This is an optimization exercise on Yosys and OpenROAD, whose aim is small area, a short achievable clock period and few clock cycles, not a production implementation. Function was checked by simulation only, so behaviour that the tests miss may differ from the original. Some runs may be left out. An edit can pass the tests and still lose a function that they never use.

**config.mk**
```make
export PLATFORM = sky130hd
export DESIGN_NAME = matriz_determ5x5
export DESIGN_NICKNAME = matriz_determ5x5
export VERILOG_FILES = /design/flow/design.v
export SDC_FILE = /design/flow/constraint.sdc
export NUM_CORES = 4
export LEC_CHECK = 0
export CAP_MARGIN = 20
export CORE_MARGIN = 2
export CORE_UTILIZATION = 20
export PLACE_DENSITY = 0.3
export SLEW_MARGIN = 20
```
**constraint.sdc**
```tcl
create_clock -name core_clock -period 30.0 [get_ports {clk}]
set_input_delay 6.0000 -clock core_clock [delete_from_list [all_inputs] [get_ports {clk}]]
set_output_delay 6.0000 -clock core_clock [all_outputs]
set_load 0.01 [all_outputs]
```
**run.sh**
```bash
#!/bin/bash
# synth_recipe.tcl (not shown) runs the flow's synth.tcl, then flattens the netlist and writes it again
# the make line also repeats each setting of config.mk as NAME=value (left out here)
make -C /OpenROAD-flow-scripts/flow DESIGN_CONFIG=/design/flow/config.mk WORK_HOME=/design/flow/orfs CLKGATE_MAP_FILE= SYNTH_SCRIPT=/design/flow/synth_recipe.tcl finish
```
**design.v**
```verilog
module matriz_determ5x5 (
	input wire [199:0] matriz_A,
	input clk,
	input start,
	output reg done,
	output reg [31:0] det
);
	wire [7:0] mat [4:0][4:0]; 
	reg [31:0] tp [4:0];
	reg [2:0] count;
	genvar i, j;
	function [31:0] det_4x4;
		input [7:0] a, b, c, d, e, f, g, h, i, j, k, l, m, n, o, p;
		begin
			det_4x4 = a * det_3x3(f, g, h, j, k, l, n, o, p) - 
						 b * det_3x3(e, g, h, i, k, l, m, o, p) + 
						 c * det_3x3(e, f, h, i, j, l, m, n, p) - 
						 d * det_3x3(e, f, g, i, j, k, m, n, o);
		end
	endfunction
	function [31:0] det_3x3;
		input [7:0] a, b, c, d, e, f, g, h, i;
		begin
			det_3x3 = a * (e * i - f * h) -
						 b * (d * i - f * g) +
						 c * (d * h - e * g);
		end
	endfunction
	generate begin
		for (i = 0; i < 5; i = i + 1) begin : asdasd
			for (j = 0; j < 5; j = j + 1) begin: aksdkaskd
				 assign mat[i][j] = matriz_A[(i * 40) + (j * 8) +: 8];
		end end end
	endgenerate
	always @(posedge clk) begin
		  if(start) begin
			  if (count < 5) begin
					tp[count] = mat[0][count] * det_4x4(
							mat[1][(count+1)%5], mat[1][(count+2)%5], mat[1][(count+3)%5], mat[1][(count+4)%5],
							mat[2][(count+1)%5], mat[2][(count+2)%5], mat[2][(count+3)%5], mat[2][(count+4)%5],
							mat[3][(count+1)%5], mat[3][(count+2)%5], mat[3][(count+3)%5], mat[3][(count+4)%5],
							mat[4][(count+1)%5], mat[4][(count+2)%5], mat[4][(count+3)%5], mat[4][(count+4)%5]
			      );
			  end else begin
					det = tp[0] + tp[1] + tp[2] + tp[3] + tp[4];
					done = 1;
			  end
			  count <= count + 1;
		  end else begin
			done = 0;
			det = 0;
			count = 0;
		  end
	end
endmodule
```
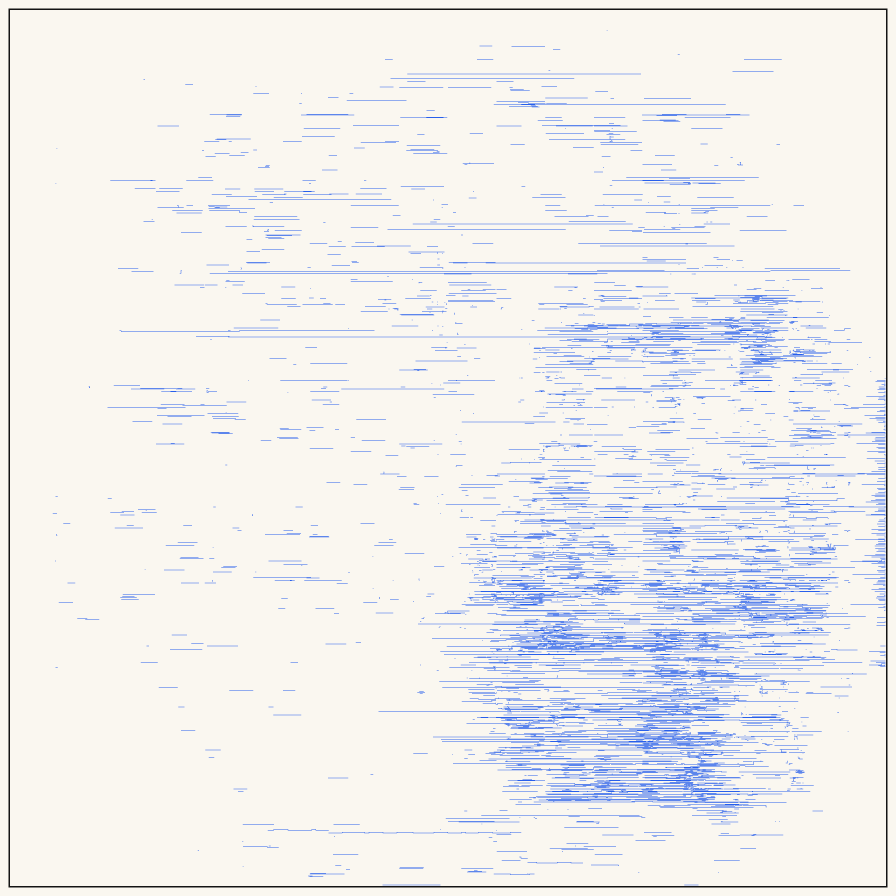
**Above:** run 1 (M3 wires).
wire length on this layer: 70.7 mm
longest straight run: 540 um
nets with wire on the layer: 1,894
GRT met3 Usage: 4.94%
final WL: 1100 mm
vias: 148,000

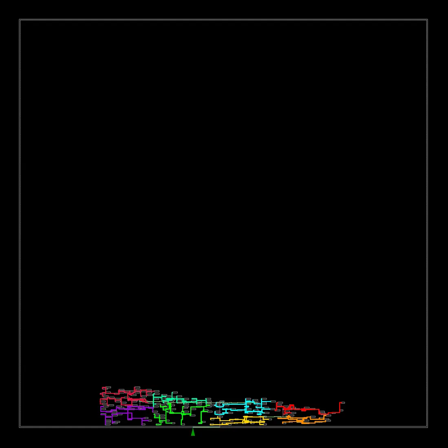
**Above:** run 1 (clock tree branches).
CTS Sinks: 196
Root Buffer: clkbuf_16
H-tree depth: 4
seq_cells: 196

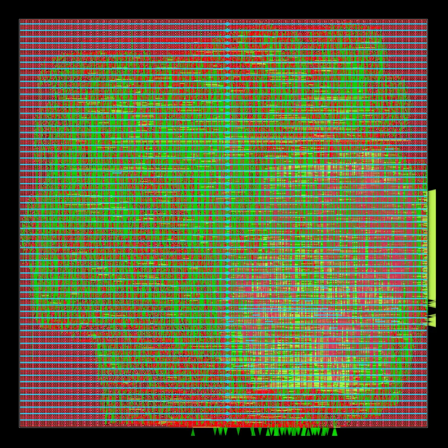
**Above:** run 1 (full-chip view from the flow's report step).
Finished Core Util: 26.6%
Finished Layout Cells: 29,900
IO Pins: 235
number of core rows: 318

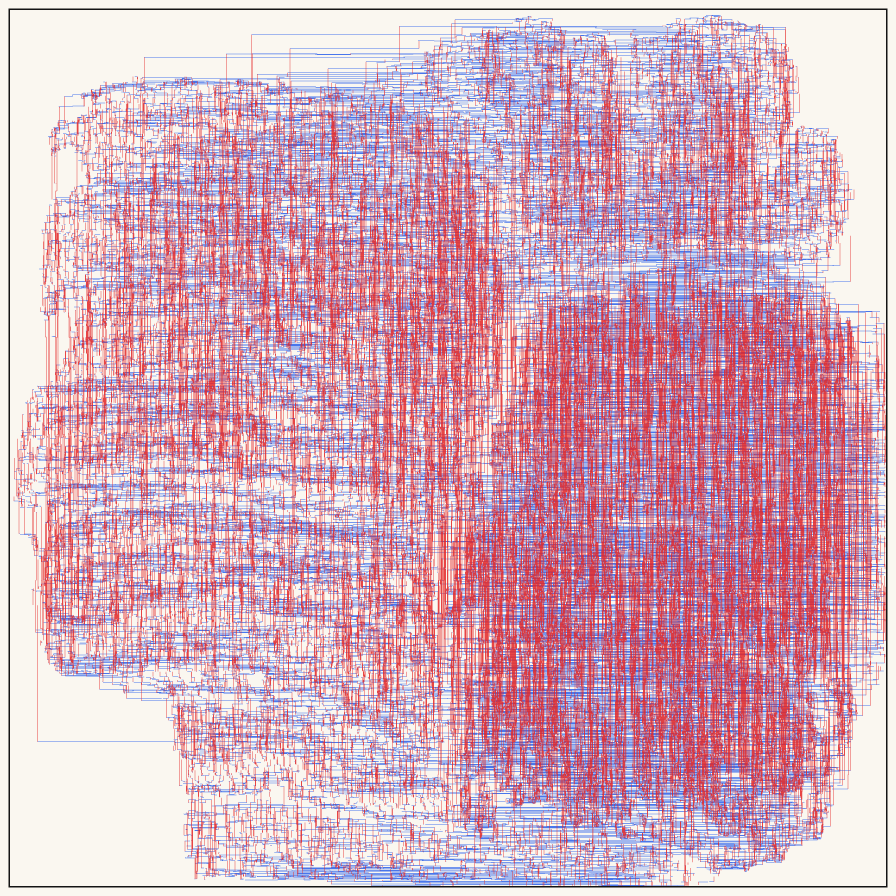
**Above:** run 1 (metal layers overlaid).
Two of the layers only.
[metal 2] red | wire length: 476 mm
[metal 1] blue | wire length: 483 mm

==> flow_summary.yaml, run 1 <==
routing:
  wl_met3_mm: 70.7
  wl_per_cell_um: 36.7
  wl_met2_mm: 476
  ant_nets: 0
  drtPass1Iterations: 10
  drtIter0Drc: 15300
  top_layer: "met5"
  vias_per_cell: 4.94
  drt-met1-wl_mm: 483
  drc: 0
die:
  die_h_um: 870
  die_x_um: 870
  die_area_um2: 756000
  start_util_pct: 20.0
  fp.coreArea_um2: 748000
setup_path:
  worstSetupEndpointType: "flop"
  worst_r2r_path_depth: 108
  critPathMaxStageDelay_ns: 0.61
  cp_data_required_time_ns: 30.27
  crit_arrival_ns: 29.62
  cp-start-kind: "input port"
  worst-setup-path-type: "in2reg"
  reg2reg_slack_ns: 1.56
  cp_common_cell: "fa_1"
  rr_startpoint: "count[1]"
  reg2reg_to: "tp[3][31]"
  cpMaxStageDelayCell: "fa_1"
clock_network:
  cts_repair_resize_count: 174
  post_cts_buffers: 19
  cts_buffers: 25
  cts_tree: "built"
  clock_latency_ns: 0.52
  hold_buffers: 0
  clkTransAtPathRegs_ns: 0.09
min_path:
  hp-class: "reg2reg"
  min_to: "det[1]"
  worstHoldPathCells: 2
  holdCritStartpoint: "det[1]"
global_route:
  grt_usage_pct: 28.5
  first_global_vias: 154000
  antenna_found_initial: 135
  grt_max_degree: 56
  grt_pass1_wl_mm: 1470
timing:
  fin_crit_sh_pct: 97.8
  tightest_slew_ns: 1.35
  setup_viol: 0
  max_freq_ghz: 0.0341
  slew_viol_final: 0
  relSlewSlack_pct: 9.90
  min_period_ns: 29.35
  hold_violations: 0
  skew_ns: 0.0270
placed_design:
  dpl_cell_area_um2: 194000
  gp_congestion: 1.02
  dp.cells: 29700
  io_buffers: 234
  hpwlAfterDp_mm: 919
synth:
  synth_area_um2: 150000
  ys_warn_count: 2
  synth_ff_type: "edfxtp_1"
  async_flop_share_pct: 0
  syn_area_per_cell_um2: 8.74
  synth-seq-cells: 196
  synth_edf_count: 160
  syn-instance-count: 17200
  ys_seq_area_share_pct: 3.69
  synthDistinctLibCells: 124
finish:
  final_cell_mix: "3,338 x fa_1, 3,134 x buf_4, 2,575 x inv_1"
  area_growth_pct: 32.8
  final_area_um2: 199000
  fin_nets: 24500
  drive_gt1_share_pct: 22.7
  layout_commonest_cell: "fa_1"
status:
  outcome: "finished clean"
flow_run:
  maxCapViolations: 0
Testbench counts for the RTL of run 1, summed over its fixed seeds: cycles 2,688.
[run 1: layout make-up]
type | count | area [um2]
well taps | 9920 | 12400
fillers | 81400 | 549000
clock buffers | 30 | 644
diodes | 97 | 243
flip-flops and latches | 196 | 5530
multi-input cells | 13200 | 134000
inverters | 2630 | 9900
clock inverters | 3 | 16.3
repair buffers | 3912 | 36100
[run 1: worst max-delay path, delay by kind of cell]
kind                       cells  cell delay (ns)
adders and majority gates     28            13.43
and+or+nand+nor                7             0.90
AOI/OAI and AO/OA             20             3.46
xor gates and xnor gates      11             2.08
buffers and inverters         26             3.64
[run 1: Yosys cell counts, types with 22 or more instances]
| library cell | n | share of area (%) |
|---|---|---|
| buf_2 | 29 | 0.097 |
| ha_1 | 911 | 7.6 |
| and3_1 | 109 | 0.45 |
| a221oi_1 | 233 | 1.4 |
| nand3_1 | 239 | 0.80 |
| o21ai_0 | 220 | 0.73 |
| a22oi_1 | 661 | 3.3 |
| buf_1 | 137 | 0.34 |
| nor3_1 | 182 | 0.61 |
| nand2_1 | 2205 | 5.5 |
| o21a_1 | 53 | 0.27 |
| xnor2_1 | 309 | 1.8 |
| nand4_1 | 206 | 0.86 |
| o211ai_1 | 36 | 0.18 |
| nand2b_1 | 196 | 0.82 |
| edfxtp_1 | 160 | 3.2 |
| clkbuf_1 | 988 | 2.5 |
| nor4_1 | 80 | 0.33 |
| a22o_1 | 201 | 1.2 |
| or2_2 | 31 | 0.13 |
| or3_1 | 25 | 0.10 |
| o31ai_1 | 24 | 0.12 |
| a222oi_1 | 135 | 0.90 |
| a31oi_1 | 48 | 0.20 |
| a221o_1 | 22 | 0.15 |
| mux2i_1 | 78 | 0.52 |
| mux2_2 | 22 | 0.17 |
| o2111ai_1 | 30 | 0.18 |
| xor2_1 | 122 | 0.71 |
| o22ai_1 | 29 | 0.12 |
| nor2b_1 | 157 | 0.66 |
| a211oi_1 | 39 | 0.20 |
| o21bai_1 | 80 | 0.40 |
| dfxtp_1 | 36 | 0.48 |
| inv_1 | 2608 | 6.5 |
| a21o_1 | 77 | 0.39 |
| fa_1 | 3422 | 46 |
| nor2_1 | 1653 | 4.1 |
| and2_1 | 442 | 1.8 |
| a32oi_1 | 27 | 0.16 |
| a21oi_1 | 461 | 1.5 |
[run 1: state kept, by name, summed over array words and instances, names as in the netlist]
name	count
tp	160
count	3
done	1
det	32
[run 1: cell families (layout without fill, tap and decap cells)]
kind of cell | count (synthesis) | after routing | share of synthesized area (%)
AND/OR/NAND/NOR | 5619 | 5619 | 16.8
adder cells (fa/ha/maj) | 4333 | 4333 | 53.3
buffers and inverters | 3800 | 6575 | 9.58
AO/OA/AOI/OAI | 2649 | 2649 | 13.1
XOR/XNOR | 452 | 452 | 2.84
flip-flops | 196 | 196 | 3.69
multiplexers | 103 | 103 | 0.720
other | 0 | 97 | 0
[run 1: through the flow]
| stage | util [%] | setup WS, ns | hold WS, ns | TNS, ns |
|---|---|---|---|---|
| 6_report | 26.6 | 0.655 | 0.462 | 0 |
| 5_1_grt | 26.6 | -0.0665 | 0.495 | -0.496 |
| 4_1_cts | 26.2 | 0.000121 | 0.470 | 0 |
| 3_5_place_dp | 26.0 | -2.09 | 0.463 | -61.93 |
| 3_3_place_gp | 25.9 | -2.32 | 0.453 | -77.82 |
| 2_1_floorplan | - | 0.454 | 0.485 | 0 |
[run 1: how the worst max path moves through the flow]
| stage | from | end | slack (ns) |
|---|---|---|---|
| after CTS | matriz_A[97] | tp[3][31] | 0.0001 |
| after global routing | matriz_A[154] | tp[3][31] | -0.07 |
| final | matriz_A[102] | tp[3][31] | 0.65 |
| after floorplan | count[0] | tp[0][31] | 0.45 |
| after detailed placement | matriz_A[1] | tp[4][31] | -2.09 |
| after global placement | matriz_A[1] | tp[2][31] | -2.32 |
[run 1: metal layers]
| layer | track usage, % | up-vias |
|---|---|---|
| met2 | 43.3 | 6577 |
| met1 | 38.9 | 78500 |
| li1 | - | 61000 |
| met4 | 14.2 | 42 |
| met5 | 0.219 | - |
| met3 | 4.94 | 1806 |
## Run 2: what changed since run 1
==> design.v (replaced) <==
module matriz_determ5x5 (
	input wire [199:0] matriz_A,
	input clk,
	input start,
	output reg done,
	output reg [31:0] det
);
	reg [199:0] R;           
	reg [3:0] cnt;
	reg v1;                  
	reg signed [16:0] m01a, m01b, k34, k24, k23, k14, k13;
	reg signed [16:0] p01a, p01b;
	reg signed [26:0] q234a, q234b;
	function [7:0] e;
		input [199:0] m;
		input integer r, c;
		e = m[r*40 + c*8 +: 8];
	endfunction
	function signed [16:0] m2;
		input [7:0] a, b, c, d;    
		m2 = {9'd0, a} * {9'd0, d} - {9'd0, b} * {9'd0, c};
	endfunction
	wire signed [8:0] a21 = {1'b0, e(R, 2, 0)};
	wire signed [8:0] a22 = {1'b0, e(R, 2, 1)};
	wire signed [8:0] a23 = {1'b0, e(R, 2, 2)};
	wire signed [8:0] a24 = {1'b0, e(R, 2, 3)};
	wire [199:0] Rrot;
	genvar r, c;
	generate
		for (r = 0; r < 5; r = r + 1) begin : gr
			for (c = 0; c < 5; c = c + 1) begin : gc
				assign Rrot[r*40 + c*8 +: 8] = R[r*40 + ((c + 1) % 5)*8 +: 8];
			end
		end
	endgenerate
	wire signed [31:0] prod_a = p01a * q234a;
	wire signed [31:0] prod_b = p01b * q234b;
	always @(posedge clk) begin
		R <= (cnt == 4'd0) ? matriz_A : Rrot;
		m01a <= m2(e(R,0,0), e(R,0,1), e(R,1,0), e(R,1,1));
		m01b <= m2(e(R,0,2), e(R,0,0), e(R,1,2), e(R,1,0));
		k34  <= m2(e(R,3,3), e(R,3,4), e(R,4,3), e(R,4,4));
		k24  <= m2(e(R,3,2), e(R,3,4), e(R,4,2), e(R,4,4));
		k23  <= m2(e(R,3,2), e(R,3,3), e(R,4,2), e(R,4,3));
		k14  <= m2(e(R,3,1), e(R,3,4), e(R,4,1), e(R,4,4));
		k13  <= m2(e(R,3,1), e(R,3,3), e(R,4,1), e(R,4,3));
		p01a <= (start & v1) ? m01a : 17'sd0;
		p01b <= (start & v1) ? m01b : 17'sd0;
		q234a <= a22 * k34 - a23 * k24 + a24 * k23;
		q234b <= a21 * k34 - a23 * k14 + a24 * k13;
		if (!start) begin
			cnt <= 4'd0;
			v1 <= 1'b0;
			done <= 1'b0;
			det <= 32'd0;
		end else begin
			if (cnt != 4'd8) cnt <= cnt + 4'd1;
			v1 <= (cnt >= 4'd1) && (cnt <= 4'd5);
			done <= (cnt >= 4'd7);
			det <= det + prod_a + prod_b;
		end
	end
endmodule
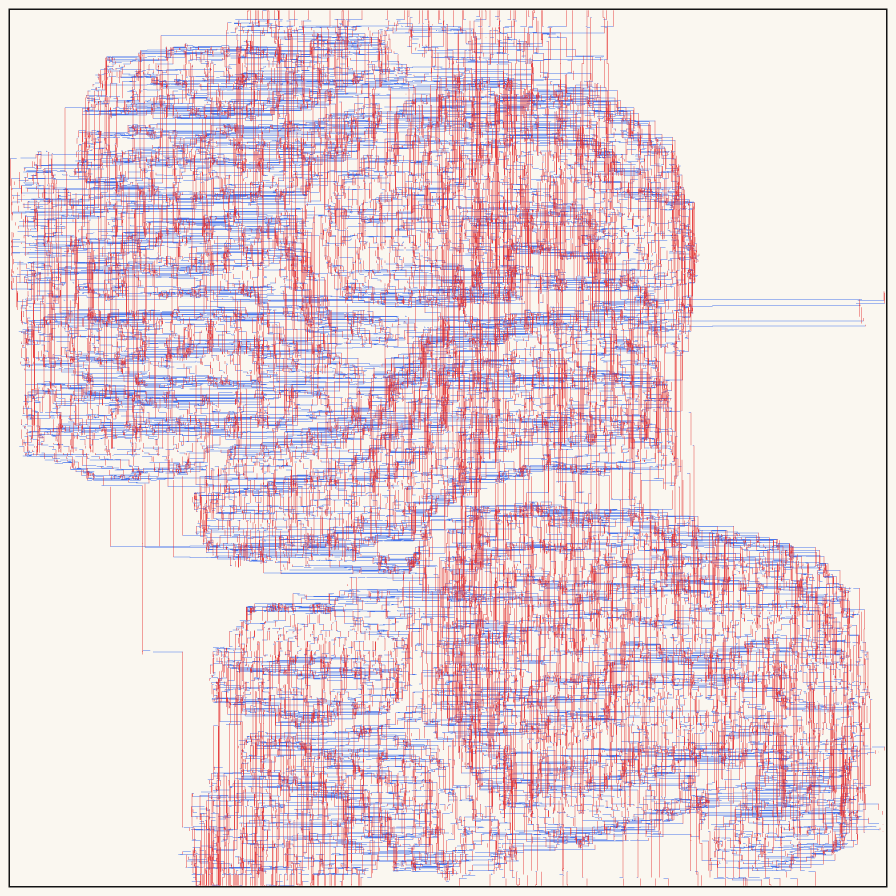
**Above:** run 2 (metal layers overlaid).
Two of the layers only.
[metal 2] red | wire length: 165 mm
[metal 1] blue | wire length: 152 mm

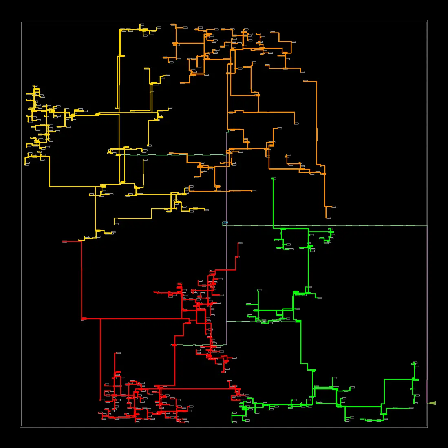
**Above:** run 2 (clock tree branches).
CTS Sinks: 445
seq_cells: 445

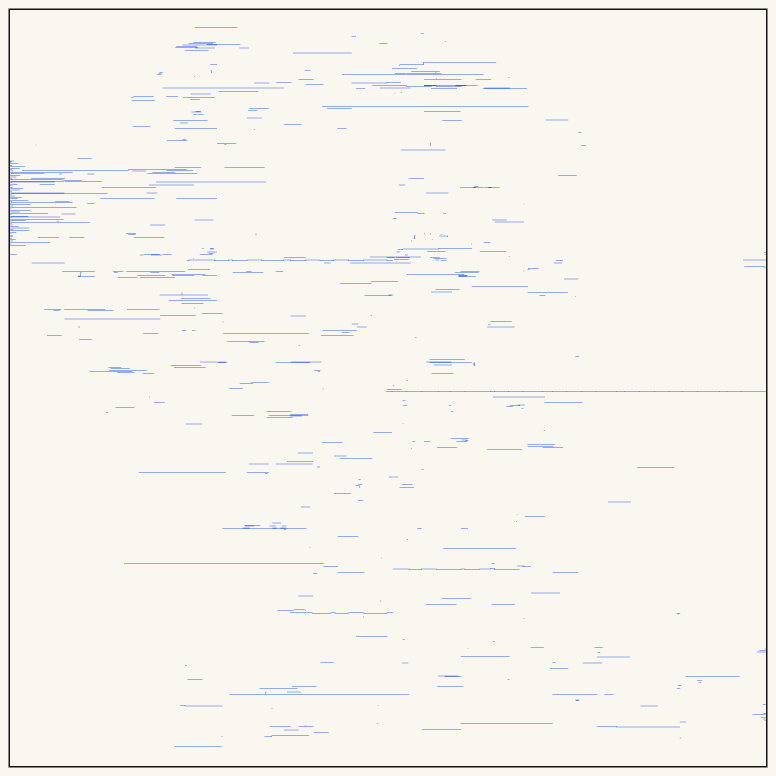
**Above:** run 2 (M3 wires).
main direction: horizontal
share of all routed wire: 2.9%
vias: 66,100
final WL: 332 mm
GRT met3 Usage: 1.33%

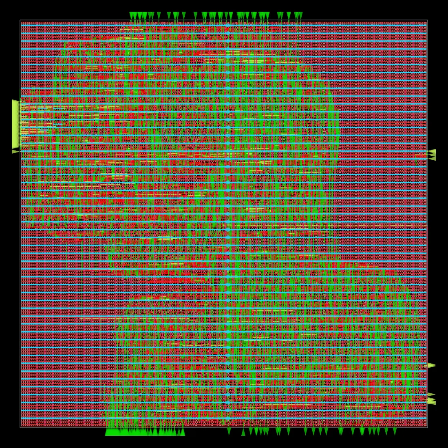
**Above:** run 2 (full-chip view from the flow's report step).
die width: 706 um
number of core rows: 257
Finished Layout Cells: 16,900
die height: 706 um
Finished Cell Area: 111,000 um2

==> run 2 against run 1 <==
  * Global-route usage decreased by 15 points
  * Design area fell by 44%
  * Utilization decreased by 3.9 points
  * Clock skew rose by 0.035 ns
  * Synthesized area fell by 34%
  * Die area decreased by 34%
  * Maximum frequency increased to 3.7 times the previous value
  * Wire length decreased by 70%
  * Still clean
  * First-iteration DRC count fell by 82%
  * Synthesized cell count fell by 40%
==> flow_summary.yaml, run 2 <==
finish:
  multi_input_area_um2: 78600
  area_growth_pct: 12.9
  largest_reg_flops: 200
  register_area_um2: 8940
  fillers: 53700
  final_cell_mix: "2,533 x inv_1, 2,274 x fa_1, 1,310 x and2_1"
  fin_nets: 13700
  layout_commonest_cell: "inv_1"
  drive_gt1_share_pct: 5.13
  final_util_pct: 22.7
synth:
  syn-instance-count: 10200
  synthDistinctLibCells: 75
  async_flop_share_pct: 0
  synthAdderAreaFrac_pct: 57.8
  synth_area_um2: 98400
  synth_top_family_by_area: "adder cells"
  synth_top_area_share_pct: 46.2
  syn_area_per_cell_um2: 9.61
  synth_edf_count: 0
  synth-xor-area-share_pct: 2.12
  synth_common_cells: "2,533 x inv_1, 2,274 x fa_1, 1,310 x and2_1"
  ys_warn_count: 1
  synth_area_leaders: "fa_1 46%, ha_1 12%, inv_1 9.7%"
  synth-compound-area-share_pct: 2.46
  yosys.area_share.simple_pct: 15.2
  synth_ff_type: "dfxtp_1"
  synthMuxAreaShare_pct: 2.32
  synth-seq-cells: 445
  ys_seq_area_share_pct: 9.05
  synth_top_area_cell: "fa_1"
  synth_most_common_cell: "inv_1"
global_route:
  antenna_found_initial: 43
  grt_usage_pct: 13.6
  first_global_vias: 76600
  grt_max_degree: 77
  overflow: 0
  grt_pass1_wl_mm: 507
timing:
  max_freq_ghz: 0.125
  hold_violations: 0
  setup_viol: 0
  tns_ns: 0
  relSlewSlack_pct: 27.3
  min_period_ns: 8.00
  skew_ns: 0.0615
  setup_ws_ns: 22.00
  slew_viol_final: 0
  fin_crit_sh_pct: 26.7
  rsz0062_at_grt: "false"
  tightest_slew_ns: 1.09
die:
  ios: 235
  start_util_pct: 20.1
  die_area_um2: 498000
  fp.coreArea_um2: 490000
setup_path:
  critPathMaxFanout: 2
  worstSetupEndpointType: "primary output"
  critPathMaxStageDelay_ns: 0.62
  crit_chain: "clkdlybuf4s50_1"
  cp-start-kind: "flop"
  critical-path-top-delay-family: "buffers and inverters"
  cp_data_required_time_ns: 24.00
  crit_arrival_ns: 2.00
  worst-setup-path-type: "reg2out"
  path_buf_inv: 1
  cpMaxStageDelayCell: "clkdlybuf4s50_1"
clock_network:
  cts_buffers: 78
  clkTransAtPathRegs_ns: 0.06
  htreeDepth: 3
  cts_root_buf: "clkbuf_16"
  hold_buffers: 0
  cts_tree: "built"
  clockBufferDepth: 4
  clock_latency_ns: 0.82
  post_cts_buffers: 0
  cts_repair_resize_count: 0
routing:
  drc: 0
  ant_nets: 0
  drtPass1Iterations: 5
  vias_per_cell: 3.92
  drtIter0Drc: 2750
  wl_per_cell_um: 19.7
placed_design:
  pre_cts_slack_ns: 22.04
  hpwlAfterDp_mm: 270
  io_buffers: 234
  gp_congestion: 0.767
  dpl_cell_area_um2: 109000
  dp.cells: 16700
min_path:
  hp-class: "reg2reg"
flow_run:
  maxCapViolations: 0
status:
  outcome: "finished clean"
Testbench counts for the RTL of run 2, summed over its fixed seeds: cycles 3,456.
## run 2: cell count changes in the layout (fill, tap and decap cells not counted), moves of 647 or more
cell / before / now
and2_1: 434 / 1310
nand2_1: 2178 / 1239
nor2_1: 1636 / 80
buf_4: 3134 / 141
fa_1: 3338 / 2274
a22oi_1: 648 / 1
## run 2: area by class of cell
cell class | count | area share, %
multi-input combinational | 6890 | 70.7
inverter | 2533 | 8.55
sequential | 445 | 8.04
tap | 6475 | 7.29
timing repair buffer | 375 | 3.05
clock buffer | 103 | 1.99
clock inverter | 30 | 0.360
antenna | 8 | 0.0180
## run 2: routing by layer
layer / vias to the layer above / wire (um) / global-route usage [%]
li1: 30000 / - / -
met1: 35100 / 152000 / 18.5
met2: 871 / 165000 / 23.8
met3: 154 / 9730 / 1.33
met4: 8 / 4480 / 1.89
met5: - / 54 / 0
## run 2: path summary, 6_finish.rpt
kind                                from       to  slack (ns)  cells past startpoint
worst min-delay path               R[25]    R[17]        0.45                      1
worst max register to register  p01b[10]  det[31]       22.23                     22
worst min register to register     R[25]    R[17]        0.45                      1
worst max-delay path             det[31]  det[31]       22.00                      1
## run 2: stage by stage
| stage | hold WS (ns) |
|---|---|
| after floorplan | 0.434 |
| after global placement | 0.438 |
| after detailed placement | 0.442 |
| after CTS | 0.422 |
| after global routing | 0.438 |
| final | 0.446 |
## run 2: cells by family after synthesis
family,count (synthesis)
DFF,445
muxes,203
xor gates and xnor gates,237
adders and majority gates,3181
and+or+nand+nor,2914
AOI/OAI and AO/OA,355
buffers and inverters,2913
--- run 3: outline of the changes from run 2 ---
design.v: 63 -> 7287 lines; modules unchanged: 0
  matriz_determ5x5: edited, 63 -> 7287 lines
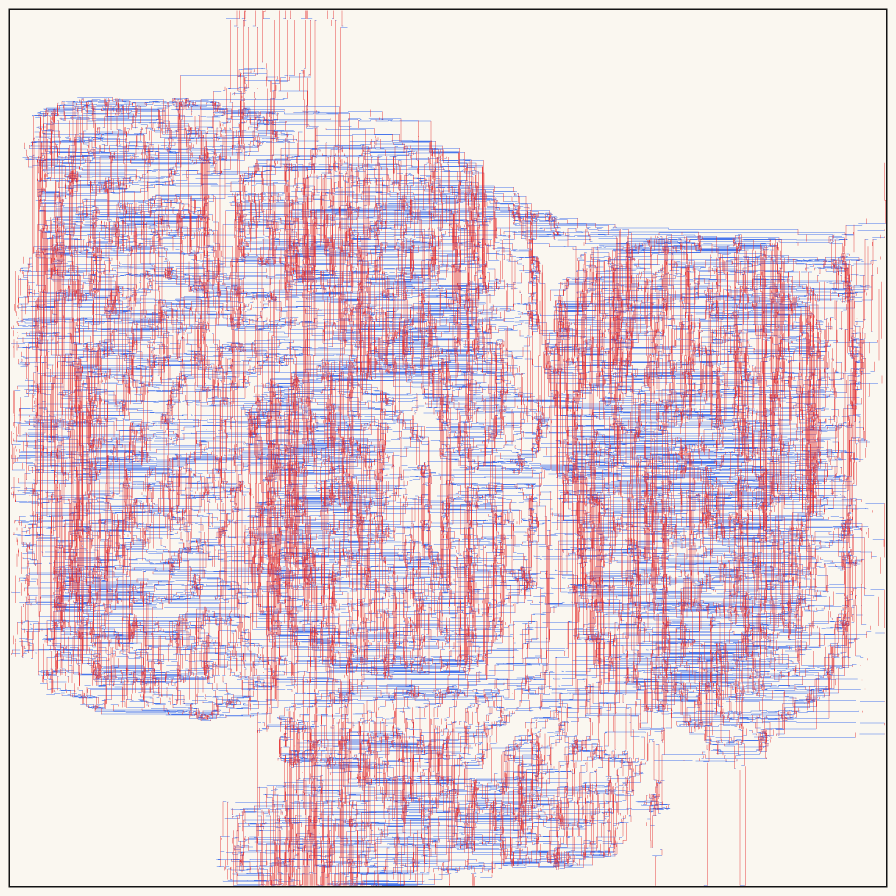
**Above:** run 3 (metal layers overlaid).
Two of the layers only.
[metal 2] red | wire length: 163 mm
[metal 1] blue | wire length: 168 mm

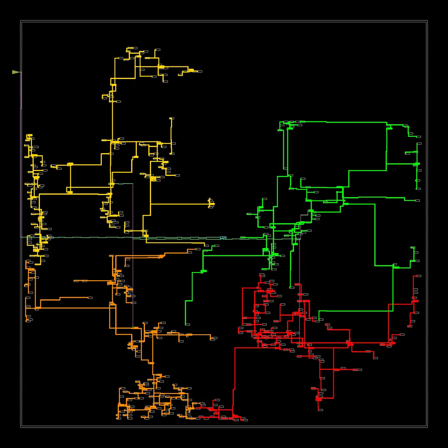
**Above:** run 3 (clock tree branches).
H-tree depth: 3
CTS buffer count: 78

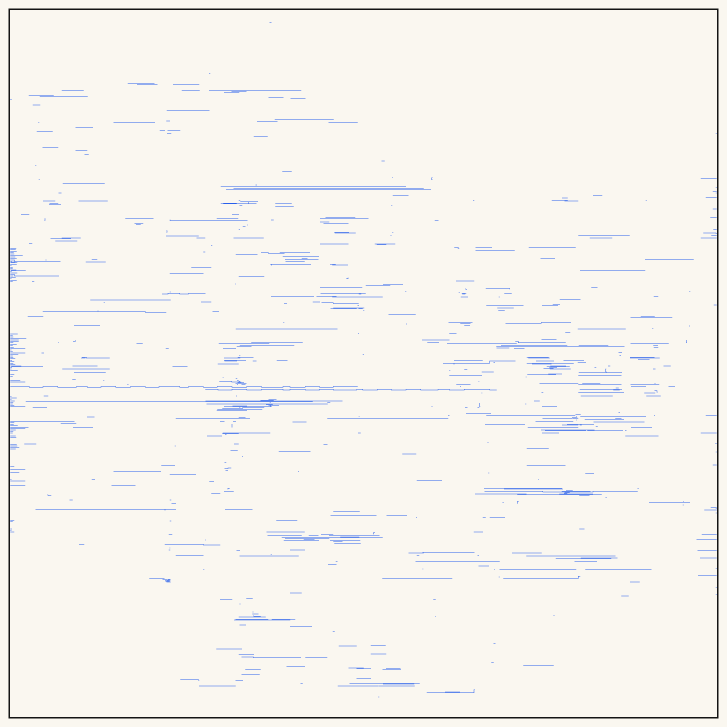
**Above:** run 3 (M3 wires).
wire length on this layer: 11,700 um
nets with wire on the layer: 395
main direction: horizontal
longest straight run: 268 um
share of all routed wire: 3.4%
GRT met3 Usage: 1.65%
final WL: 349 mm
vias: 57,600

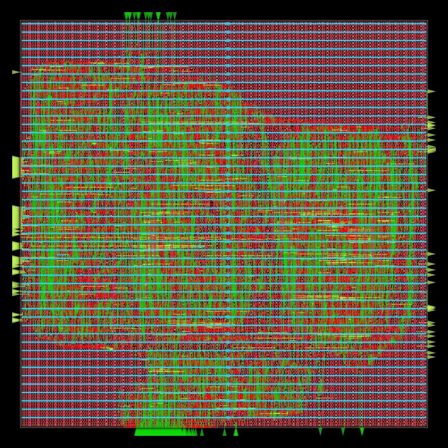
**Above:** run 3 (full-chip view from the flow's report step).
Finished Core Util: 22.8%
Finished Cell Area: 98,200 um2

==> run 3 against run 2 <==
  * Critical path depth is the same
  * First-iteration DRC count up 3.3%
  * Sequential share of layout area rose by 1.1 points
  * Non-clock buffer count grew 34
  * Count of clock-buffer cells in the layout down 2
==> flow_summary.yaml, run 3 <==
setup_path:
  path_buf_inv: 1
  critPathMaxStageDelay_ns: 0.63
  worst-setup-path-type: "reg2out"
  reg2reg_to: "det[31]"
  reg2reg_slack_ns: 22.45
  rr_startpoint: "q234a[13]"
  critical-path-top-delay-family: "buffers and inverters"
  critPathMaxFanout: 2
  worstSetupEndpointType: "primary output"
die:
  die_area_um2: 437000
  fp.coreArea_um2: 430000
  row_count: 241
  die_x_um: 661
routing:
  ant_nets: 0
  wl_per_cell_um: 24.2
timing:
  skew_ns: 0.0713
  min_period_ns: 7.98
  relSlewSlack_pct: 26.3
  slew_viol_final: 0
  fin_crit_sh_pct: 26.6
  tns_ns: 0
min_path:
  worstHoldPathCells: 1
global_route:
  grt_pass1_wl_mm: 506
  grt_usage_pct: 16.2
  antenna_found_initial: 50
  first_global_vias: 67300
synth:
  synth-seq-cells: 445
  synth_most_common_cell: "fa_1"
  synth_top_area_share_pct: 49.3
finish:
  largest_reg_flops: 200
  fillers: 46400
  instances_no_fill: 14400
  layout_commonest_cell: "fa_1"
  area_growth_pct: 13.8
status:
  outcome: "finished clean"
clock_network:
  cts_repair_resize_count: 0
  cts_root_buf: "clkbuf_16"
  clkTransAtPathRegs_ns: 0.05
flow_run:
  maxCapViolations: 0
Testbench counts for the RTL of run 3, summed over its fixed seeds: cycles 3,456.
## run 3: cell count changes after synthesis, moves of 25 or more
cell,previous run,this run
and2_1,1310,2066
buf_4,0,32
clkbuf_1,367,337
fa_1,2274,2125
ha_1,907,350
inv_1,2533,1585
nand2_1,1239,523
nor2b_1,50,25
## run 3: metrics by stage
stage          setup slack, ns  cell area, um2
3_5_place_dp             22.34           95700
2_1_floorplan            23.30           86300
6_report                 22.02           98200
3_3_place_gp             22.24           95700
5_1_grt                  21.95           98200
4_1_cts                  21.94           98200
## run 3: worst max path at each step
| stage | slack (ns) | startpoint | end | depth (start not counted) |
|---|---|---|---|---|
| CTS | 21.94 | det[14] | det[14] | 1 |
| global placement | 22.24 | p01a[10] | det[31] | 21 |
| floorplan | 23.30 | start | v1 | 3 |
| finish | 22.02 | det[31] | det[31] | 1 |
| global route | 21.95 | det[31] | det[31] | 1 |
| detailed placement | 22.34 | p01a[10] | det[29] | 21 |
## run 3: layout make-up
class	instances	area (um2)	share of cell area (%)
Inverter	1585	5950	6.06
Tap cell	5710	7140	7.27
Antenna cell	13	32.5	0.0331
Clock inverter	35	369	0.376
Timing Repair Buffer	409	3660	3.73
Multi-Input combinational cell	6146	70000	71.2
Clock buffer	101	2170	2.21
Sequential cell	445	8940	9.10
## run 3: cells by family (layout without fill, tap and decap cells)
family          count (synthesis)  in the layout
flops                         445            445
compound gates                380            380
other cells                     0             13
fa+ha+maj                    2475           2475
xor+xnor                      202            202
simple gates                 2886           2886
buf+inv                      1956           2130
mux                           203            203
## run 3: metal layers
| layer | wire length, um | vias up | share of wire [%] | global-route usage (%) |
|---|---|---|---|---|
| li1 | - | 25300 | - | - |
| met5 | 25 | - | 0.0072 | 0 |
| met4 | 6370 | 4 | 1.8 | 2.84 |
| met2 | 163000 | 1011 | 47 | 27.0 |
| met3 | 11700 | 262 | 3.4 | 1.65 |
| met1 | 168000 | 31000 | 48 | 22.8 |
## run 3: worst reg2reg max path: stages, from the launching register on
cell,delay [ns]
dfxtp_1,0.85
and2_1,0.27
fa_1,0.42
inv_1,0.10
fa_1,0.44
fa_1,0.45
fa_1,0.57
fa_1,0.44
fa_1,0.43
fa_1,0.47
fa_1,0.61
inv_1,0.08
ha_1,0.33
a21oi_1,0.21
nand2_1,0.10
nor4_1,0.20
nor2_1,0.11
a221oi_2,0.68
o211a_1,0.28
o21ai_1,0.09
xnor2_1,0.12
and2_1,0.17
## Run 4: what changed since run 3
--- a/config.mk
+++ b/config.mk
@@ -7,6 +7,6 @@
 export LEC_CHECK = 0
 export CAP_MARGIN = 20
 export CORE_MARGIN = 2
-export CORE_UTILIZATION = 20
-export PLACE_DENSITY = 0.3
+export CORE_UTILIZATION = 45
+export PLACE_DENSITY = 0.6
 export SLEW_MARGIN = 20
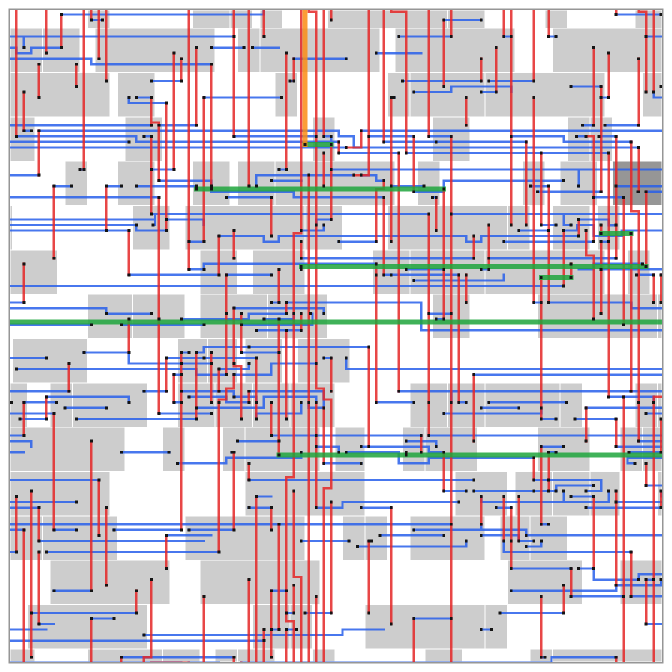
**Above:** run 4 (layout detail).
Region (90, 312) to (130, 352) um. Cells in gray, sequential cells in the stronger gray; small squares are vias.
[metal 1] blue
[metal 3] green
[metal 2] red
[metal 4] orange
sequential cells in the window: 0
cells with their middle in the window: 95
most frequent: and2_1 (20), inv_1 (19), fa_1 (19)

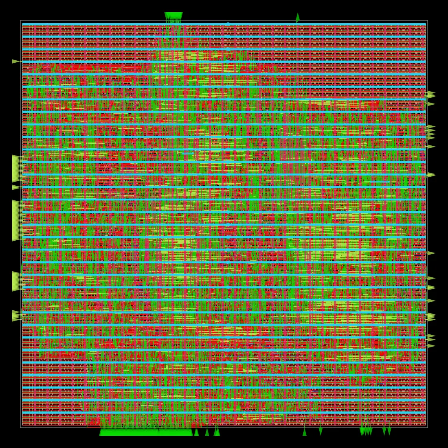
**Above:** run 4 (full-chip view from the flow's report step).
die width: 442 um
Finished Layout Cells: 11,200
final WL: 263 mm
number of core rows: 160
Die Area: 195,000 um2

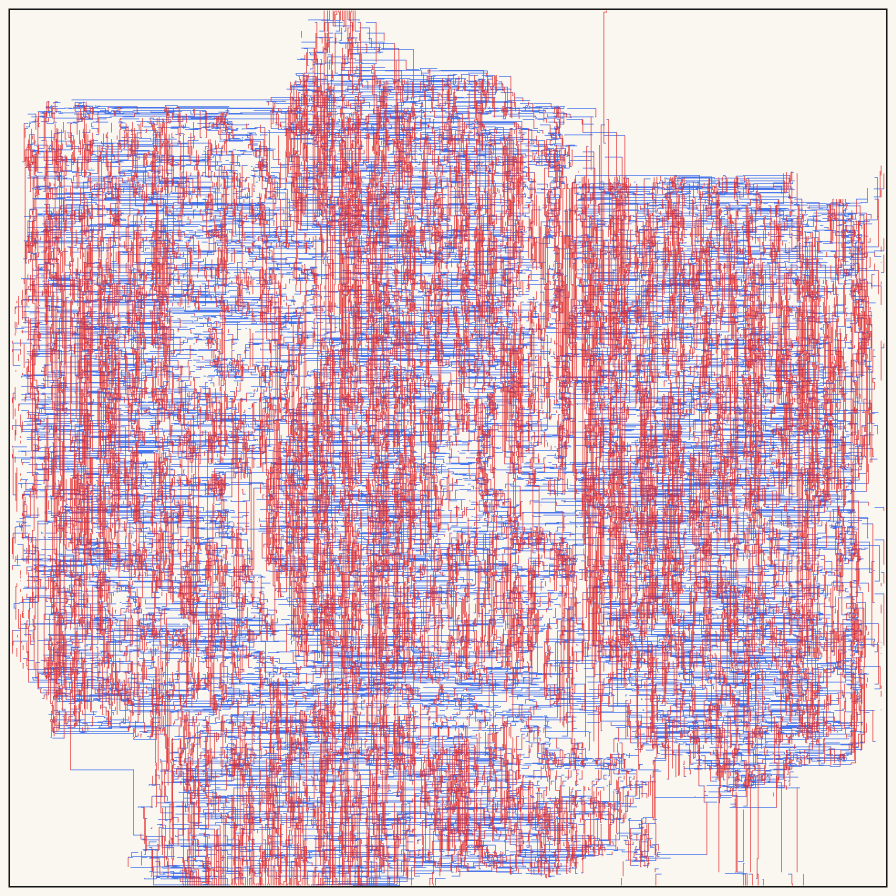
**Above:** run 4 (metal layers overlaid).
Two of the layers only.
[metal 1] blue | wire length: 109 mm
[metal 2] red | wire length: 125 mm
global-route usage over all layers: 27.7%
DR WL/cell: 23.5 um
vias: 58,700

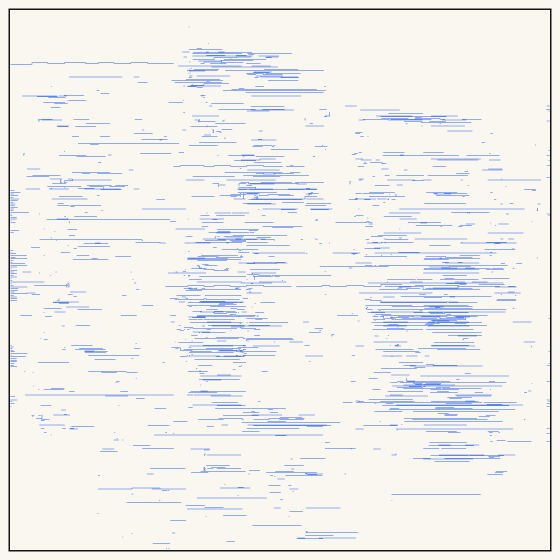
**Above:** run 4 (M3 wires).
longest straight run: 138 um
wire length on this layer: 19,400 um
main direction: horizontal
share of all routed wire: 7.4%
GRT met3 Usage: 4.44%

==> run 4 against run 3 <==
  * First-iteration DRC count up 41%
  * Largest cell class unchanged
  * Non-clock buffer count is 49 lower
  * Global-route usage up 11 points
  * Critical endpoint unchanged
  * Synthesized cell count stayed put
  * Utilization up 26 points
  * Still clean
==> flow_summary.yaml, run 4 <==
setup_path:
  crit_chain: "clkdlybuf4s50_1"
  path_buf_inv: 1
  worstSetupEndpointType: "primary output"
  critPathMaxStageDelay_ns: 0.64
  critPathMaxFanout: 2
  critical-path-top-delay-family: "buffers and inverters"
  rr_startpoint: "p01a[1]"
  cp-start-kind: "flop"
  startpoint: "det[31]"
  worst-setup-path-type: "reg2out"
finish:
  fin_nets: 11300
  final_util_pct: 49.0
  fillers: 17800
  largest_reg_flops: 200
  area_growth_pct: 7.96
  layout_commonest_cell: "fa_1"
timing:
  skew_ns: 0.0496
  slew_viol_final: 0
  min_period_ns: 7.80
  fin_crit_sh_pct: 26.0
  relSlewSlack_pct: 16.9
  tightest_slew_ns: 1.24
  tns_ns: 0
  rsz0062_at_grt: "false"
  setup_ws_ns: 22.20
synth:
  synth_most_common_cell: "fa_1"
  synth_edf_count: 0
  synth_top_area_share_pct: 49.3
  syn-instance-count: 8547
  synth_area_um2: 86300
  synth-seq-cells: 445
  synth_top_area_cell: "fa_1"
  synth_area_leaders: "fa_1 49%, and2_1 15%, dfxtp_1 10%"
clock_network:
  cts_repair_resize_count: 0
  cts_root_buf: "clkbuf_16"
  htreeDepth: 2
  hold_buffers: 0
  clock_latency_ns: 0.70
  cts_buffers: 56
  clockBufferDepth: 3
  clkTransAtPathRegs_ns: 0.06
status:
  outcome: "finished clean"
placed_design:
  hpwlAfterDp_mm: 200
  io_buffers: 234
  pre_cts_slack_ns: 22.57
flow_run:
  maxCapViolations: 0
routing:
  ant_nets: 0
  drc: 0
  drtPass1Iterations: 8
global_route:
  antenna_found_initial: 9
  grt_max_degree: 74
  grt_pass1_wl_mm: 408
  first_global_vias: 66700
die:
  fp.coreArea_um2: 190000
  ios: 235
min_path:
  holdCritStartpoint: "R[25]"
==> run 4: cell counts after synthesis <==
Identical to the previous run, type by type.
==> run 4: cell type report <==
type                       count  area (um2)  area share, %
sequential                   445        8930           9.58
antenna                        8        20.0         0.0215
tap                         2511        3140           3.37
timing repair buffer         360        3280           3.52
clock inverter                28         324          0.348
inverter                    1585        5950           6.38
multi-input combinational   6146       70000           75.1
clock buffer                  73        1600           1.71
==> run 4: final timing paths <==
kind / endpoint / slack, ns / depth (start not counted)
max reg2reg: det[29] / 22.51 / 21
min: R[17] / 0.45 / 1
min reg2reg: R[17] / 0.45 / 1
max: det[31] / 22.20 / 1
==> run 4: per-stage QoR <==
step | cell area, um2 | cells
floorplan | 86300 | 8547
global placement | 91300 | 11000
detailed placement | 91300 | 11000
CTS | 93200 | 11100
global route | 93200 | 11100
finish | 93200 | 11200
==> run 4: layer usage <==
metal	GRT usage, %	share of wire (%)	vias to the layer above
met5	0	0.011	-
met4	8.86	3.6	4
met3	4.44	7.4	529
met2	46.3	48	2231
met1	36.7	41	30800
li1	-	-	25100
==> run 4: logic make-up after synthesis <==
kind of cell               synth area share, %
xor gates and xnor gates                  2.05
muxes                                     2.64
DFF                                       10.3
adders and majority gates                 54.3
AOI/OAI and AO/OA                         2.95
buffers and inverters                     8.64
and+or+nand+nor                           19.0
## Run 5: large edit since run 4, in outline
design.v: 7287 -> 6314 lines; modules unchanged: 0
  det_fa: new, 3 lines
  det_ha: new, 3 lines
  matriz_determ5x5: edited, 7287 -> 6308 lines
==> module det_ha as of run 5 <==
module det_ha (input a, input b, output s, output co);
	assign {co, s} = a + b;
endmodule
==> module det_fa as of run 5 <==
module det_fa (input a, input b, input c, output s, output co);
	assign {co, s} = a + b + c;
endmodule
--- a/config.mk
+++ b/config.mk
@@ -8,5 +8,6 @@
 export CAP_MARGIN = 20
 export CORE_MARGIN = 2
-export CORE_UTILIZATION = 45
-export PLACE_DENSITY = 0.6
+export CORE_UTILIZATION = 20
+export PLACE_DENSITY = 0.3
 export SLEW_MARGIN = 20
+export SYNTH_HIERARCHICAL = 1
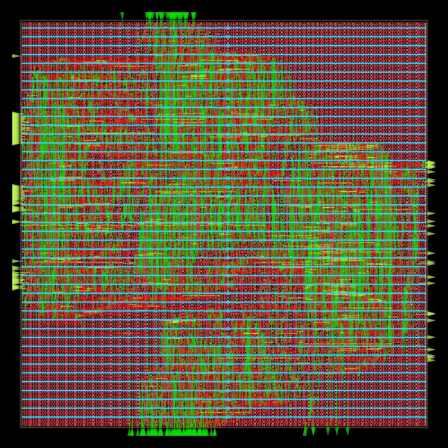
**Above:** run 5 (full-chip view from the flow's report step).
final WL: 316 mm
Finished Layout Cells: 12,700
Die Area: 392,000 um2
Finished Cell Area: 88,300 um2
Finished Core Util: 22.9%

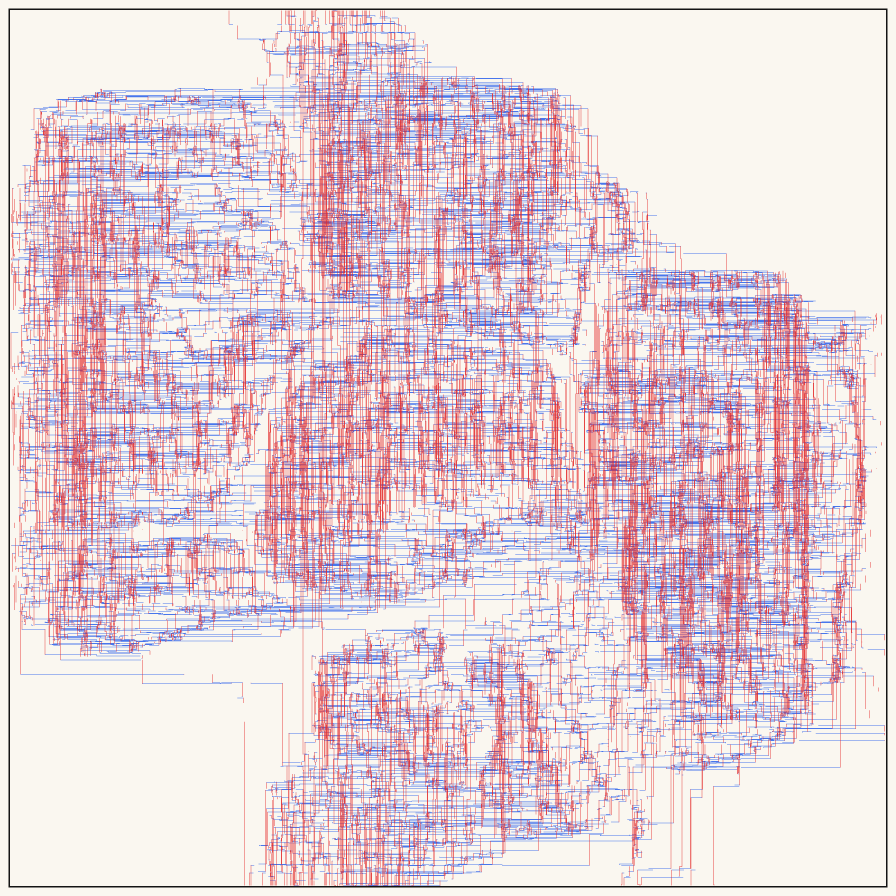
**Above:** run 5 (metal layers overlaid).
Two of the layers only.
[metal 2] red | wire length: 150 mm
[metal 1] blue | wire length: 148 mm
vias: 54,100
DR WL/cell: 24.9 um

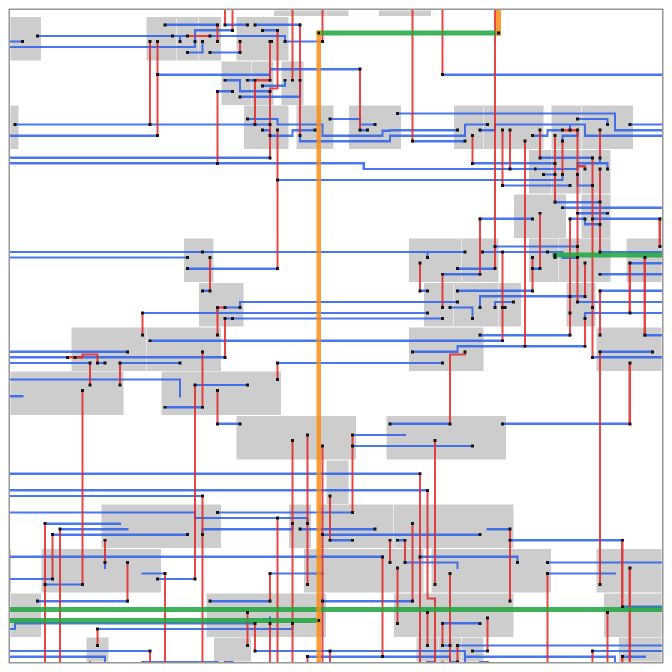
**Above:** run 5 (layout detail).
Region (137, 450) to (177, 490) um. Cells in gray, sequential cells in the stronger gray; small squares are vias.
[metal 3] green
[metal 1] blue
[metal 2] red
[metal 4] orange
cells with their middle in the window: 54
most frequent: fa_1 (12), nand2_1 (5), ha_1 (5)
sequential cells in the window: 0

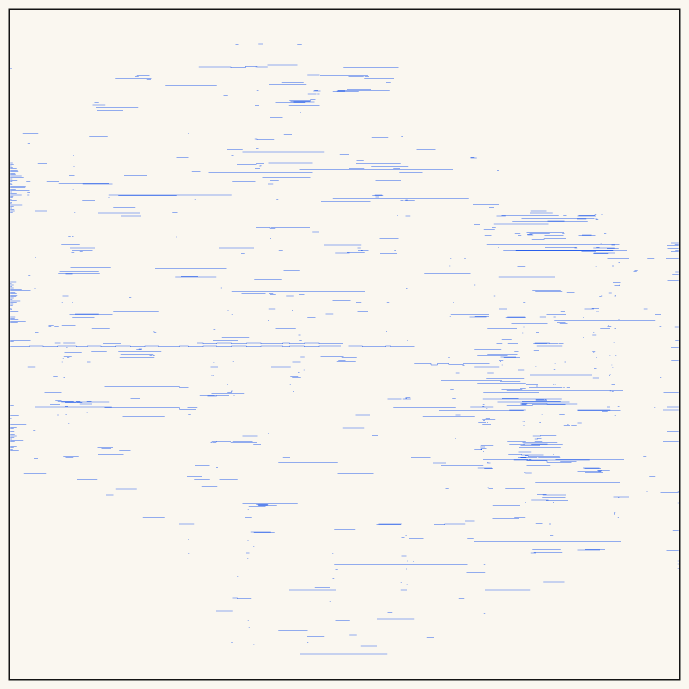
**Above:** run 5 (M3 wires).
nets with wire on the layer: 422
longest straight run: 144 um
share of all routed wire: 3.4%

==> run 5 against run 4 <==
  * Non-clock buffer count rose by 65
  * Count of clock-buffer cells in the layout rose by 24
  * Highest routed layer is now met4
  * Clock skew rose by 0.027 ns
  * Largest cell class unchanged
  * Cell count rose by 14%
  * Critical endpoint is now det[26]
  * Maximum frequency fell by 0.58%
  * Synthesized cell count fell by 13%
  * Worst hold slack got worse by 0.081 ns
==> flow_summary.yaml, run 5 <==
setup_path:
  rr_startpoint: "pa_one[3]"
  worstSetupEndpointType: "primary output"
  crit_chain: "clkdlybuf4s50_1"
  cp_data_required_time_ns: 24.00
  worst_r2r_path_depth: 18
  cpMaxStageDelayCell: "clkdlybuf4s50_1"
  worst-setup-path-type: "reg2out"
  reg2reg_to: "det[28]"
  critPathMaxStageDelay_ns: 0.60
  critPathMaxFanout: 2
  reg2reg_slack_ns: 22.74
  crit_cells: 1
  cp-start-kind: "flop"
  path_buf_inv: 1
  critical-path-top-delay-family: "buffers and inverters"
synth:
  syn-instance-count: 7475
  synth_edf_count: 0
  synth_top_area_cell: "fa_1"
  synth_area_leaders: "fa_1 48%, dfxtp_1 12%, and2_1 8.4%"
  synth_top_family_by_area: "adder cells"
  synth_top_area_share_pct: 48.4
  synth-xor-area-share_pct: 6.85
  synth-compound-area-share_pct: 7.01
  synthAdderAreaFrac_pct: 53.6
  synth_ff_type: "dfxtp_1"
  synth_area_um2: 77500
  synth_most_common_cell: "fa_1"
  synth-seq-cells: 463
  synthMuxAreaShare_pct: 0.0646
  yosys.area_share.simple_pct: 17.2
clock_network:
  cts_root_buf: "clkbuf_16"
  clockBufferDepth: 4
  hold_buffers: 0
  cts_buffers: 75
  post_cts_buffers: 0
  clkTransAtPathRegs_ns: 0.06
  htreeDepth: 3
  cts_repair_resize_count: 0
  clock_latency_ns: 0.80
  cts_tree: "built"
finish:
  area_growth_pct: 14.0
  fin_nets: 9868
  layout_commonest_cell: "fa_1"
  largest_reg_flops: 200
routing:
  drc: 0
  ant_nets: 0
  drtPass1Iterations: 6
min_path:
  worstHoldPathCells: 2
  min_to: "R[56]"
  holdCritStartpoint: "R[64]"
placed_design:
  dp.cells: 12600
  pre_cts_slack_ns: 22.08
  io_buffers: 234
  hpwlAfterDp_mm: 237
global_route:
  first_global_vias: 62700
  grt_pass1_wl_mm: 462
  grt_usage_pct: 16.2
  grt_max_degree: 76
  overflow: 0
  antenna_found_initial: 17
flow_run:
  maxCapViolations: 0
die:
  start_util_pct: 20.1
  row_count: 228
  die_x_um: 626
  die_h_um: 626
  fp.coreArea_um2: 386000
  ios: 235
timing:
  tns_ns: 0
  relSlewSlack_pct: 27.6
  rsz0062_at_grt: "false"
  hold_violations: 0
  max_freq_ghz: 0.127
  setup_ws_ns: 22.15
  skew_ns: 0.0764
  tightest_slew_ns: 1.08
  slew_viol_final: 0
  fin_crit_sh_pct: 26.2
  min_period_ns: 7.85
status:
  outcome: "finished clean"
Testbench counts for the RTL of run 5, summed over its fixed seeds: cycles 3,456.
[run 5: kinds of logic after synthesis]
kind of cell	Yosys count
and+or+nand+nor	2776
adders and majority gates	2195
AOI/OAI and AO/OA	780
buffers and inverters	649
xor gates and xnor gates	606
DFF	463
muxes	5
other	1
[run 5: per-module statistics from Yosys, one instance, submodules excluded]
| module | flip-flops and latches | cells | copies in the design |
|---|---|---|---|
| matriz_determ5x5 | 463 | 5481 | 1 |
| det_fa | 0 | 1 | 1863 |
| det_ha | 0 | 1 | 131 |
[run 5: cell type report]
cell class                      instances  area [um2]
Fill cell                           41700      297000
Tap cell                             5175        6470
Clock buffer                           97        2110
Clock inverter                         33         453
Multi-Input combinational cell       6443       66000
Timing Repair Buffer                  425        3780
Antenna cell                            7        17.5
Inverter                               63         236
Sequential cell                       463        9300
[run 5: per-stage QoR]
stage	area, um2	hold WS [ns]
4_1_cts	88300	0.374
2_1_floorplan	77800	0.384
3_5_place_dp	85700	0.403
3_3_place_gp	85700	0.407
5_1_grt	88300	0.401
6_report	88300	0.373
[run 5: worst max-delay path by stage]
stage	endpoint	slack [ns]	from
after floorplan	det[28]	23.16	start
after global placement	det[31]	22.02	start
after detailed placement	det[29]	22.08	start
after CTS	det[3]	22.03	det[3]
after global routing	det[3]	22.07	det[3]
final	det[26]	22.15	det[26]
[run 5: routing by layer]
metal	track usage (%)	routed length [um]	vias to the layer above	share of wire (%)
met3	1.59	10800	323	3.4
li1	-	-	23500	-
met5	0	0	-	0
met2	27.1	150000	1210	47
met1	22.4	148000	29000	47
met4	3.97	7820	0	2.5
## Run 6: what changed since run 5
--- a/config.mk
+++ b/config.mk
@@ -7,7 +7,7 @@
 export LEC_CHECK = 0
 export CAP_MARGIN = 20
 export CORE_MARGIN = 2
-export CORE_UTILIZATION = 20
-export PLACE_DENSITY = 0.3
+export CORE_UTILIZATION = 45
+export PLACE_DENSITY = 0.6
 export SLEW_MARGIN = 20
 export SYNTH_HIERARCHICAL = 1
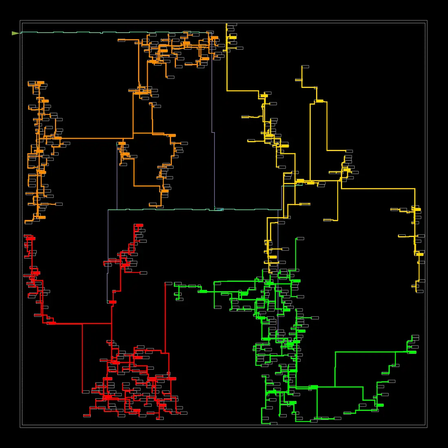
**Above:** run 6 (clock tree branches).
CTS Sinks: 463
H-tree depth: 2
CTS buffer count: 58
seq_cells: 463

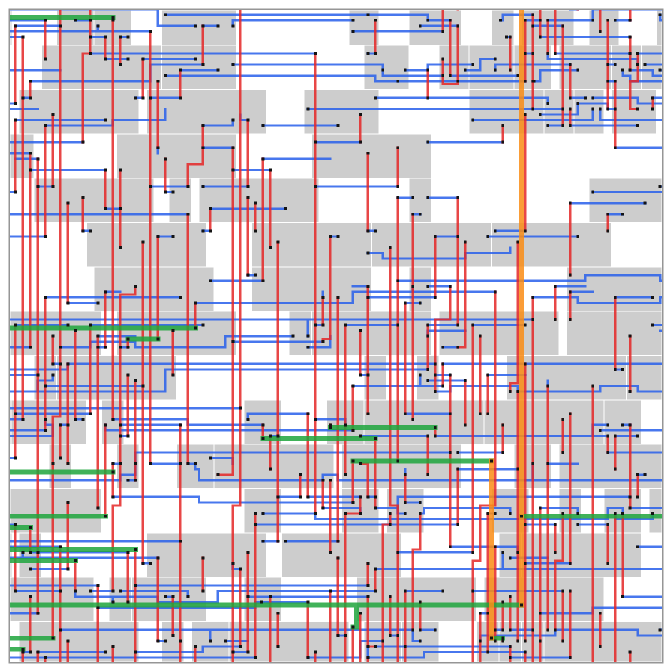
**Above:** run 6 (layout detail).
Region (85, 294) to (125, 334) um. Cells in gray, sequential cells in the stronger gray; small squares are vias.
[metal 3] green
[metal 2] red
[metal 1] blue
[metal 4] orange
sequential cells in the window: 0
most frequent: fa_1 (36), and2_1 (17), nand2_1 (16)
cells with their middle in the window: 92

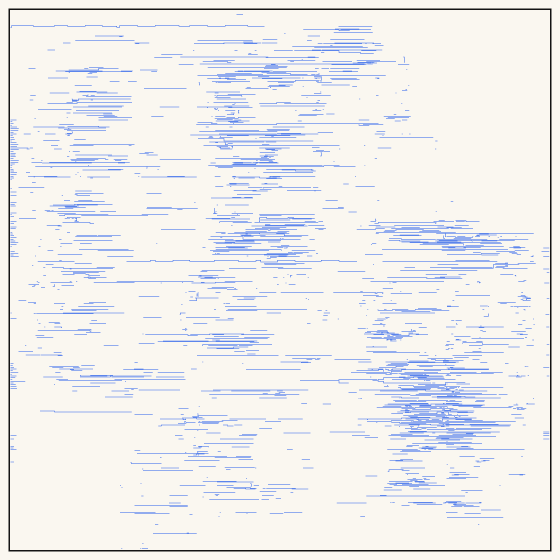
**Above:** run 6 (M3 wires).
final WL: 242 mm
GRT met3 Usage: 5.18%
vias: 55,400

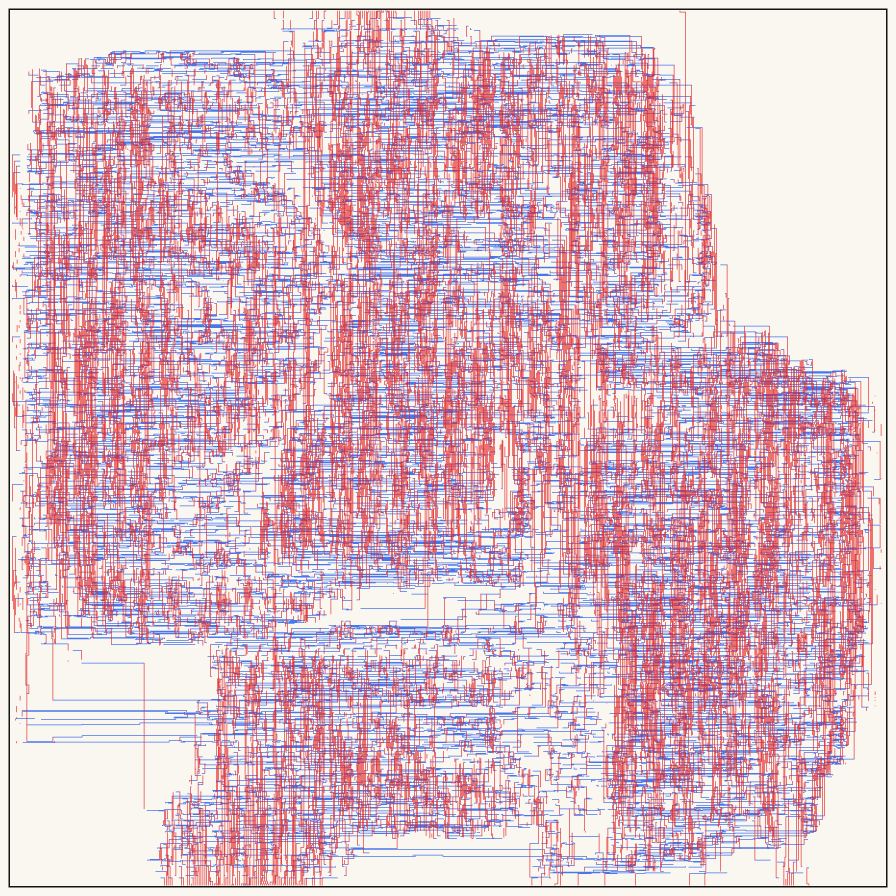
**Above:** run 6 (metal layers overlaid).
Two of the layers only.
[metal 2] red | wire length: 110 mm
[metal 1] blue | wire length: 98.7 mm
global-route usage over all layers: 28.1%
DR WL/cell: 24.7 um

==> run 6 against run 5 <==
  * Maximum frequency grew 0.91%
  * Utilization rose by 26 points
  * Cell count is 23% lower
  * Flip-flop and latch count stayed put
  * Synthesized cell count stayed put
  * Count of clock-buffer cells in the layout decreased by 27
  * Critical path type unchanged
  * Design area fell by 5.2%
  * Global-route usage grew 12 points
==> flow_summary.yaml, run 6 <==
status:
  outcome: "finished clean"
global_route:
  overflow: 0
  grt_max_degree: 85
  grt_pass1_wl_mm: 373
  antenna_found_initial: 10
  first_global_vias: 61400
routing:
  drtPass1Iterations: 6
  drc: 0
  ant_nets: 0
  drtIter0Drc: 4703
  vias_per_cell: 5.68
setup_path:
  cpMaxStageDelayCell: "clkdlybuf4s50_1"
  critPathMaxFanout: 2
  cp-start-kind: "flop"
  crit_arrival_ns: 1.78
  critical-path-top-delay-family: "buffers and inverters"
  path_buf_inv: 1
  crit_chain: "clkdlybuf4s50_1"
  critPathMaxStageDelay_ns: 0.68
  worst-setup-path-type: "reg2out"
  cp_data_required_time_ns: 24.00
  worstSetupEndpointType: "primary output"
timing:
  min_period_ns: 7.78
  max_freq_ghz: 0.129
  hold-worst-slack_ns: 0.413
  fin_crit_sh_pct: 25.9
  hold_violations: 0
  slew_viol_final: 0
  skew_ns: 0.0349
  relSlewSlack_pct: 15.0
  setup_viol: 0
  tns_ns: 0
  rsz0062_at_grt: "false"
  tightest_slew_ns: 1.27
synth:
  ys_seq_area_share_pct: 12.0
  yosys.area_share.simple_pct: 17.2
  async_flop_share_pct: 0
  synth_top_family_by_area: "adder cells"
  synth_top_area_cell: "fa_1"
  synth_area_leaders: "fa_1 48%, dfxtp_1 12%, and2_1 8.4%"
  synth_edf_count: 0
  syn-instance-count: 7475
  synth-xor-area-share_pct: 6.85
  synth_common_cells: "1,873 x fa_1, 1,476 x nand2_1, 1,037 x and2_1"
  synth_ff_type: "dfxtp_1"
  synth_top_area_share_pct: 48.4
  ys_warn_count: 7
  synth_most_common_cell: "fa_1"
  syn_area_per_cell_um2: 10.4
  synth-seq-cells: 463
  synthMuxAreaShare_pct: 0.0646
  synthAdderAreaFrac_pct: 53.6
  synth_area_um2: 77500
  synthDistinctLibCells: 66
  synth-compound-area-share_pct: 7.01
finish:
  area_growth_pct: 8.11
  fin_nets: 9802
  final_area_um2: 83800
  final_cell_mix: "1,873 x fa_1, 1,476 x nand2_1, 1,037 x and2_1"
  drive_gt1_share_pct: 3.71
  layout_commonest_cell: "fa_1"
  largest_reg_flops: 200
  fillers: 15800
die:
  die_x_um: 419
  die_area_um2: 175000
  row_count: 152
  ios: 235
  die_h_um: 419
  fp.coreArea_um2: 171000
  start_util_pct: 45.2
placed_design:
  io_buffers: 234
  dpl_cell_area_um2: 81800
  hpwlAfterDp_mm: 179
  gp_congestion: 0.936
clock_network:
  hold_buffers: 0
  cts_repair_resize_count: 0
  cts_root_buf: "clkbuf_16"
  cts_tree: "built"
  post_cts_buffers: 0
  clock_latency_ns: 0.71
  clkTransAtPathRegs_ns: 0.06
  clockBufferDepth: 3
flow_run:
  maxCapViolations: 0
min_path:
  hp-class: "reg2reg"
-- run 6: cells by family after synthesis --
kind of cell / count (synthesis)
and+or+nand+nor: 2776
adders and majority gates: 2195
AOI/OAI and AO/OA: 780
buffers and inverters: 649
xor gates and xnor gates: 606
DFF: 463
muxes: 5
other: 1
-- run 6: layer usage --
metal / routed length [um] / GRT usage (%) / part of all wire, %
met5: 33 / 0 / 0.014
met4: 11100 / 11.2 / 4.6
met3: 21400 / 5.18 / 8.9
met2: 110000 / 44.7 / 46
met1: 98700 / 38.0 / 41
-- run 6: area by class of cell --
| type | instances | area, um2 | area share, % |
|---|---|---|---|
| clock inverter | 32 | 402 | 0.480 |
| antenna | 4 | 10.0 | 0.0120 |
| multi-input combinational | 6443 | 66000 | 78.7 |
| clock buffer | 70 | 1570 | 1.87 |
| tap | 2310 | 2890 | 3.45 |
| timing repair buffer | 376 | 3410 | 4.07 |
| inverter | 63 | 236 | 0.282 |
| sequential | 463 | 9290 | 11.1 |
-- run 6: metrics by stage --
step / utilization [%] / setup slack, ns / cells
after floorplan: - / 23.16 / 7555
after global placement: 47.7 / 22.27 / 9655
after detailed placement: 47.7 / 22.28 / 9655
after CTS: 48.9 / 22.09 / 9757
after global routing: 48.9 / 22.15 / 9758
final: 48.9 / 22.22 / 9761
-- run 6: modules after synthesis, one instance, submodules excluded --
module,area [um2],cells
det_fa,20.0,1
det_ha,12.5,1
matriz_determ5x5,38500,5481
-- run 6: path summary, 6_finish.rpt --
path / startpoint / endpoint / slack (ns) / cells after the start
max reg2reg: pb_one[5] / det[28] / 22.71 / 18
max: det[31] / det[31] / 22.22 / 1
min reg2reg: m01b[0] / pb_two[0] / 0.41 / 1
min: m01b[0] / pb_two[0] / 0.41 / 1
## Run 7: what changed since run 6
--- a/config.mk
+++ b/config.mk
@@ -5,6 +5,7 @@
 export SDC_FILE = /design/flow/constraint.sdc
 export NUM_CORES = 4
 export LEC_CHECK = 0
+export ABC_AREA = 1
 export CAP_MARGIN = 20
 export CORE_MARGIN = 2
 export CORE_UTILIZATION = 45
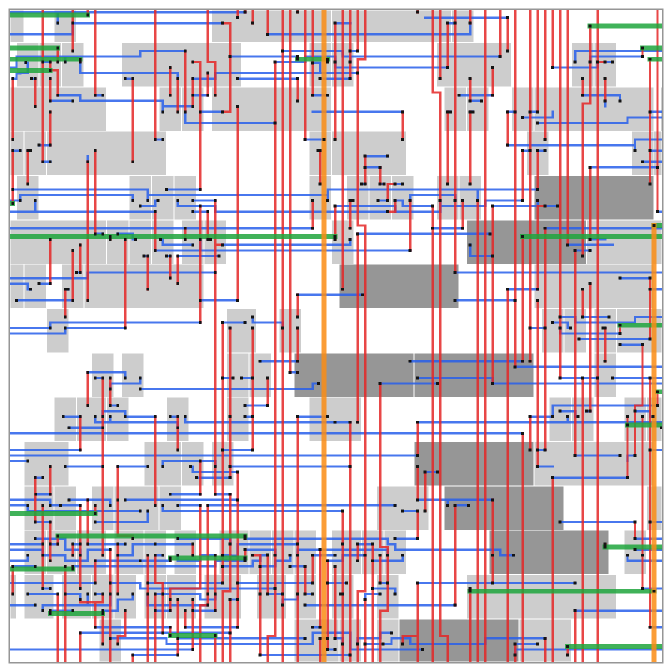
**Above:** run 7 (layout detail).
Region (87, 302) to (127, 342) um. Cells in gray, sequential cells in the stronger gray; small squares are vias.
[metal 1] blue
[metal 2] red
[metal 3] green
[metal 4] orange
most frequent: nand2_1 (50), inv_1 (24), fa_1 (12)
sequential cells in the window: 9
netlist names of flops here include: k23 (9)
cells with their middle in the window: 123

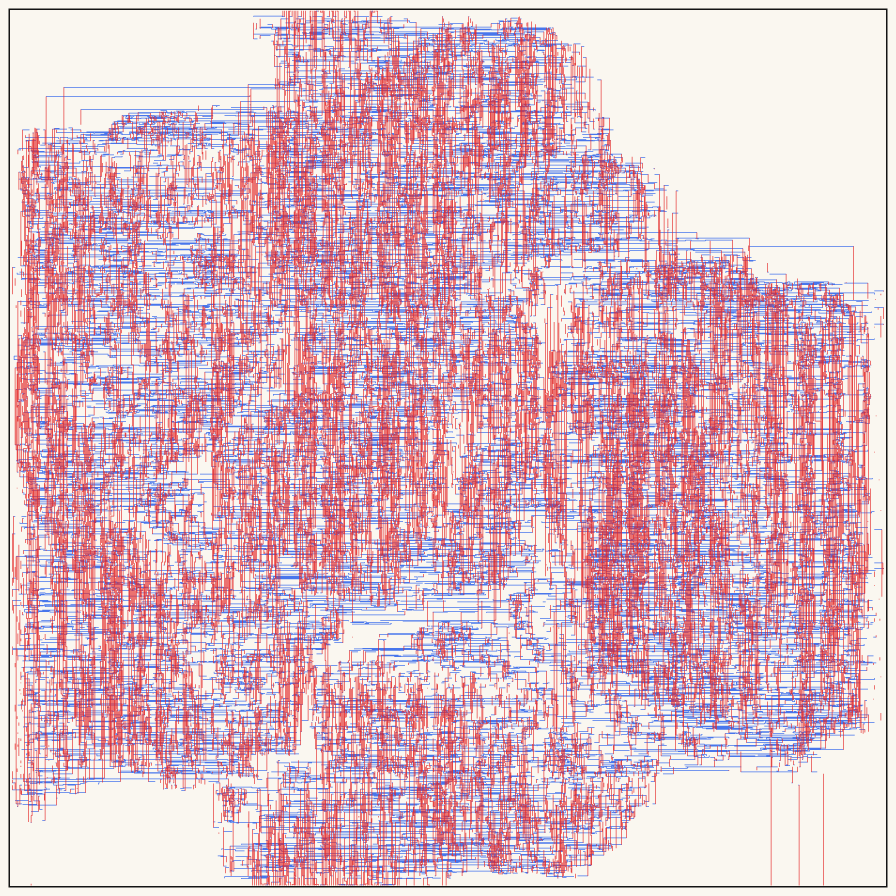
**Above:** run 7 (metal layers overlaid).
Two of the layers only.
[metal 2] red | wire length: 124 mm
[metal 1] blue | wire length: 104 mm
global-route usage over all layers: 29.1%
vias: 61,900

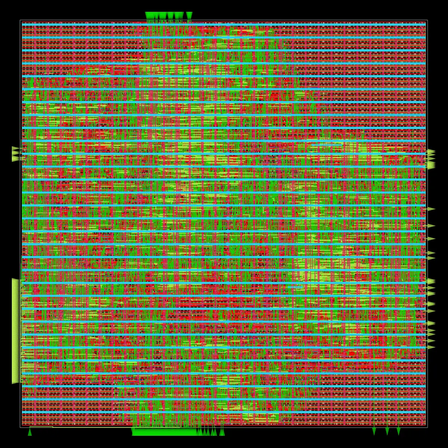
**Above:** run 7 (full-chip view from the flow's report step).
Finished Layout Cells: 11,300
die height: 429 um
Finished Cell Area: 87,100 um2
Finished Core Util: 48.3%
final WL: 265 mm

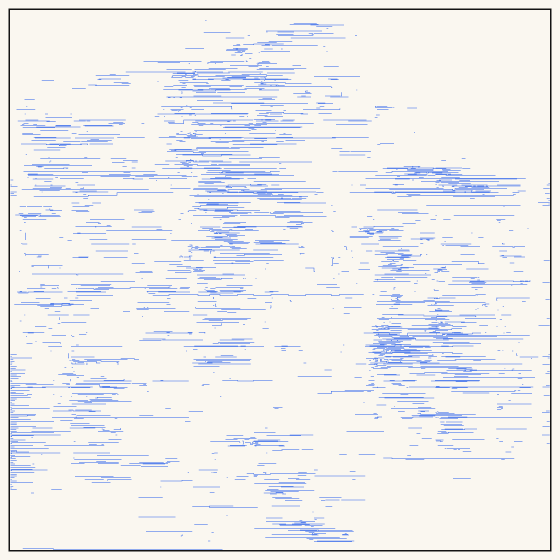
**Above:** run 7 (M3 wires).
GRT met3 Usage: 5.79%

==> run 7 against run 6 <==
  * Flip-flop and latch count unchanged
  * Register-to-register slack improved by 0.63 ns
  * Critical path type unchanged
  * Clock skew increased by 0.029 ns
  * Highest routed layer unchanged
  * Critical endpoint unchanged
==> flow_summary.yaml, run 7 <==
status:
  outcome: "finished clean"
setup_path:
  critical-path-top-delay-family: "buffers and inverters"
  worstSetupEndpointType: "primary output"
  rr_startpoint: "pa_one[1]"
  crit_arrival_ns: 1.65
  cp-start-kind: "flop"
  cp_data_required_time_ns: 24.00
  crit_chain: "clkdlybuf4s50_1"
  worst_r2r_path_depth: 20
  startpoint: "det[31]"
  path_buf_inv: 1
  critPathMaxFanout: 2
  reg2reg_slack_ns: 23.34
  reg2reg_to: "det[28]"
  crit_path_end: "det[31]"
  worst-setup-path-type: "reg2out"
  crit_cells: 1
  critPathMaxStageDelay_ns: 0.56
  cpMaxStageDelayCell: "clkdlybuf4s50_1"
synth:
  ys_warn_count: 7
  synth_top_area_cell: "fa_1"
  synth_common_cells: "2,412 x nand2_1, 1,873 x fa_1, 1,366 x inv_1"
  syn-instance-count: 9026
  synth-seq-cells: 463
  synthDistinctLibCells: 50
  ys_seq_area_share_pct: 11.4
  synth_edf_count: 0
  synth_top_area_share_pct: 46.1
  synth_most_common_cell: "nand2_1"
  synth_ff_type: "dfxtp_1"
  async_flop_share_pct: 0
  synth_area_leaders: "fa_1 46%, dfxtp_1 11%, nand2_1 11%"
finish:
  final_cell_mix: "2,411 x nand2_1, 1,873 x fa_1, 1,366 x inv_1"
  drive_gt1_share_pct: 5.35
  fin_nets: 11300
  area_growth_pct: 7.03
  layout_commonest_cell: "nand2_1"
  largest_reg_flops: 200
placed_design:
  gp_congestion: 0.954
  dp.cells: 11200
  hpwlAfterDp_mm: 202
  dpl_cell_area_um2: 85000
global_route:
  antenna_found_initial: 6
  overflow: 0
  grt_max_degree: 83
  grt_pass1_wl_mm: 408
  first_global_vias: 67200
routing:
  drc: 0
  vias_per_cell: 5.48
  drtPass1Iterations: 9
  wl_per_cell_um: 23.4
  drtIter0Drc: 5539
die:
  fp.coreArea_um2: 180000
  row_count: 156
  die_x_um: 429
  die_area_um2: 184000
  ios: 235
  start_util_pct: 45.1
clock_network:
  clkTransAtPathRegs_ns: 0.06
  clock_latency_ns: 0.75
  clockBufferDepth: 3
  cts_buffers: 59
  post_cts_buffers: 0
  cts.sinks: 463
  cts_tree: "built"
  hold_buffers: 0
  cts_root_buf: "clkbuf_16"
  cts_repair_resize_count: 0
  htreeDepth: 2
timing:
  hold_violations: 0
  tightest_slew_ns: 1.29
  relSlewSlack_pct: 13.3
  setup_viol: 0
  fin_crit_sh_pct: 25.5
  slew_viol_final: 0
  tns_ns: 0
  min_period_ns: 7.65
  max_freq_ghz: 0.131
  rsz0062_at_grt: "false"
  skew_ns: 0.0638
min_path:
  hp-class: "reg2reg"
flow_run:
  maxCapViolations: 0
-- run 7: per-module statistics from Yosys, one instance, submodules excluded --
| module | cells inside | copies in the design | cell area [um2] |
|---|---|---|---|
| det_ha | 1 | 131 | 12.5 |
| matriz_determ5x5 | 7032 | 1 | 42400 |
| det_fa | 1 | 1863 | 20.0 |
-- run 7: how the worst min path moves through the flow --
stage | from | to | slack, ns
floorplan | m01a[0] | pa_two[0] | 0.39
global placement | m01b[0] | pb_two[0] | 0.41
detailed placement | m01a[0] | pa_two[0] | 0.41
CTS | m01a[0] | pa_two[0] | 0.42
global route | m01a[0] | pa_two[0] | 0.45
finish | m01a[0] | pa_two[0] | 0.41
-- run 7: stage by stage --
step / setup slack, ns / hold WS, ns
2_1_floorplan: 23.50 / 0.391
3_3_place_gp: 22.65 / 0.409
3_5_place_dp: 22.62 / 0.409
4_1_cts: 22.27 / 0.420
5_1_grt: 22.27 / 0.445
6_report: 22.35 / 0.414
-- run 7: cells by family after synthesis --
group	after synthesis	synth area share (%)
compound gates	729	5.38
other cells	1	0.00461
xor+xnor	543	5.85
buf+inv	2036	9.80
flops	463	11.4
simple gates	2859	13.8
fa+ha+maj	2195	51.1
mux	200	2.77
-- run 7: per-layer routing --
layer | share of wire [%] | wire (um) | track usage, %
met5 | 0.017 | 44 | 0.156
met4 | 4.5 | 12000 | 11.8
met3 | 9.1 | 24200 | 5.79
met2 | 47 | 124000 | 47.5
met1 | 39 | 104000 | 37.8
-- run 7: final cells by class --
class | instances | area [um2]
multi-input combinational | 6607 | 64400
timing repair buffer | 339 | 3130
fill | 17000 | 93100
clock buffer | 74 | 1610
sequential | 463 | 9280
clock inverter | 38 | 402
antenna | 1 | 2.50
inverter | 1400 | 5260
tap | 2370 | 2970
## Run 8: large edit since run 7, in outline
design.v: 6314 -> 7310 lines; modules unchanged: 2
  matriz_determ5x5: edited, 6308 -> 7304 lines
--- a/config.mk
+++ b/config.mk
@@ -6,5 +6,4 @@
 export NUM_CORES = 4
 export LEC_CHECK = 0
-export ABC_AREA = 1
 export CAP_MARGIN = 20
 export CORE_MARGIN = 2
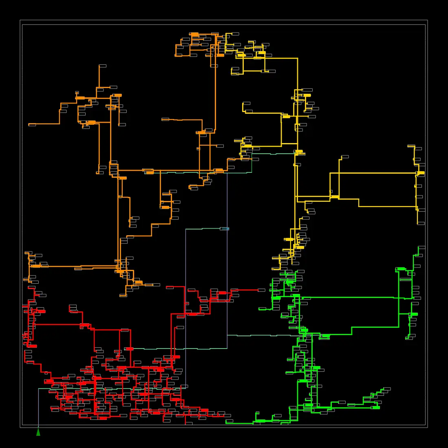
**Above:** run 8 (clock tree branches).
CTS buffer count: 55
seq_cells: 429
CTS Sinks: 429

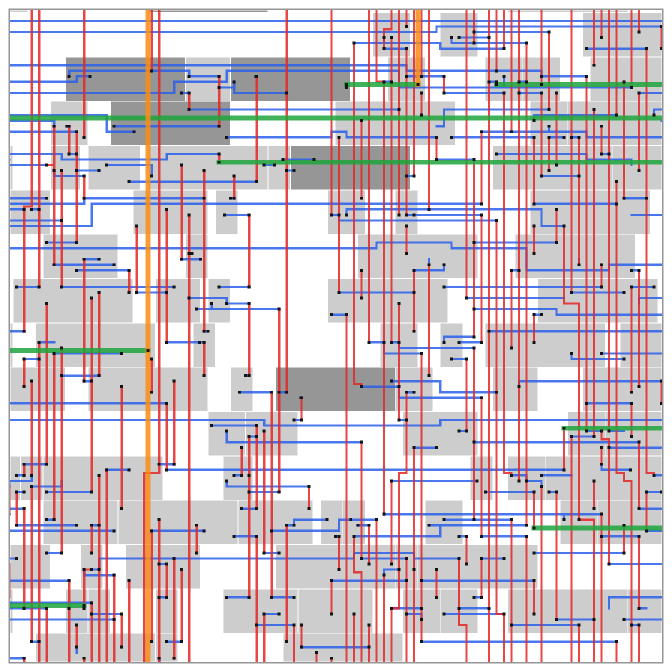
**Above:** run 8 (layout detail).
Region (84, 292) to (124, 332) um. Cells in gray, sequential cells in the stronger gray; small squares are vias.
[metal 3] green
[metal 1] blue
[metal 4] orange
[metal 2] red
netlist names of flops here include: k14 (5)
sequential cells in the window: 5
cells with their middle in the window: 81
most frequent: fa_1 (25), and2_1 (15), ha_1 (9)

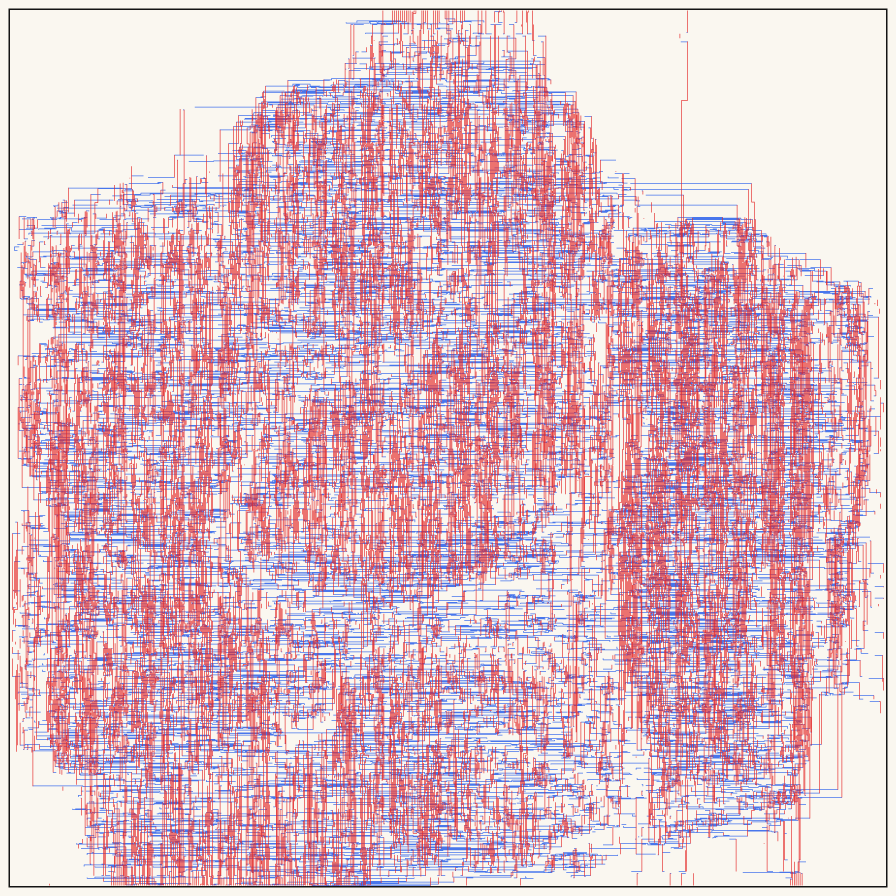
**Above:** run 8 (metal layers overlaid).
Two of the layers only.
[metal 1] blue | wire length: 96.1 mm
[metal 2] red | wire length: 117 mm
vias: 52,400
DR WL/cell: 27.0 um

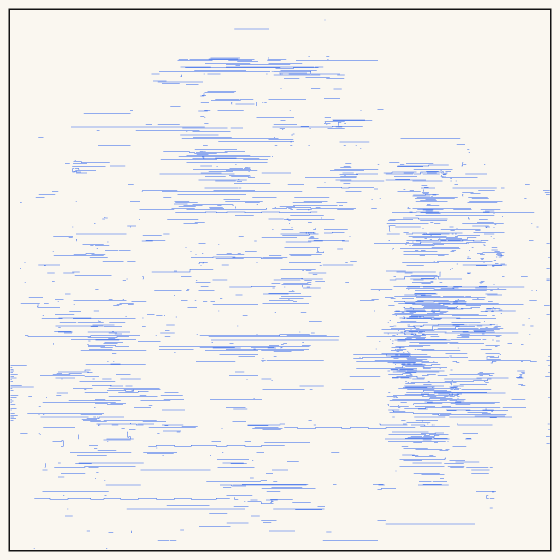
**Above:** run 8 (M3 wires).
main direction: horizontal
longest straight run: 116 um
GRT met3 Usage: 5.72%
final WL: 243 mm

==> run 8 against run 7 <==
  * Still clean on timing, DRC and antenna
  * Maximum frequency is 1.6% lower
  * Setup slack got worse by 0.12 ns
  * Synthesized area shrank 6.4%
  * Non-clock buffer count rose by 29
  * Count of clock-buffer cells in the layout fell by 4
  * Critical path type unchanged
  * Critical endpoint unchanged
  * Largest cell class unchanged
  * Highest routed layer unchanged
==> flow_summary.yaml, run 8 <==
die:
  row_count: 150
  die_area_um2: 173000
  start_util_pct: 45.4
  fp.coreArea_um2: 168000
finish:
  final_util_pct: 49.3
  drive_gt1_share_pct: 6.91
  final_area_um2: 82600
  fin_nets: 9223
  final_cell_mix: "1,946 x fa_1, 998 x and2_1, 817 x nand2_1"
  fillers: 15000
  area_growth_pct: 8.40
  largest_reg_flops: 200
setup_path:
  cp-start-kind: "flop"
  cpMaxStageDelayCell: "clkdlybuf4s50_1"
  crit_arrival_ns: 1.77
  cp_data_required_time_ns: 24.00
clock_network:
  clockBufferDepth: 3
  clock_latency_ns: 0.74
  post_cts_buffers: 0
  clkTransAtPathRegs_ns: 0.09
global_route:
  overflow: 0
  first_global_vias: 60300
timing:
  hold_violations: 0
  tns_ns: 0
  min_period_ns: 7.77
  slew_viol_final: 0
  relSlewSlack_pct: 22.1
  fin_crit_sh_pct: 25.9
  skew_ns: 0.0638
routing:
  drtPass1Iterations: 6
  drc: 0
synth:
  synth-seq-cells: 429
  synth_most_common_cell: "fa_1"
  syn-instance-count: 6782
  synth_top_area_share_pct: 51.1
  async_flop_share_pct: 0
  synth_area_leaders: "fa_1 51%, dfxtp_1 11%, and2_1 8.2%"
placed_design:
  gp_congestion: 0.932
  dpl_cell_area_um2: 80600
status:
  outcome: "finished clean"
Testbench counts for the RTL of run 8, summed over its fixed seeds: cycles 3,456.
-- run 8: cell count changes in the layout (fill, tap and decap cells not counted), sizes merged, moves of 34 or more --
cell	change
a21oi	-119
a22oi	+364
and2	+993
dfxtp	-34
fa	+73
inv	-1253
nand2	-1611
nand3	-133
nor2	-127
nor2b	+51
o22ai	-366
xnor2	+437
xor2	-444
-- run 8: logic make-up (layout without fill, tap and decap cells) --
group                      count (synthesis)  count (layout)  synth area share [%]
AOI/OAI and AO/OA                        665             665                  6.23
DFF                                      429             429                  11.3
other                                      1              86               0.00492
adders and majority gates               2263            2263                  56.4
xor gates and xnor gates                 536             536                  6.16
muxes                                    202             202                  2.98
buffers and inverters                    656             597                  3.25
and+or+nand+nor                         2030            2030                  13.7
-- run 8: routing by layer --
metal  part of all wire [%]  global-route usage [%]  vias to the layer above
met5                  0.011                       0                        -
met4                    4.7                    11.8                        4
met3                    7.8                    5.72                      703
met2                     48                    48.3                     2482
met1                     39                    36.7                    27800
li1                       -                       -                    21400
-- run 8: worst paths after layout --
path | cells after the start | to | from
min | 1 | R[198] | R[166]
max reg2reg | 19 | q234a[25] | R[98]
min reg2reg | 1 | R[198] | R[166]
max | 1 | det[31] | det[31]
-- run 8: final cells by class --
class | instances | area [um2] | share of cell area [%]
Antenna cell | 5 | 12.5 | 0.0152
Clock buffer | 70 | 1470 | 1.78
Clock inverter | 32 | 463 | 0.561
Inverter | 127 | 477 | 0.577
Multi-Input combinational cell | 5777 | 65400 | 79.2
Sequential cell | 429 | 8620 | 10.4
Tap cell | 2204 | 2760 | 3.34
Timing Repair Buffer | 368 | 3350 | 4.06
-- run 8: Yosys stat by module, one instance, submodules excluded --
module	flops+latches	cells inside	times used	area, um2
matriz_determ5x5	429	4788	1	37200
det_fa	0	1	1863	20.0
det_ha	0	1	131	12.5

==> notes/layouts.md <==
Pictures saved along the way, in no particular order.

Clock tree branches.
Plate I
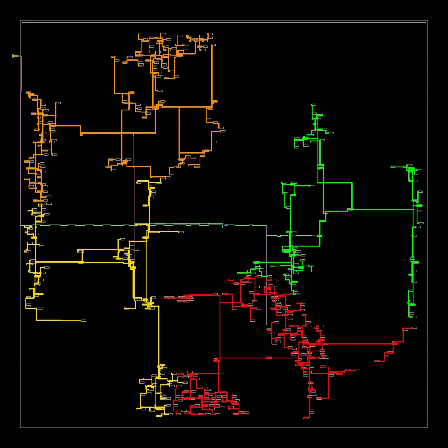
Plate II
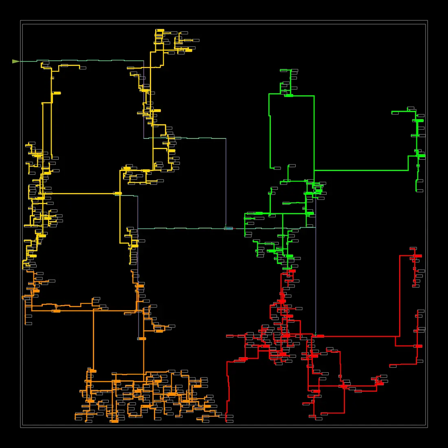
- run 5 = Plate I
- run 4 = Plate II

## static timing again, ports no longer ideal
In the flow no input, the clock included, has a driving cell. The finished layouts below were timed again as built, in two steps. Step 1: set_driving_cell puts a clkbuf_16 on clk and a buf_2 on each other input, an assumption about the parent block. Step 2 also shifts input and output timing later by t, the mid clock arrival at the registers, as if the neighbouring blocks saw the same clock. a / b / c = no drivers / after step 1 / after step 2; a / b = the first two.
run	shift t [ns]	slack for setup (ns)	worst setup path after step 2	clock arrival spread, ns
run 1	0.543	0.655 / 0.632 / 0.089	input to register	0.032 / 0.032
run 2	0.895	21.996 / 21.897 / 22.232	register to register	0.077 / 0.078
run 3	0.913	22.020 / 21.915 / 22.451	register to register	0.073 / 0.073
run 4	0.766	22.197 / 22.109 / 22.515	register to register	0.056 / 0.055
run 5	0.867	22.151 / 22.044 / 22.175	input to register	0.081 / 0.082
run 6	0.771	22.222 / 22.139 / 22.287	input to register	0.036 / 0.036
run 7	0.795	22.352 / 22.271 / 22.579	input to register	0.063 / 0.063
run 8	0.793	22.231 / 22.143 / 22.555	register to register	0.065 / 0.065
After both steps every run listed still meets setup and hold. The setup slack of run 1, which loses most, moves by -0.023 ns with the drivers and by -0.566 ns with both steps.
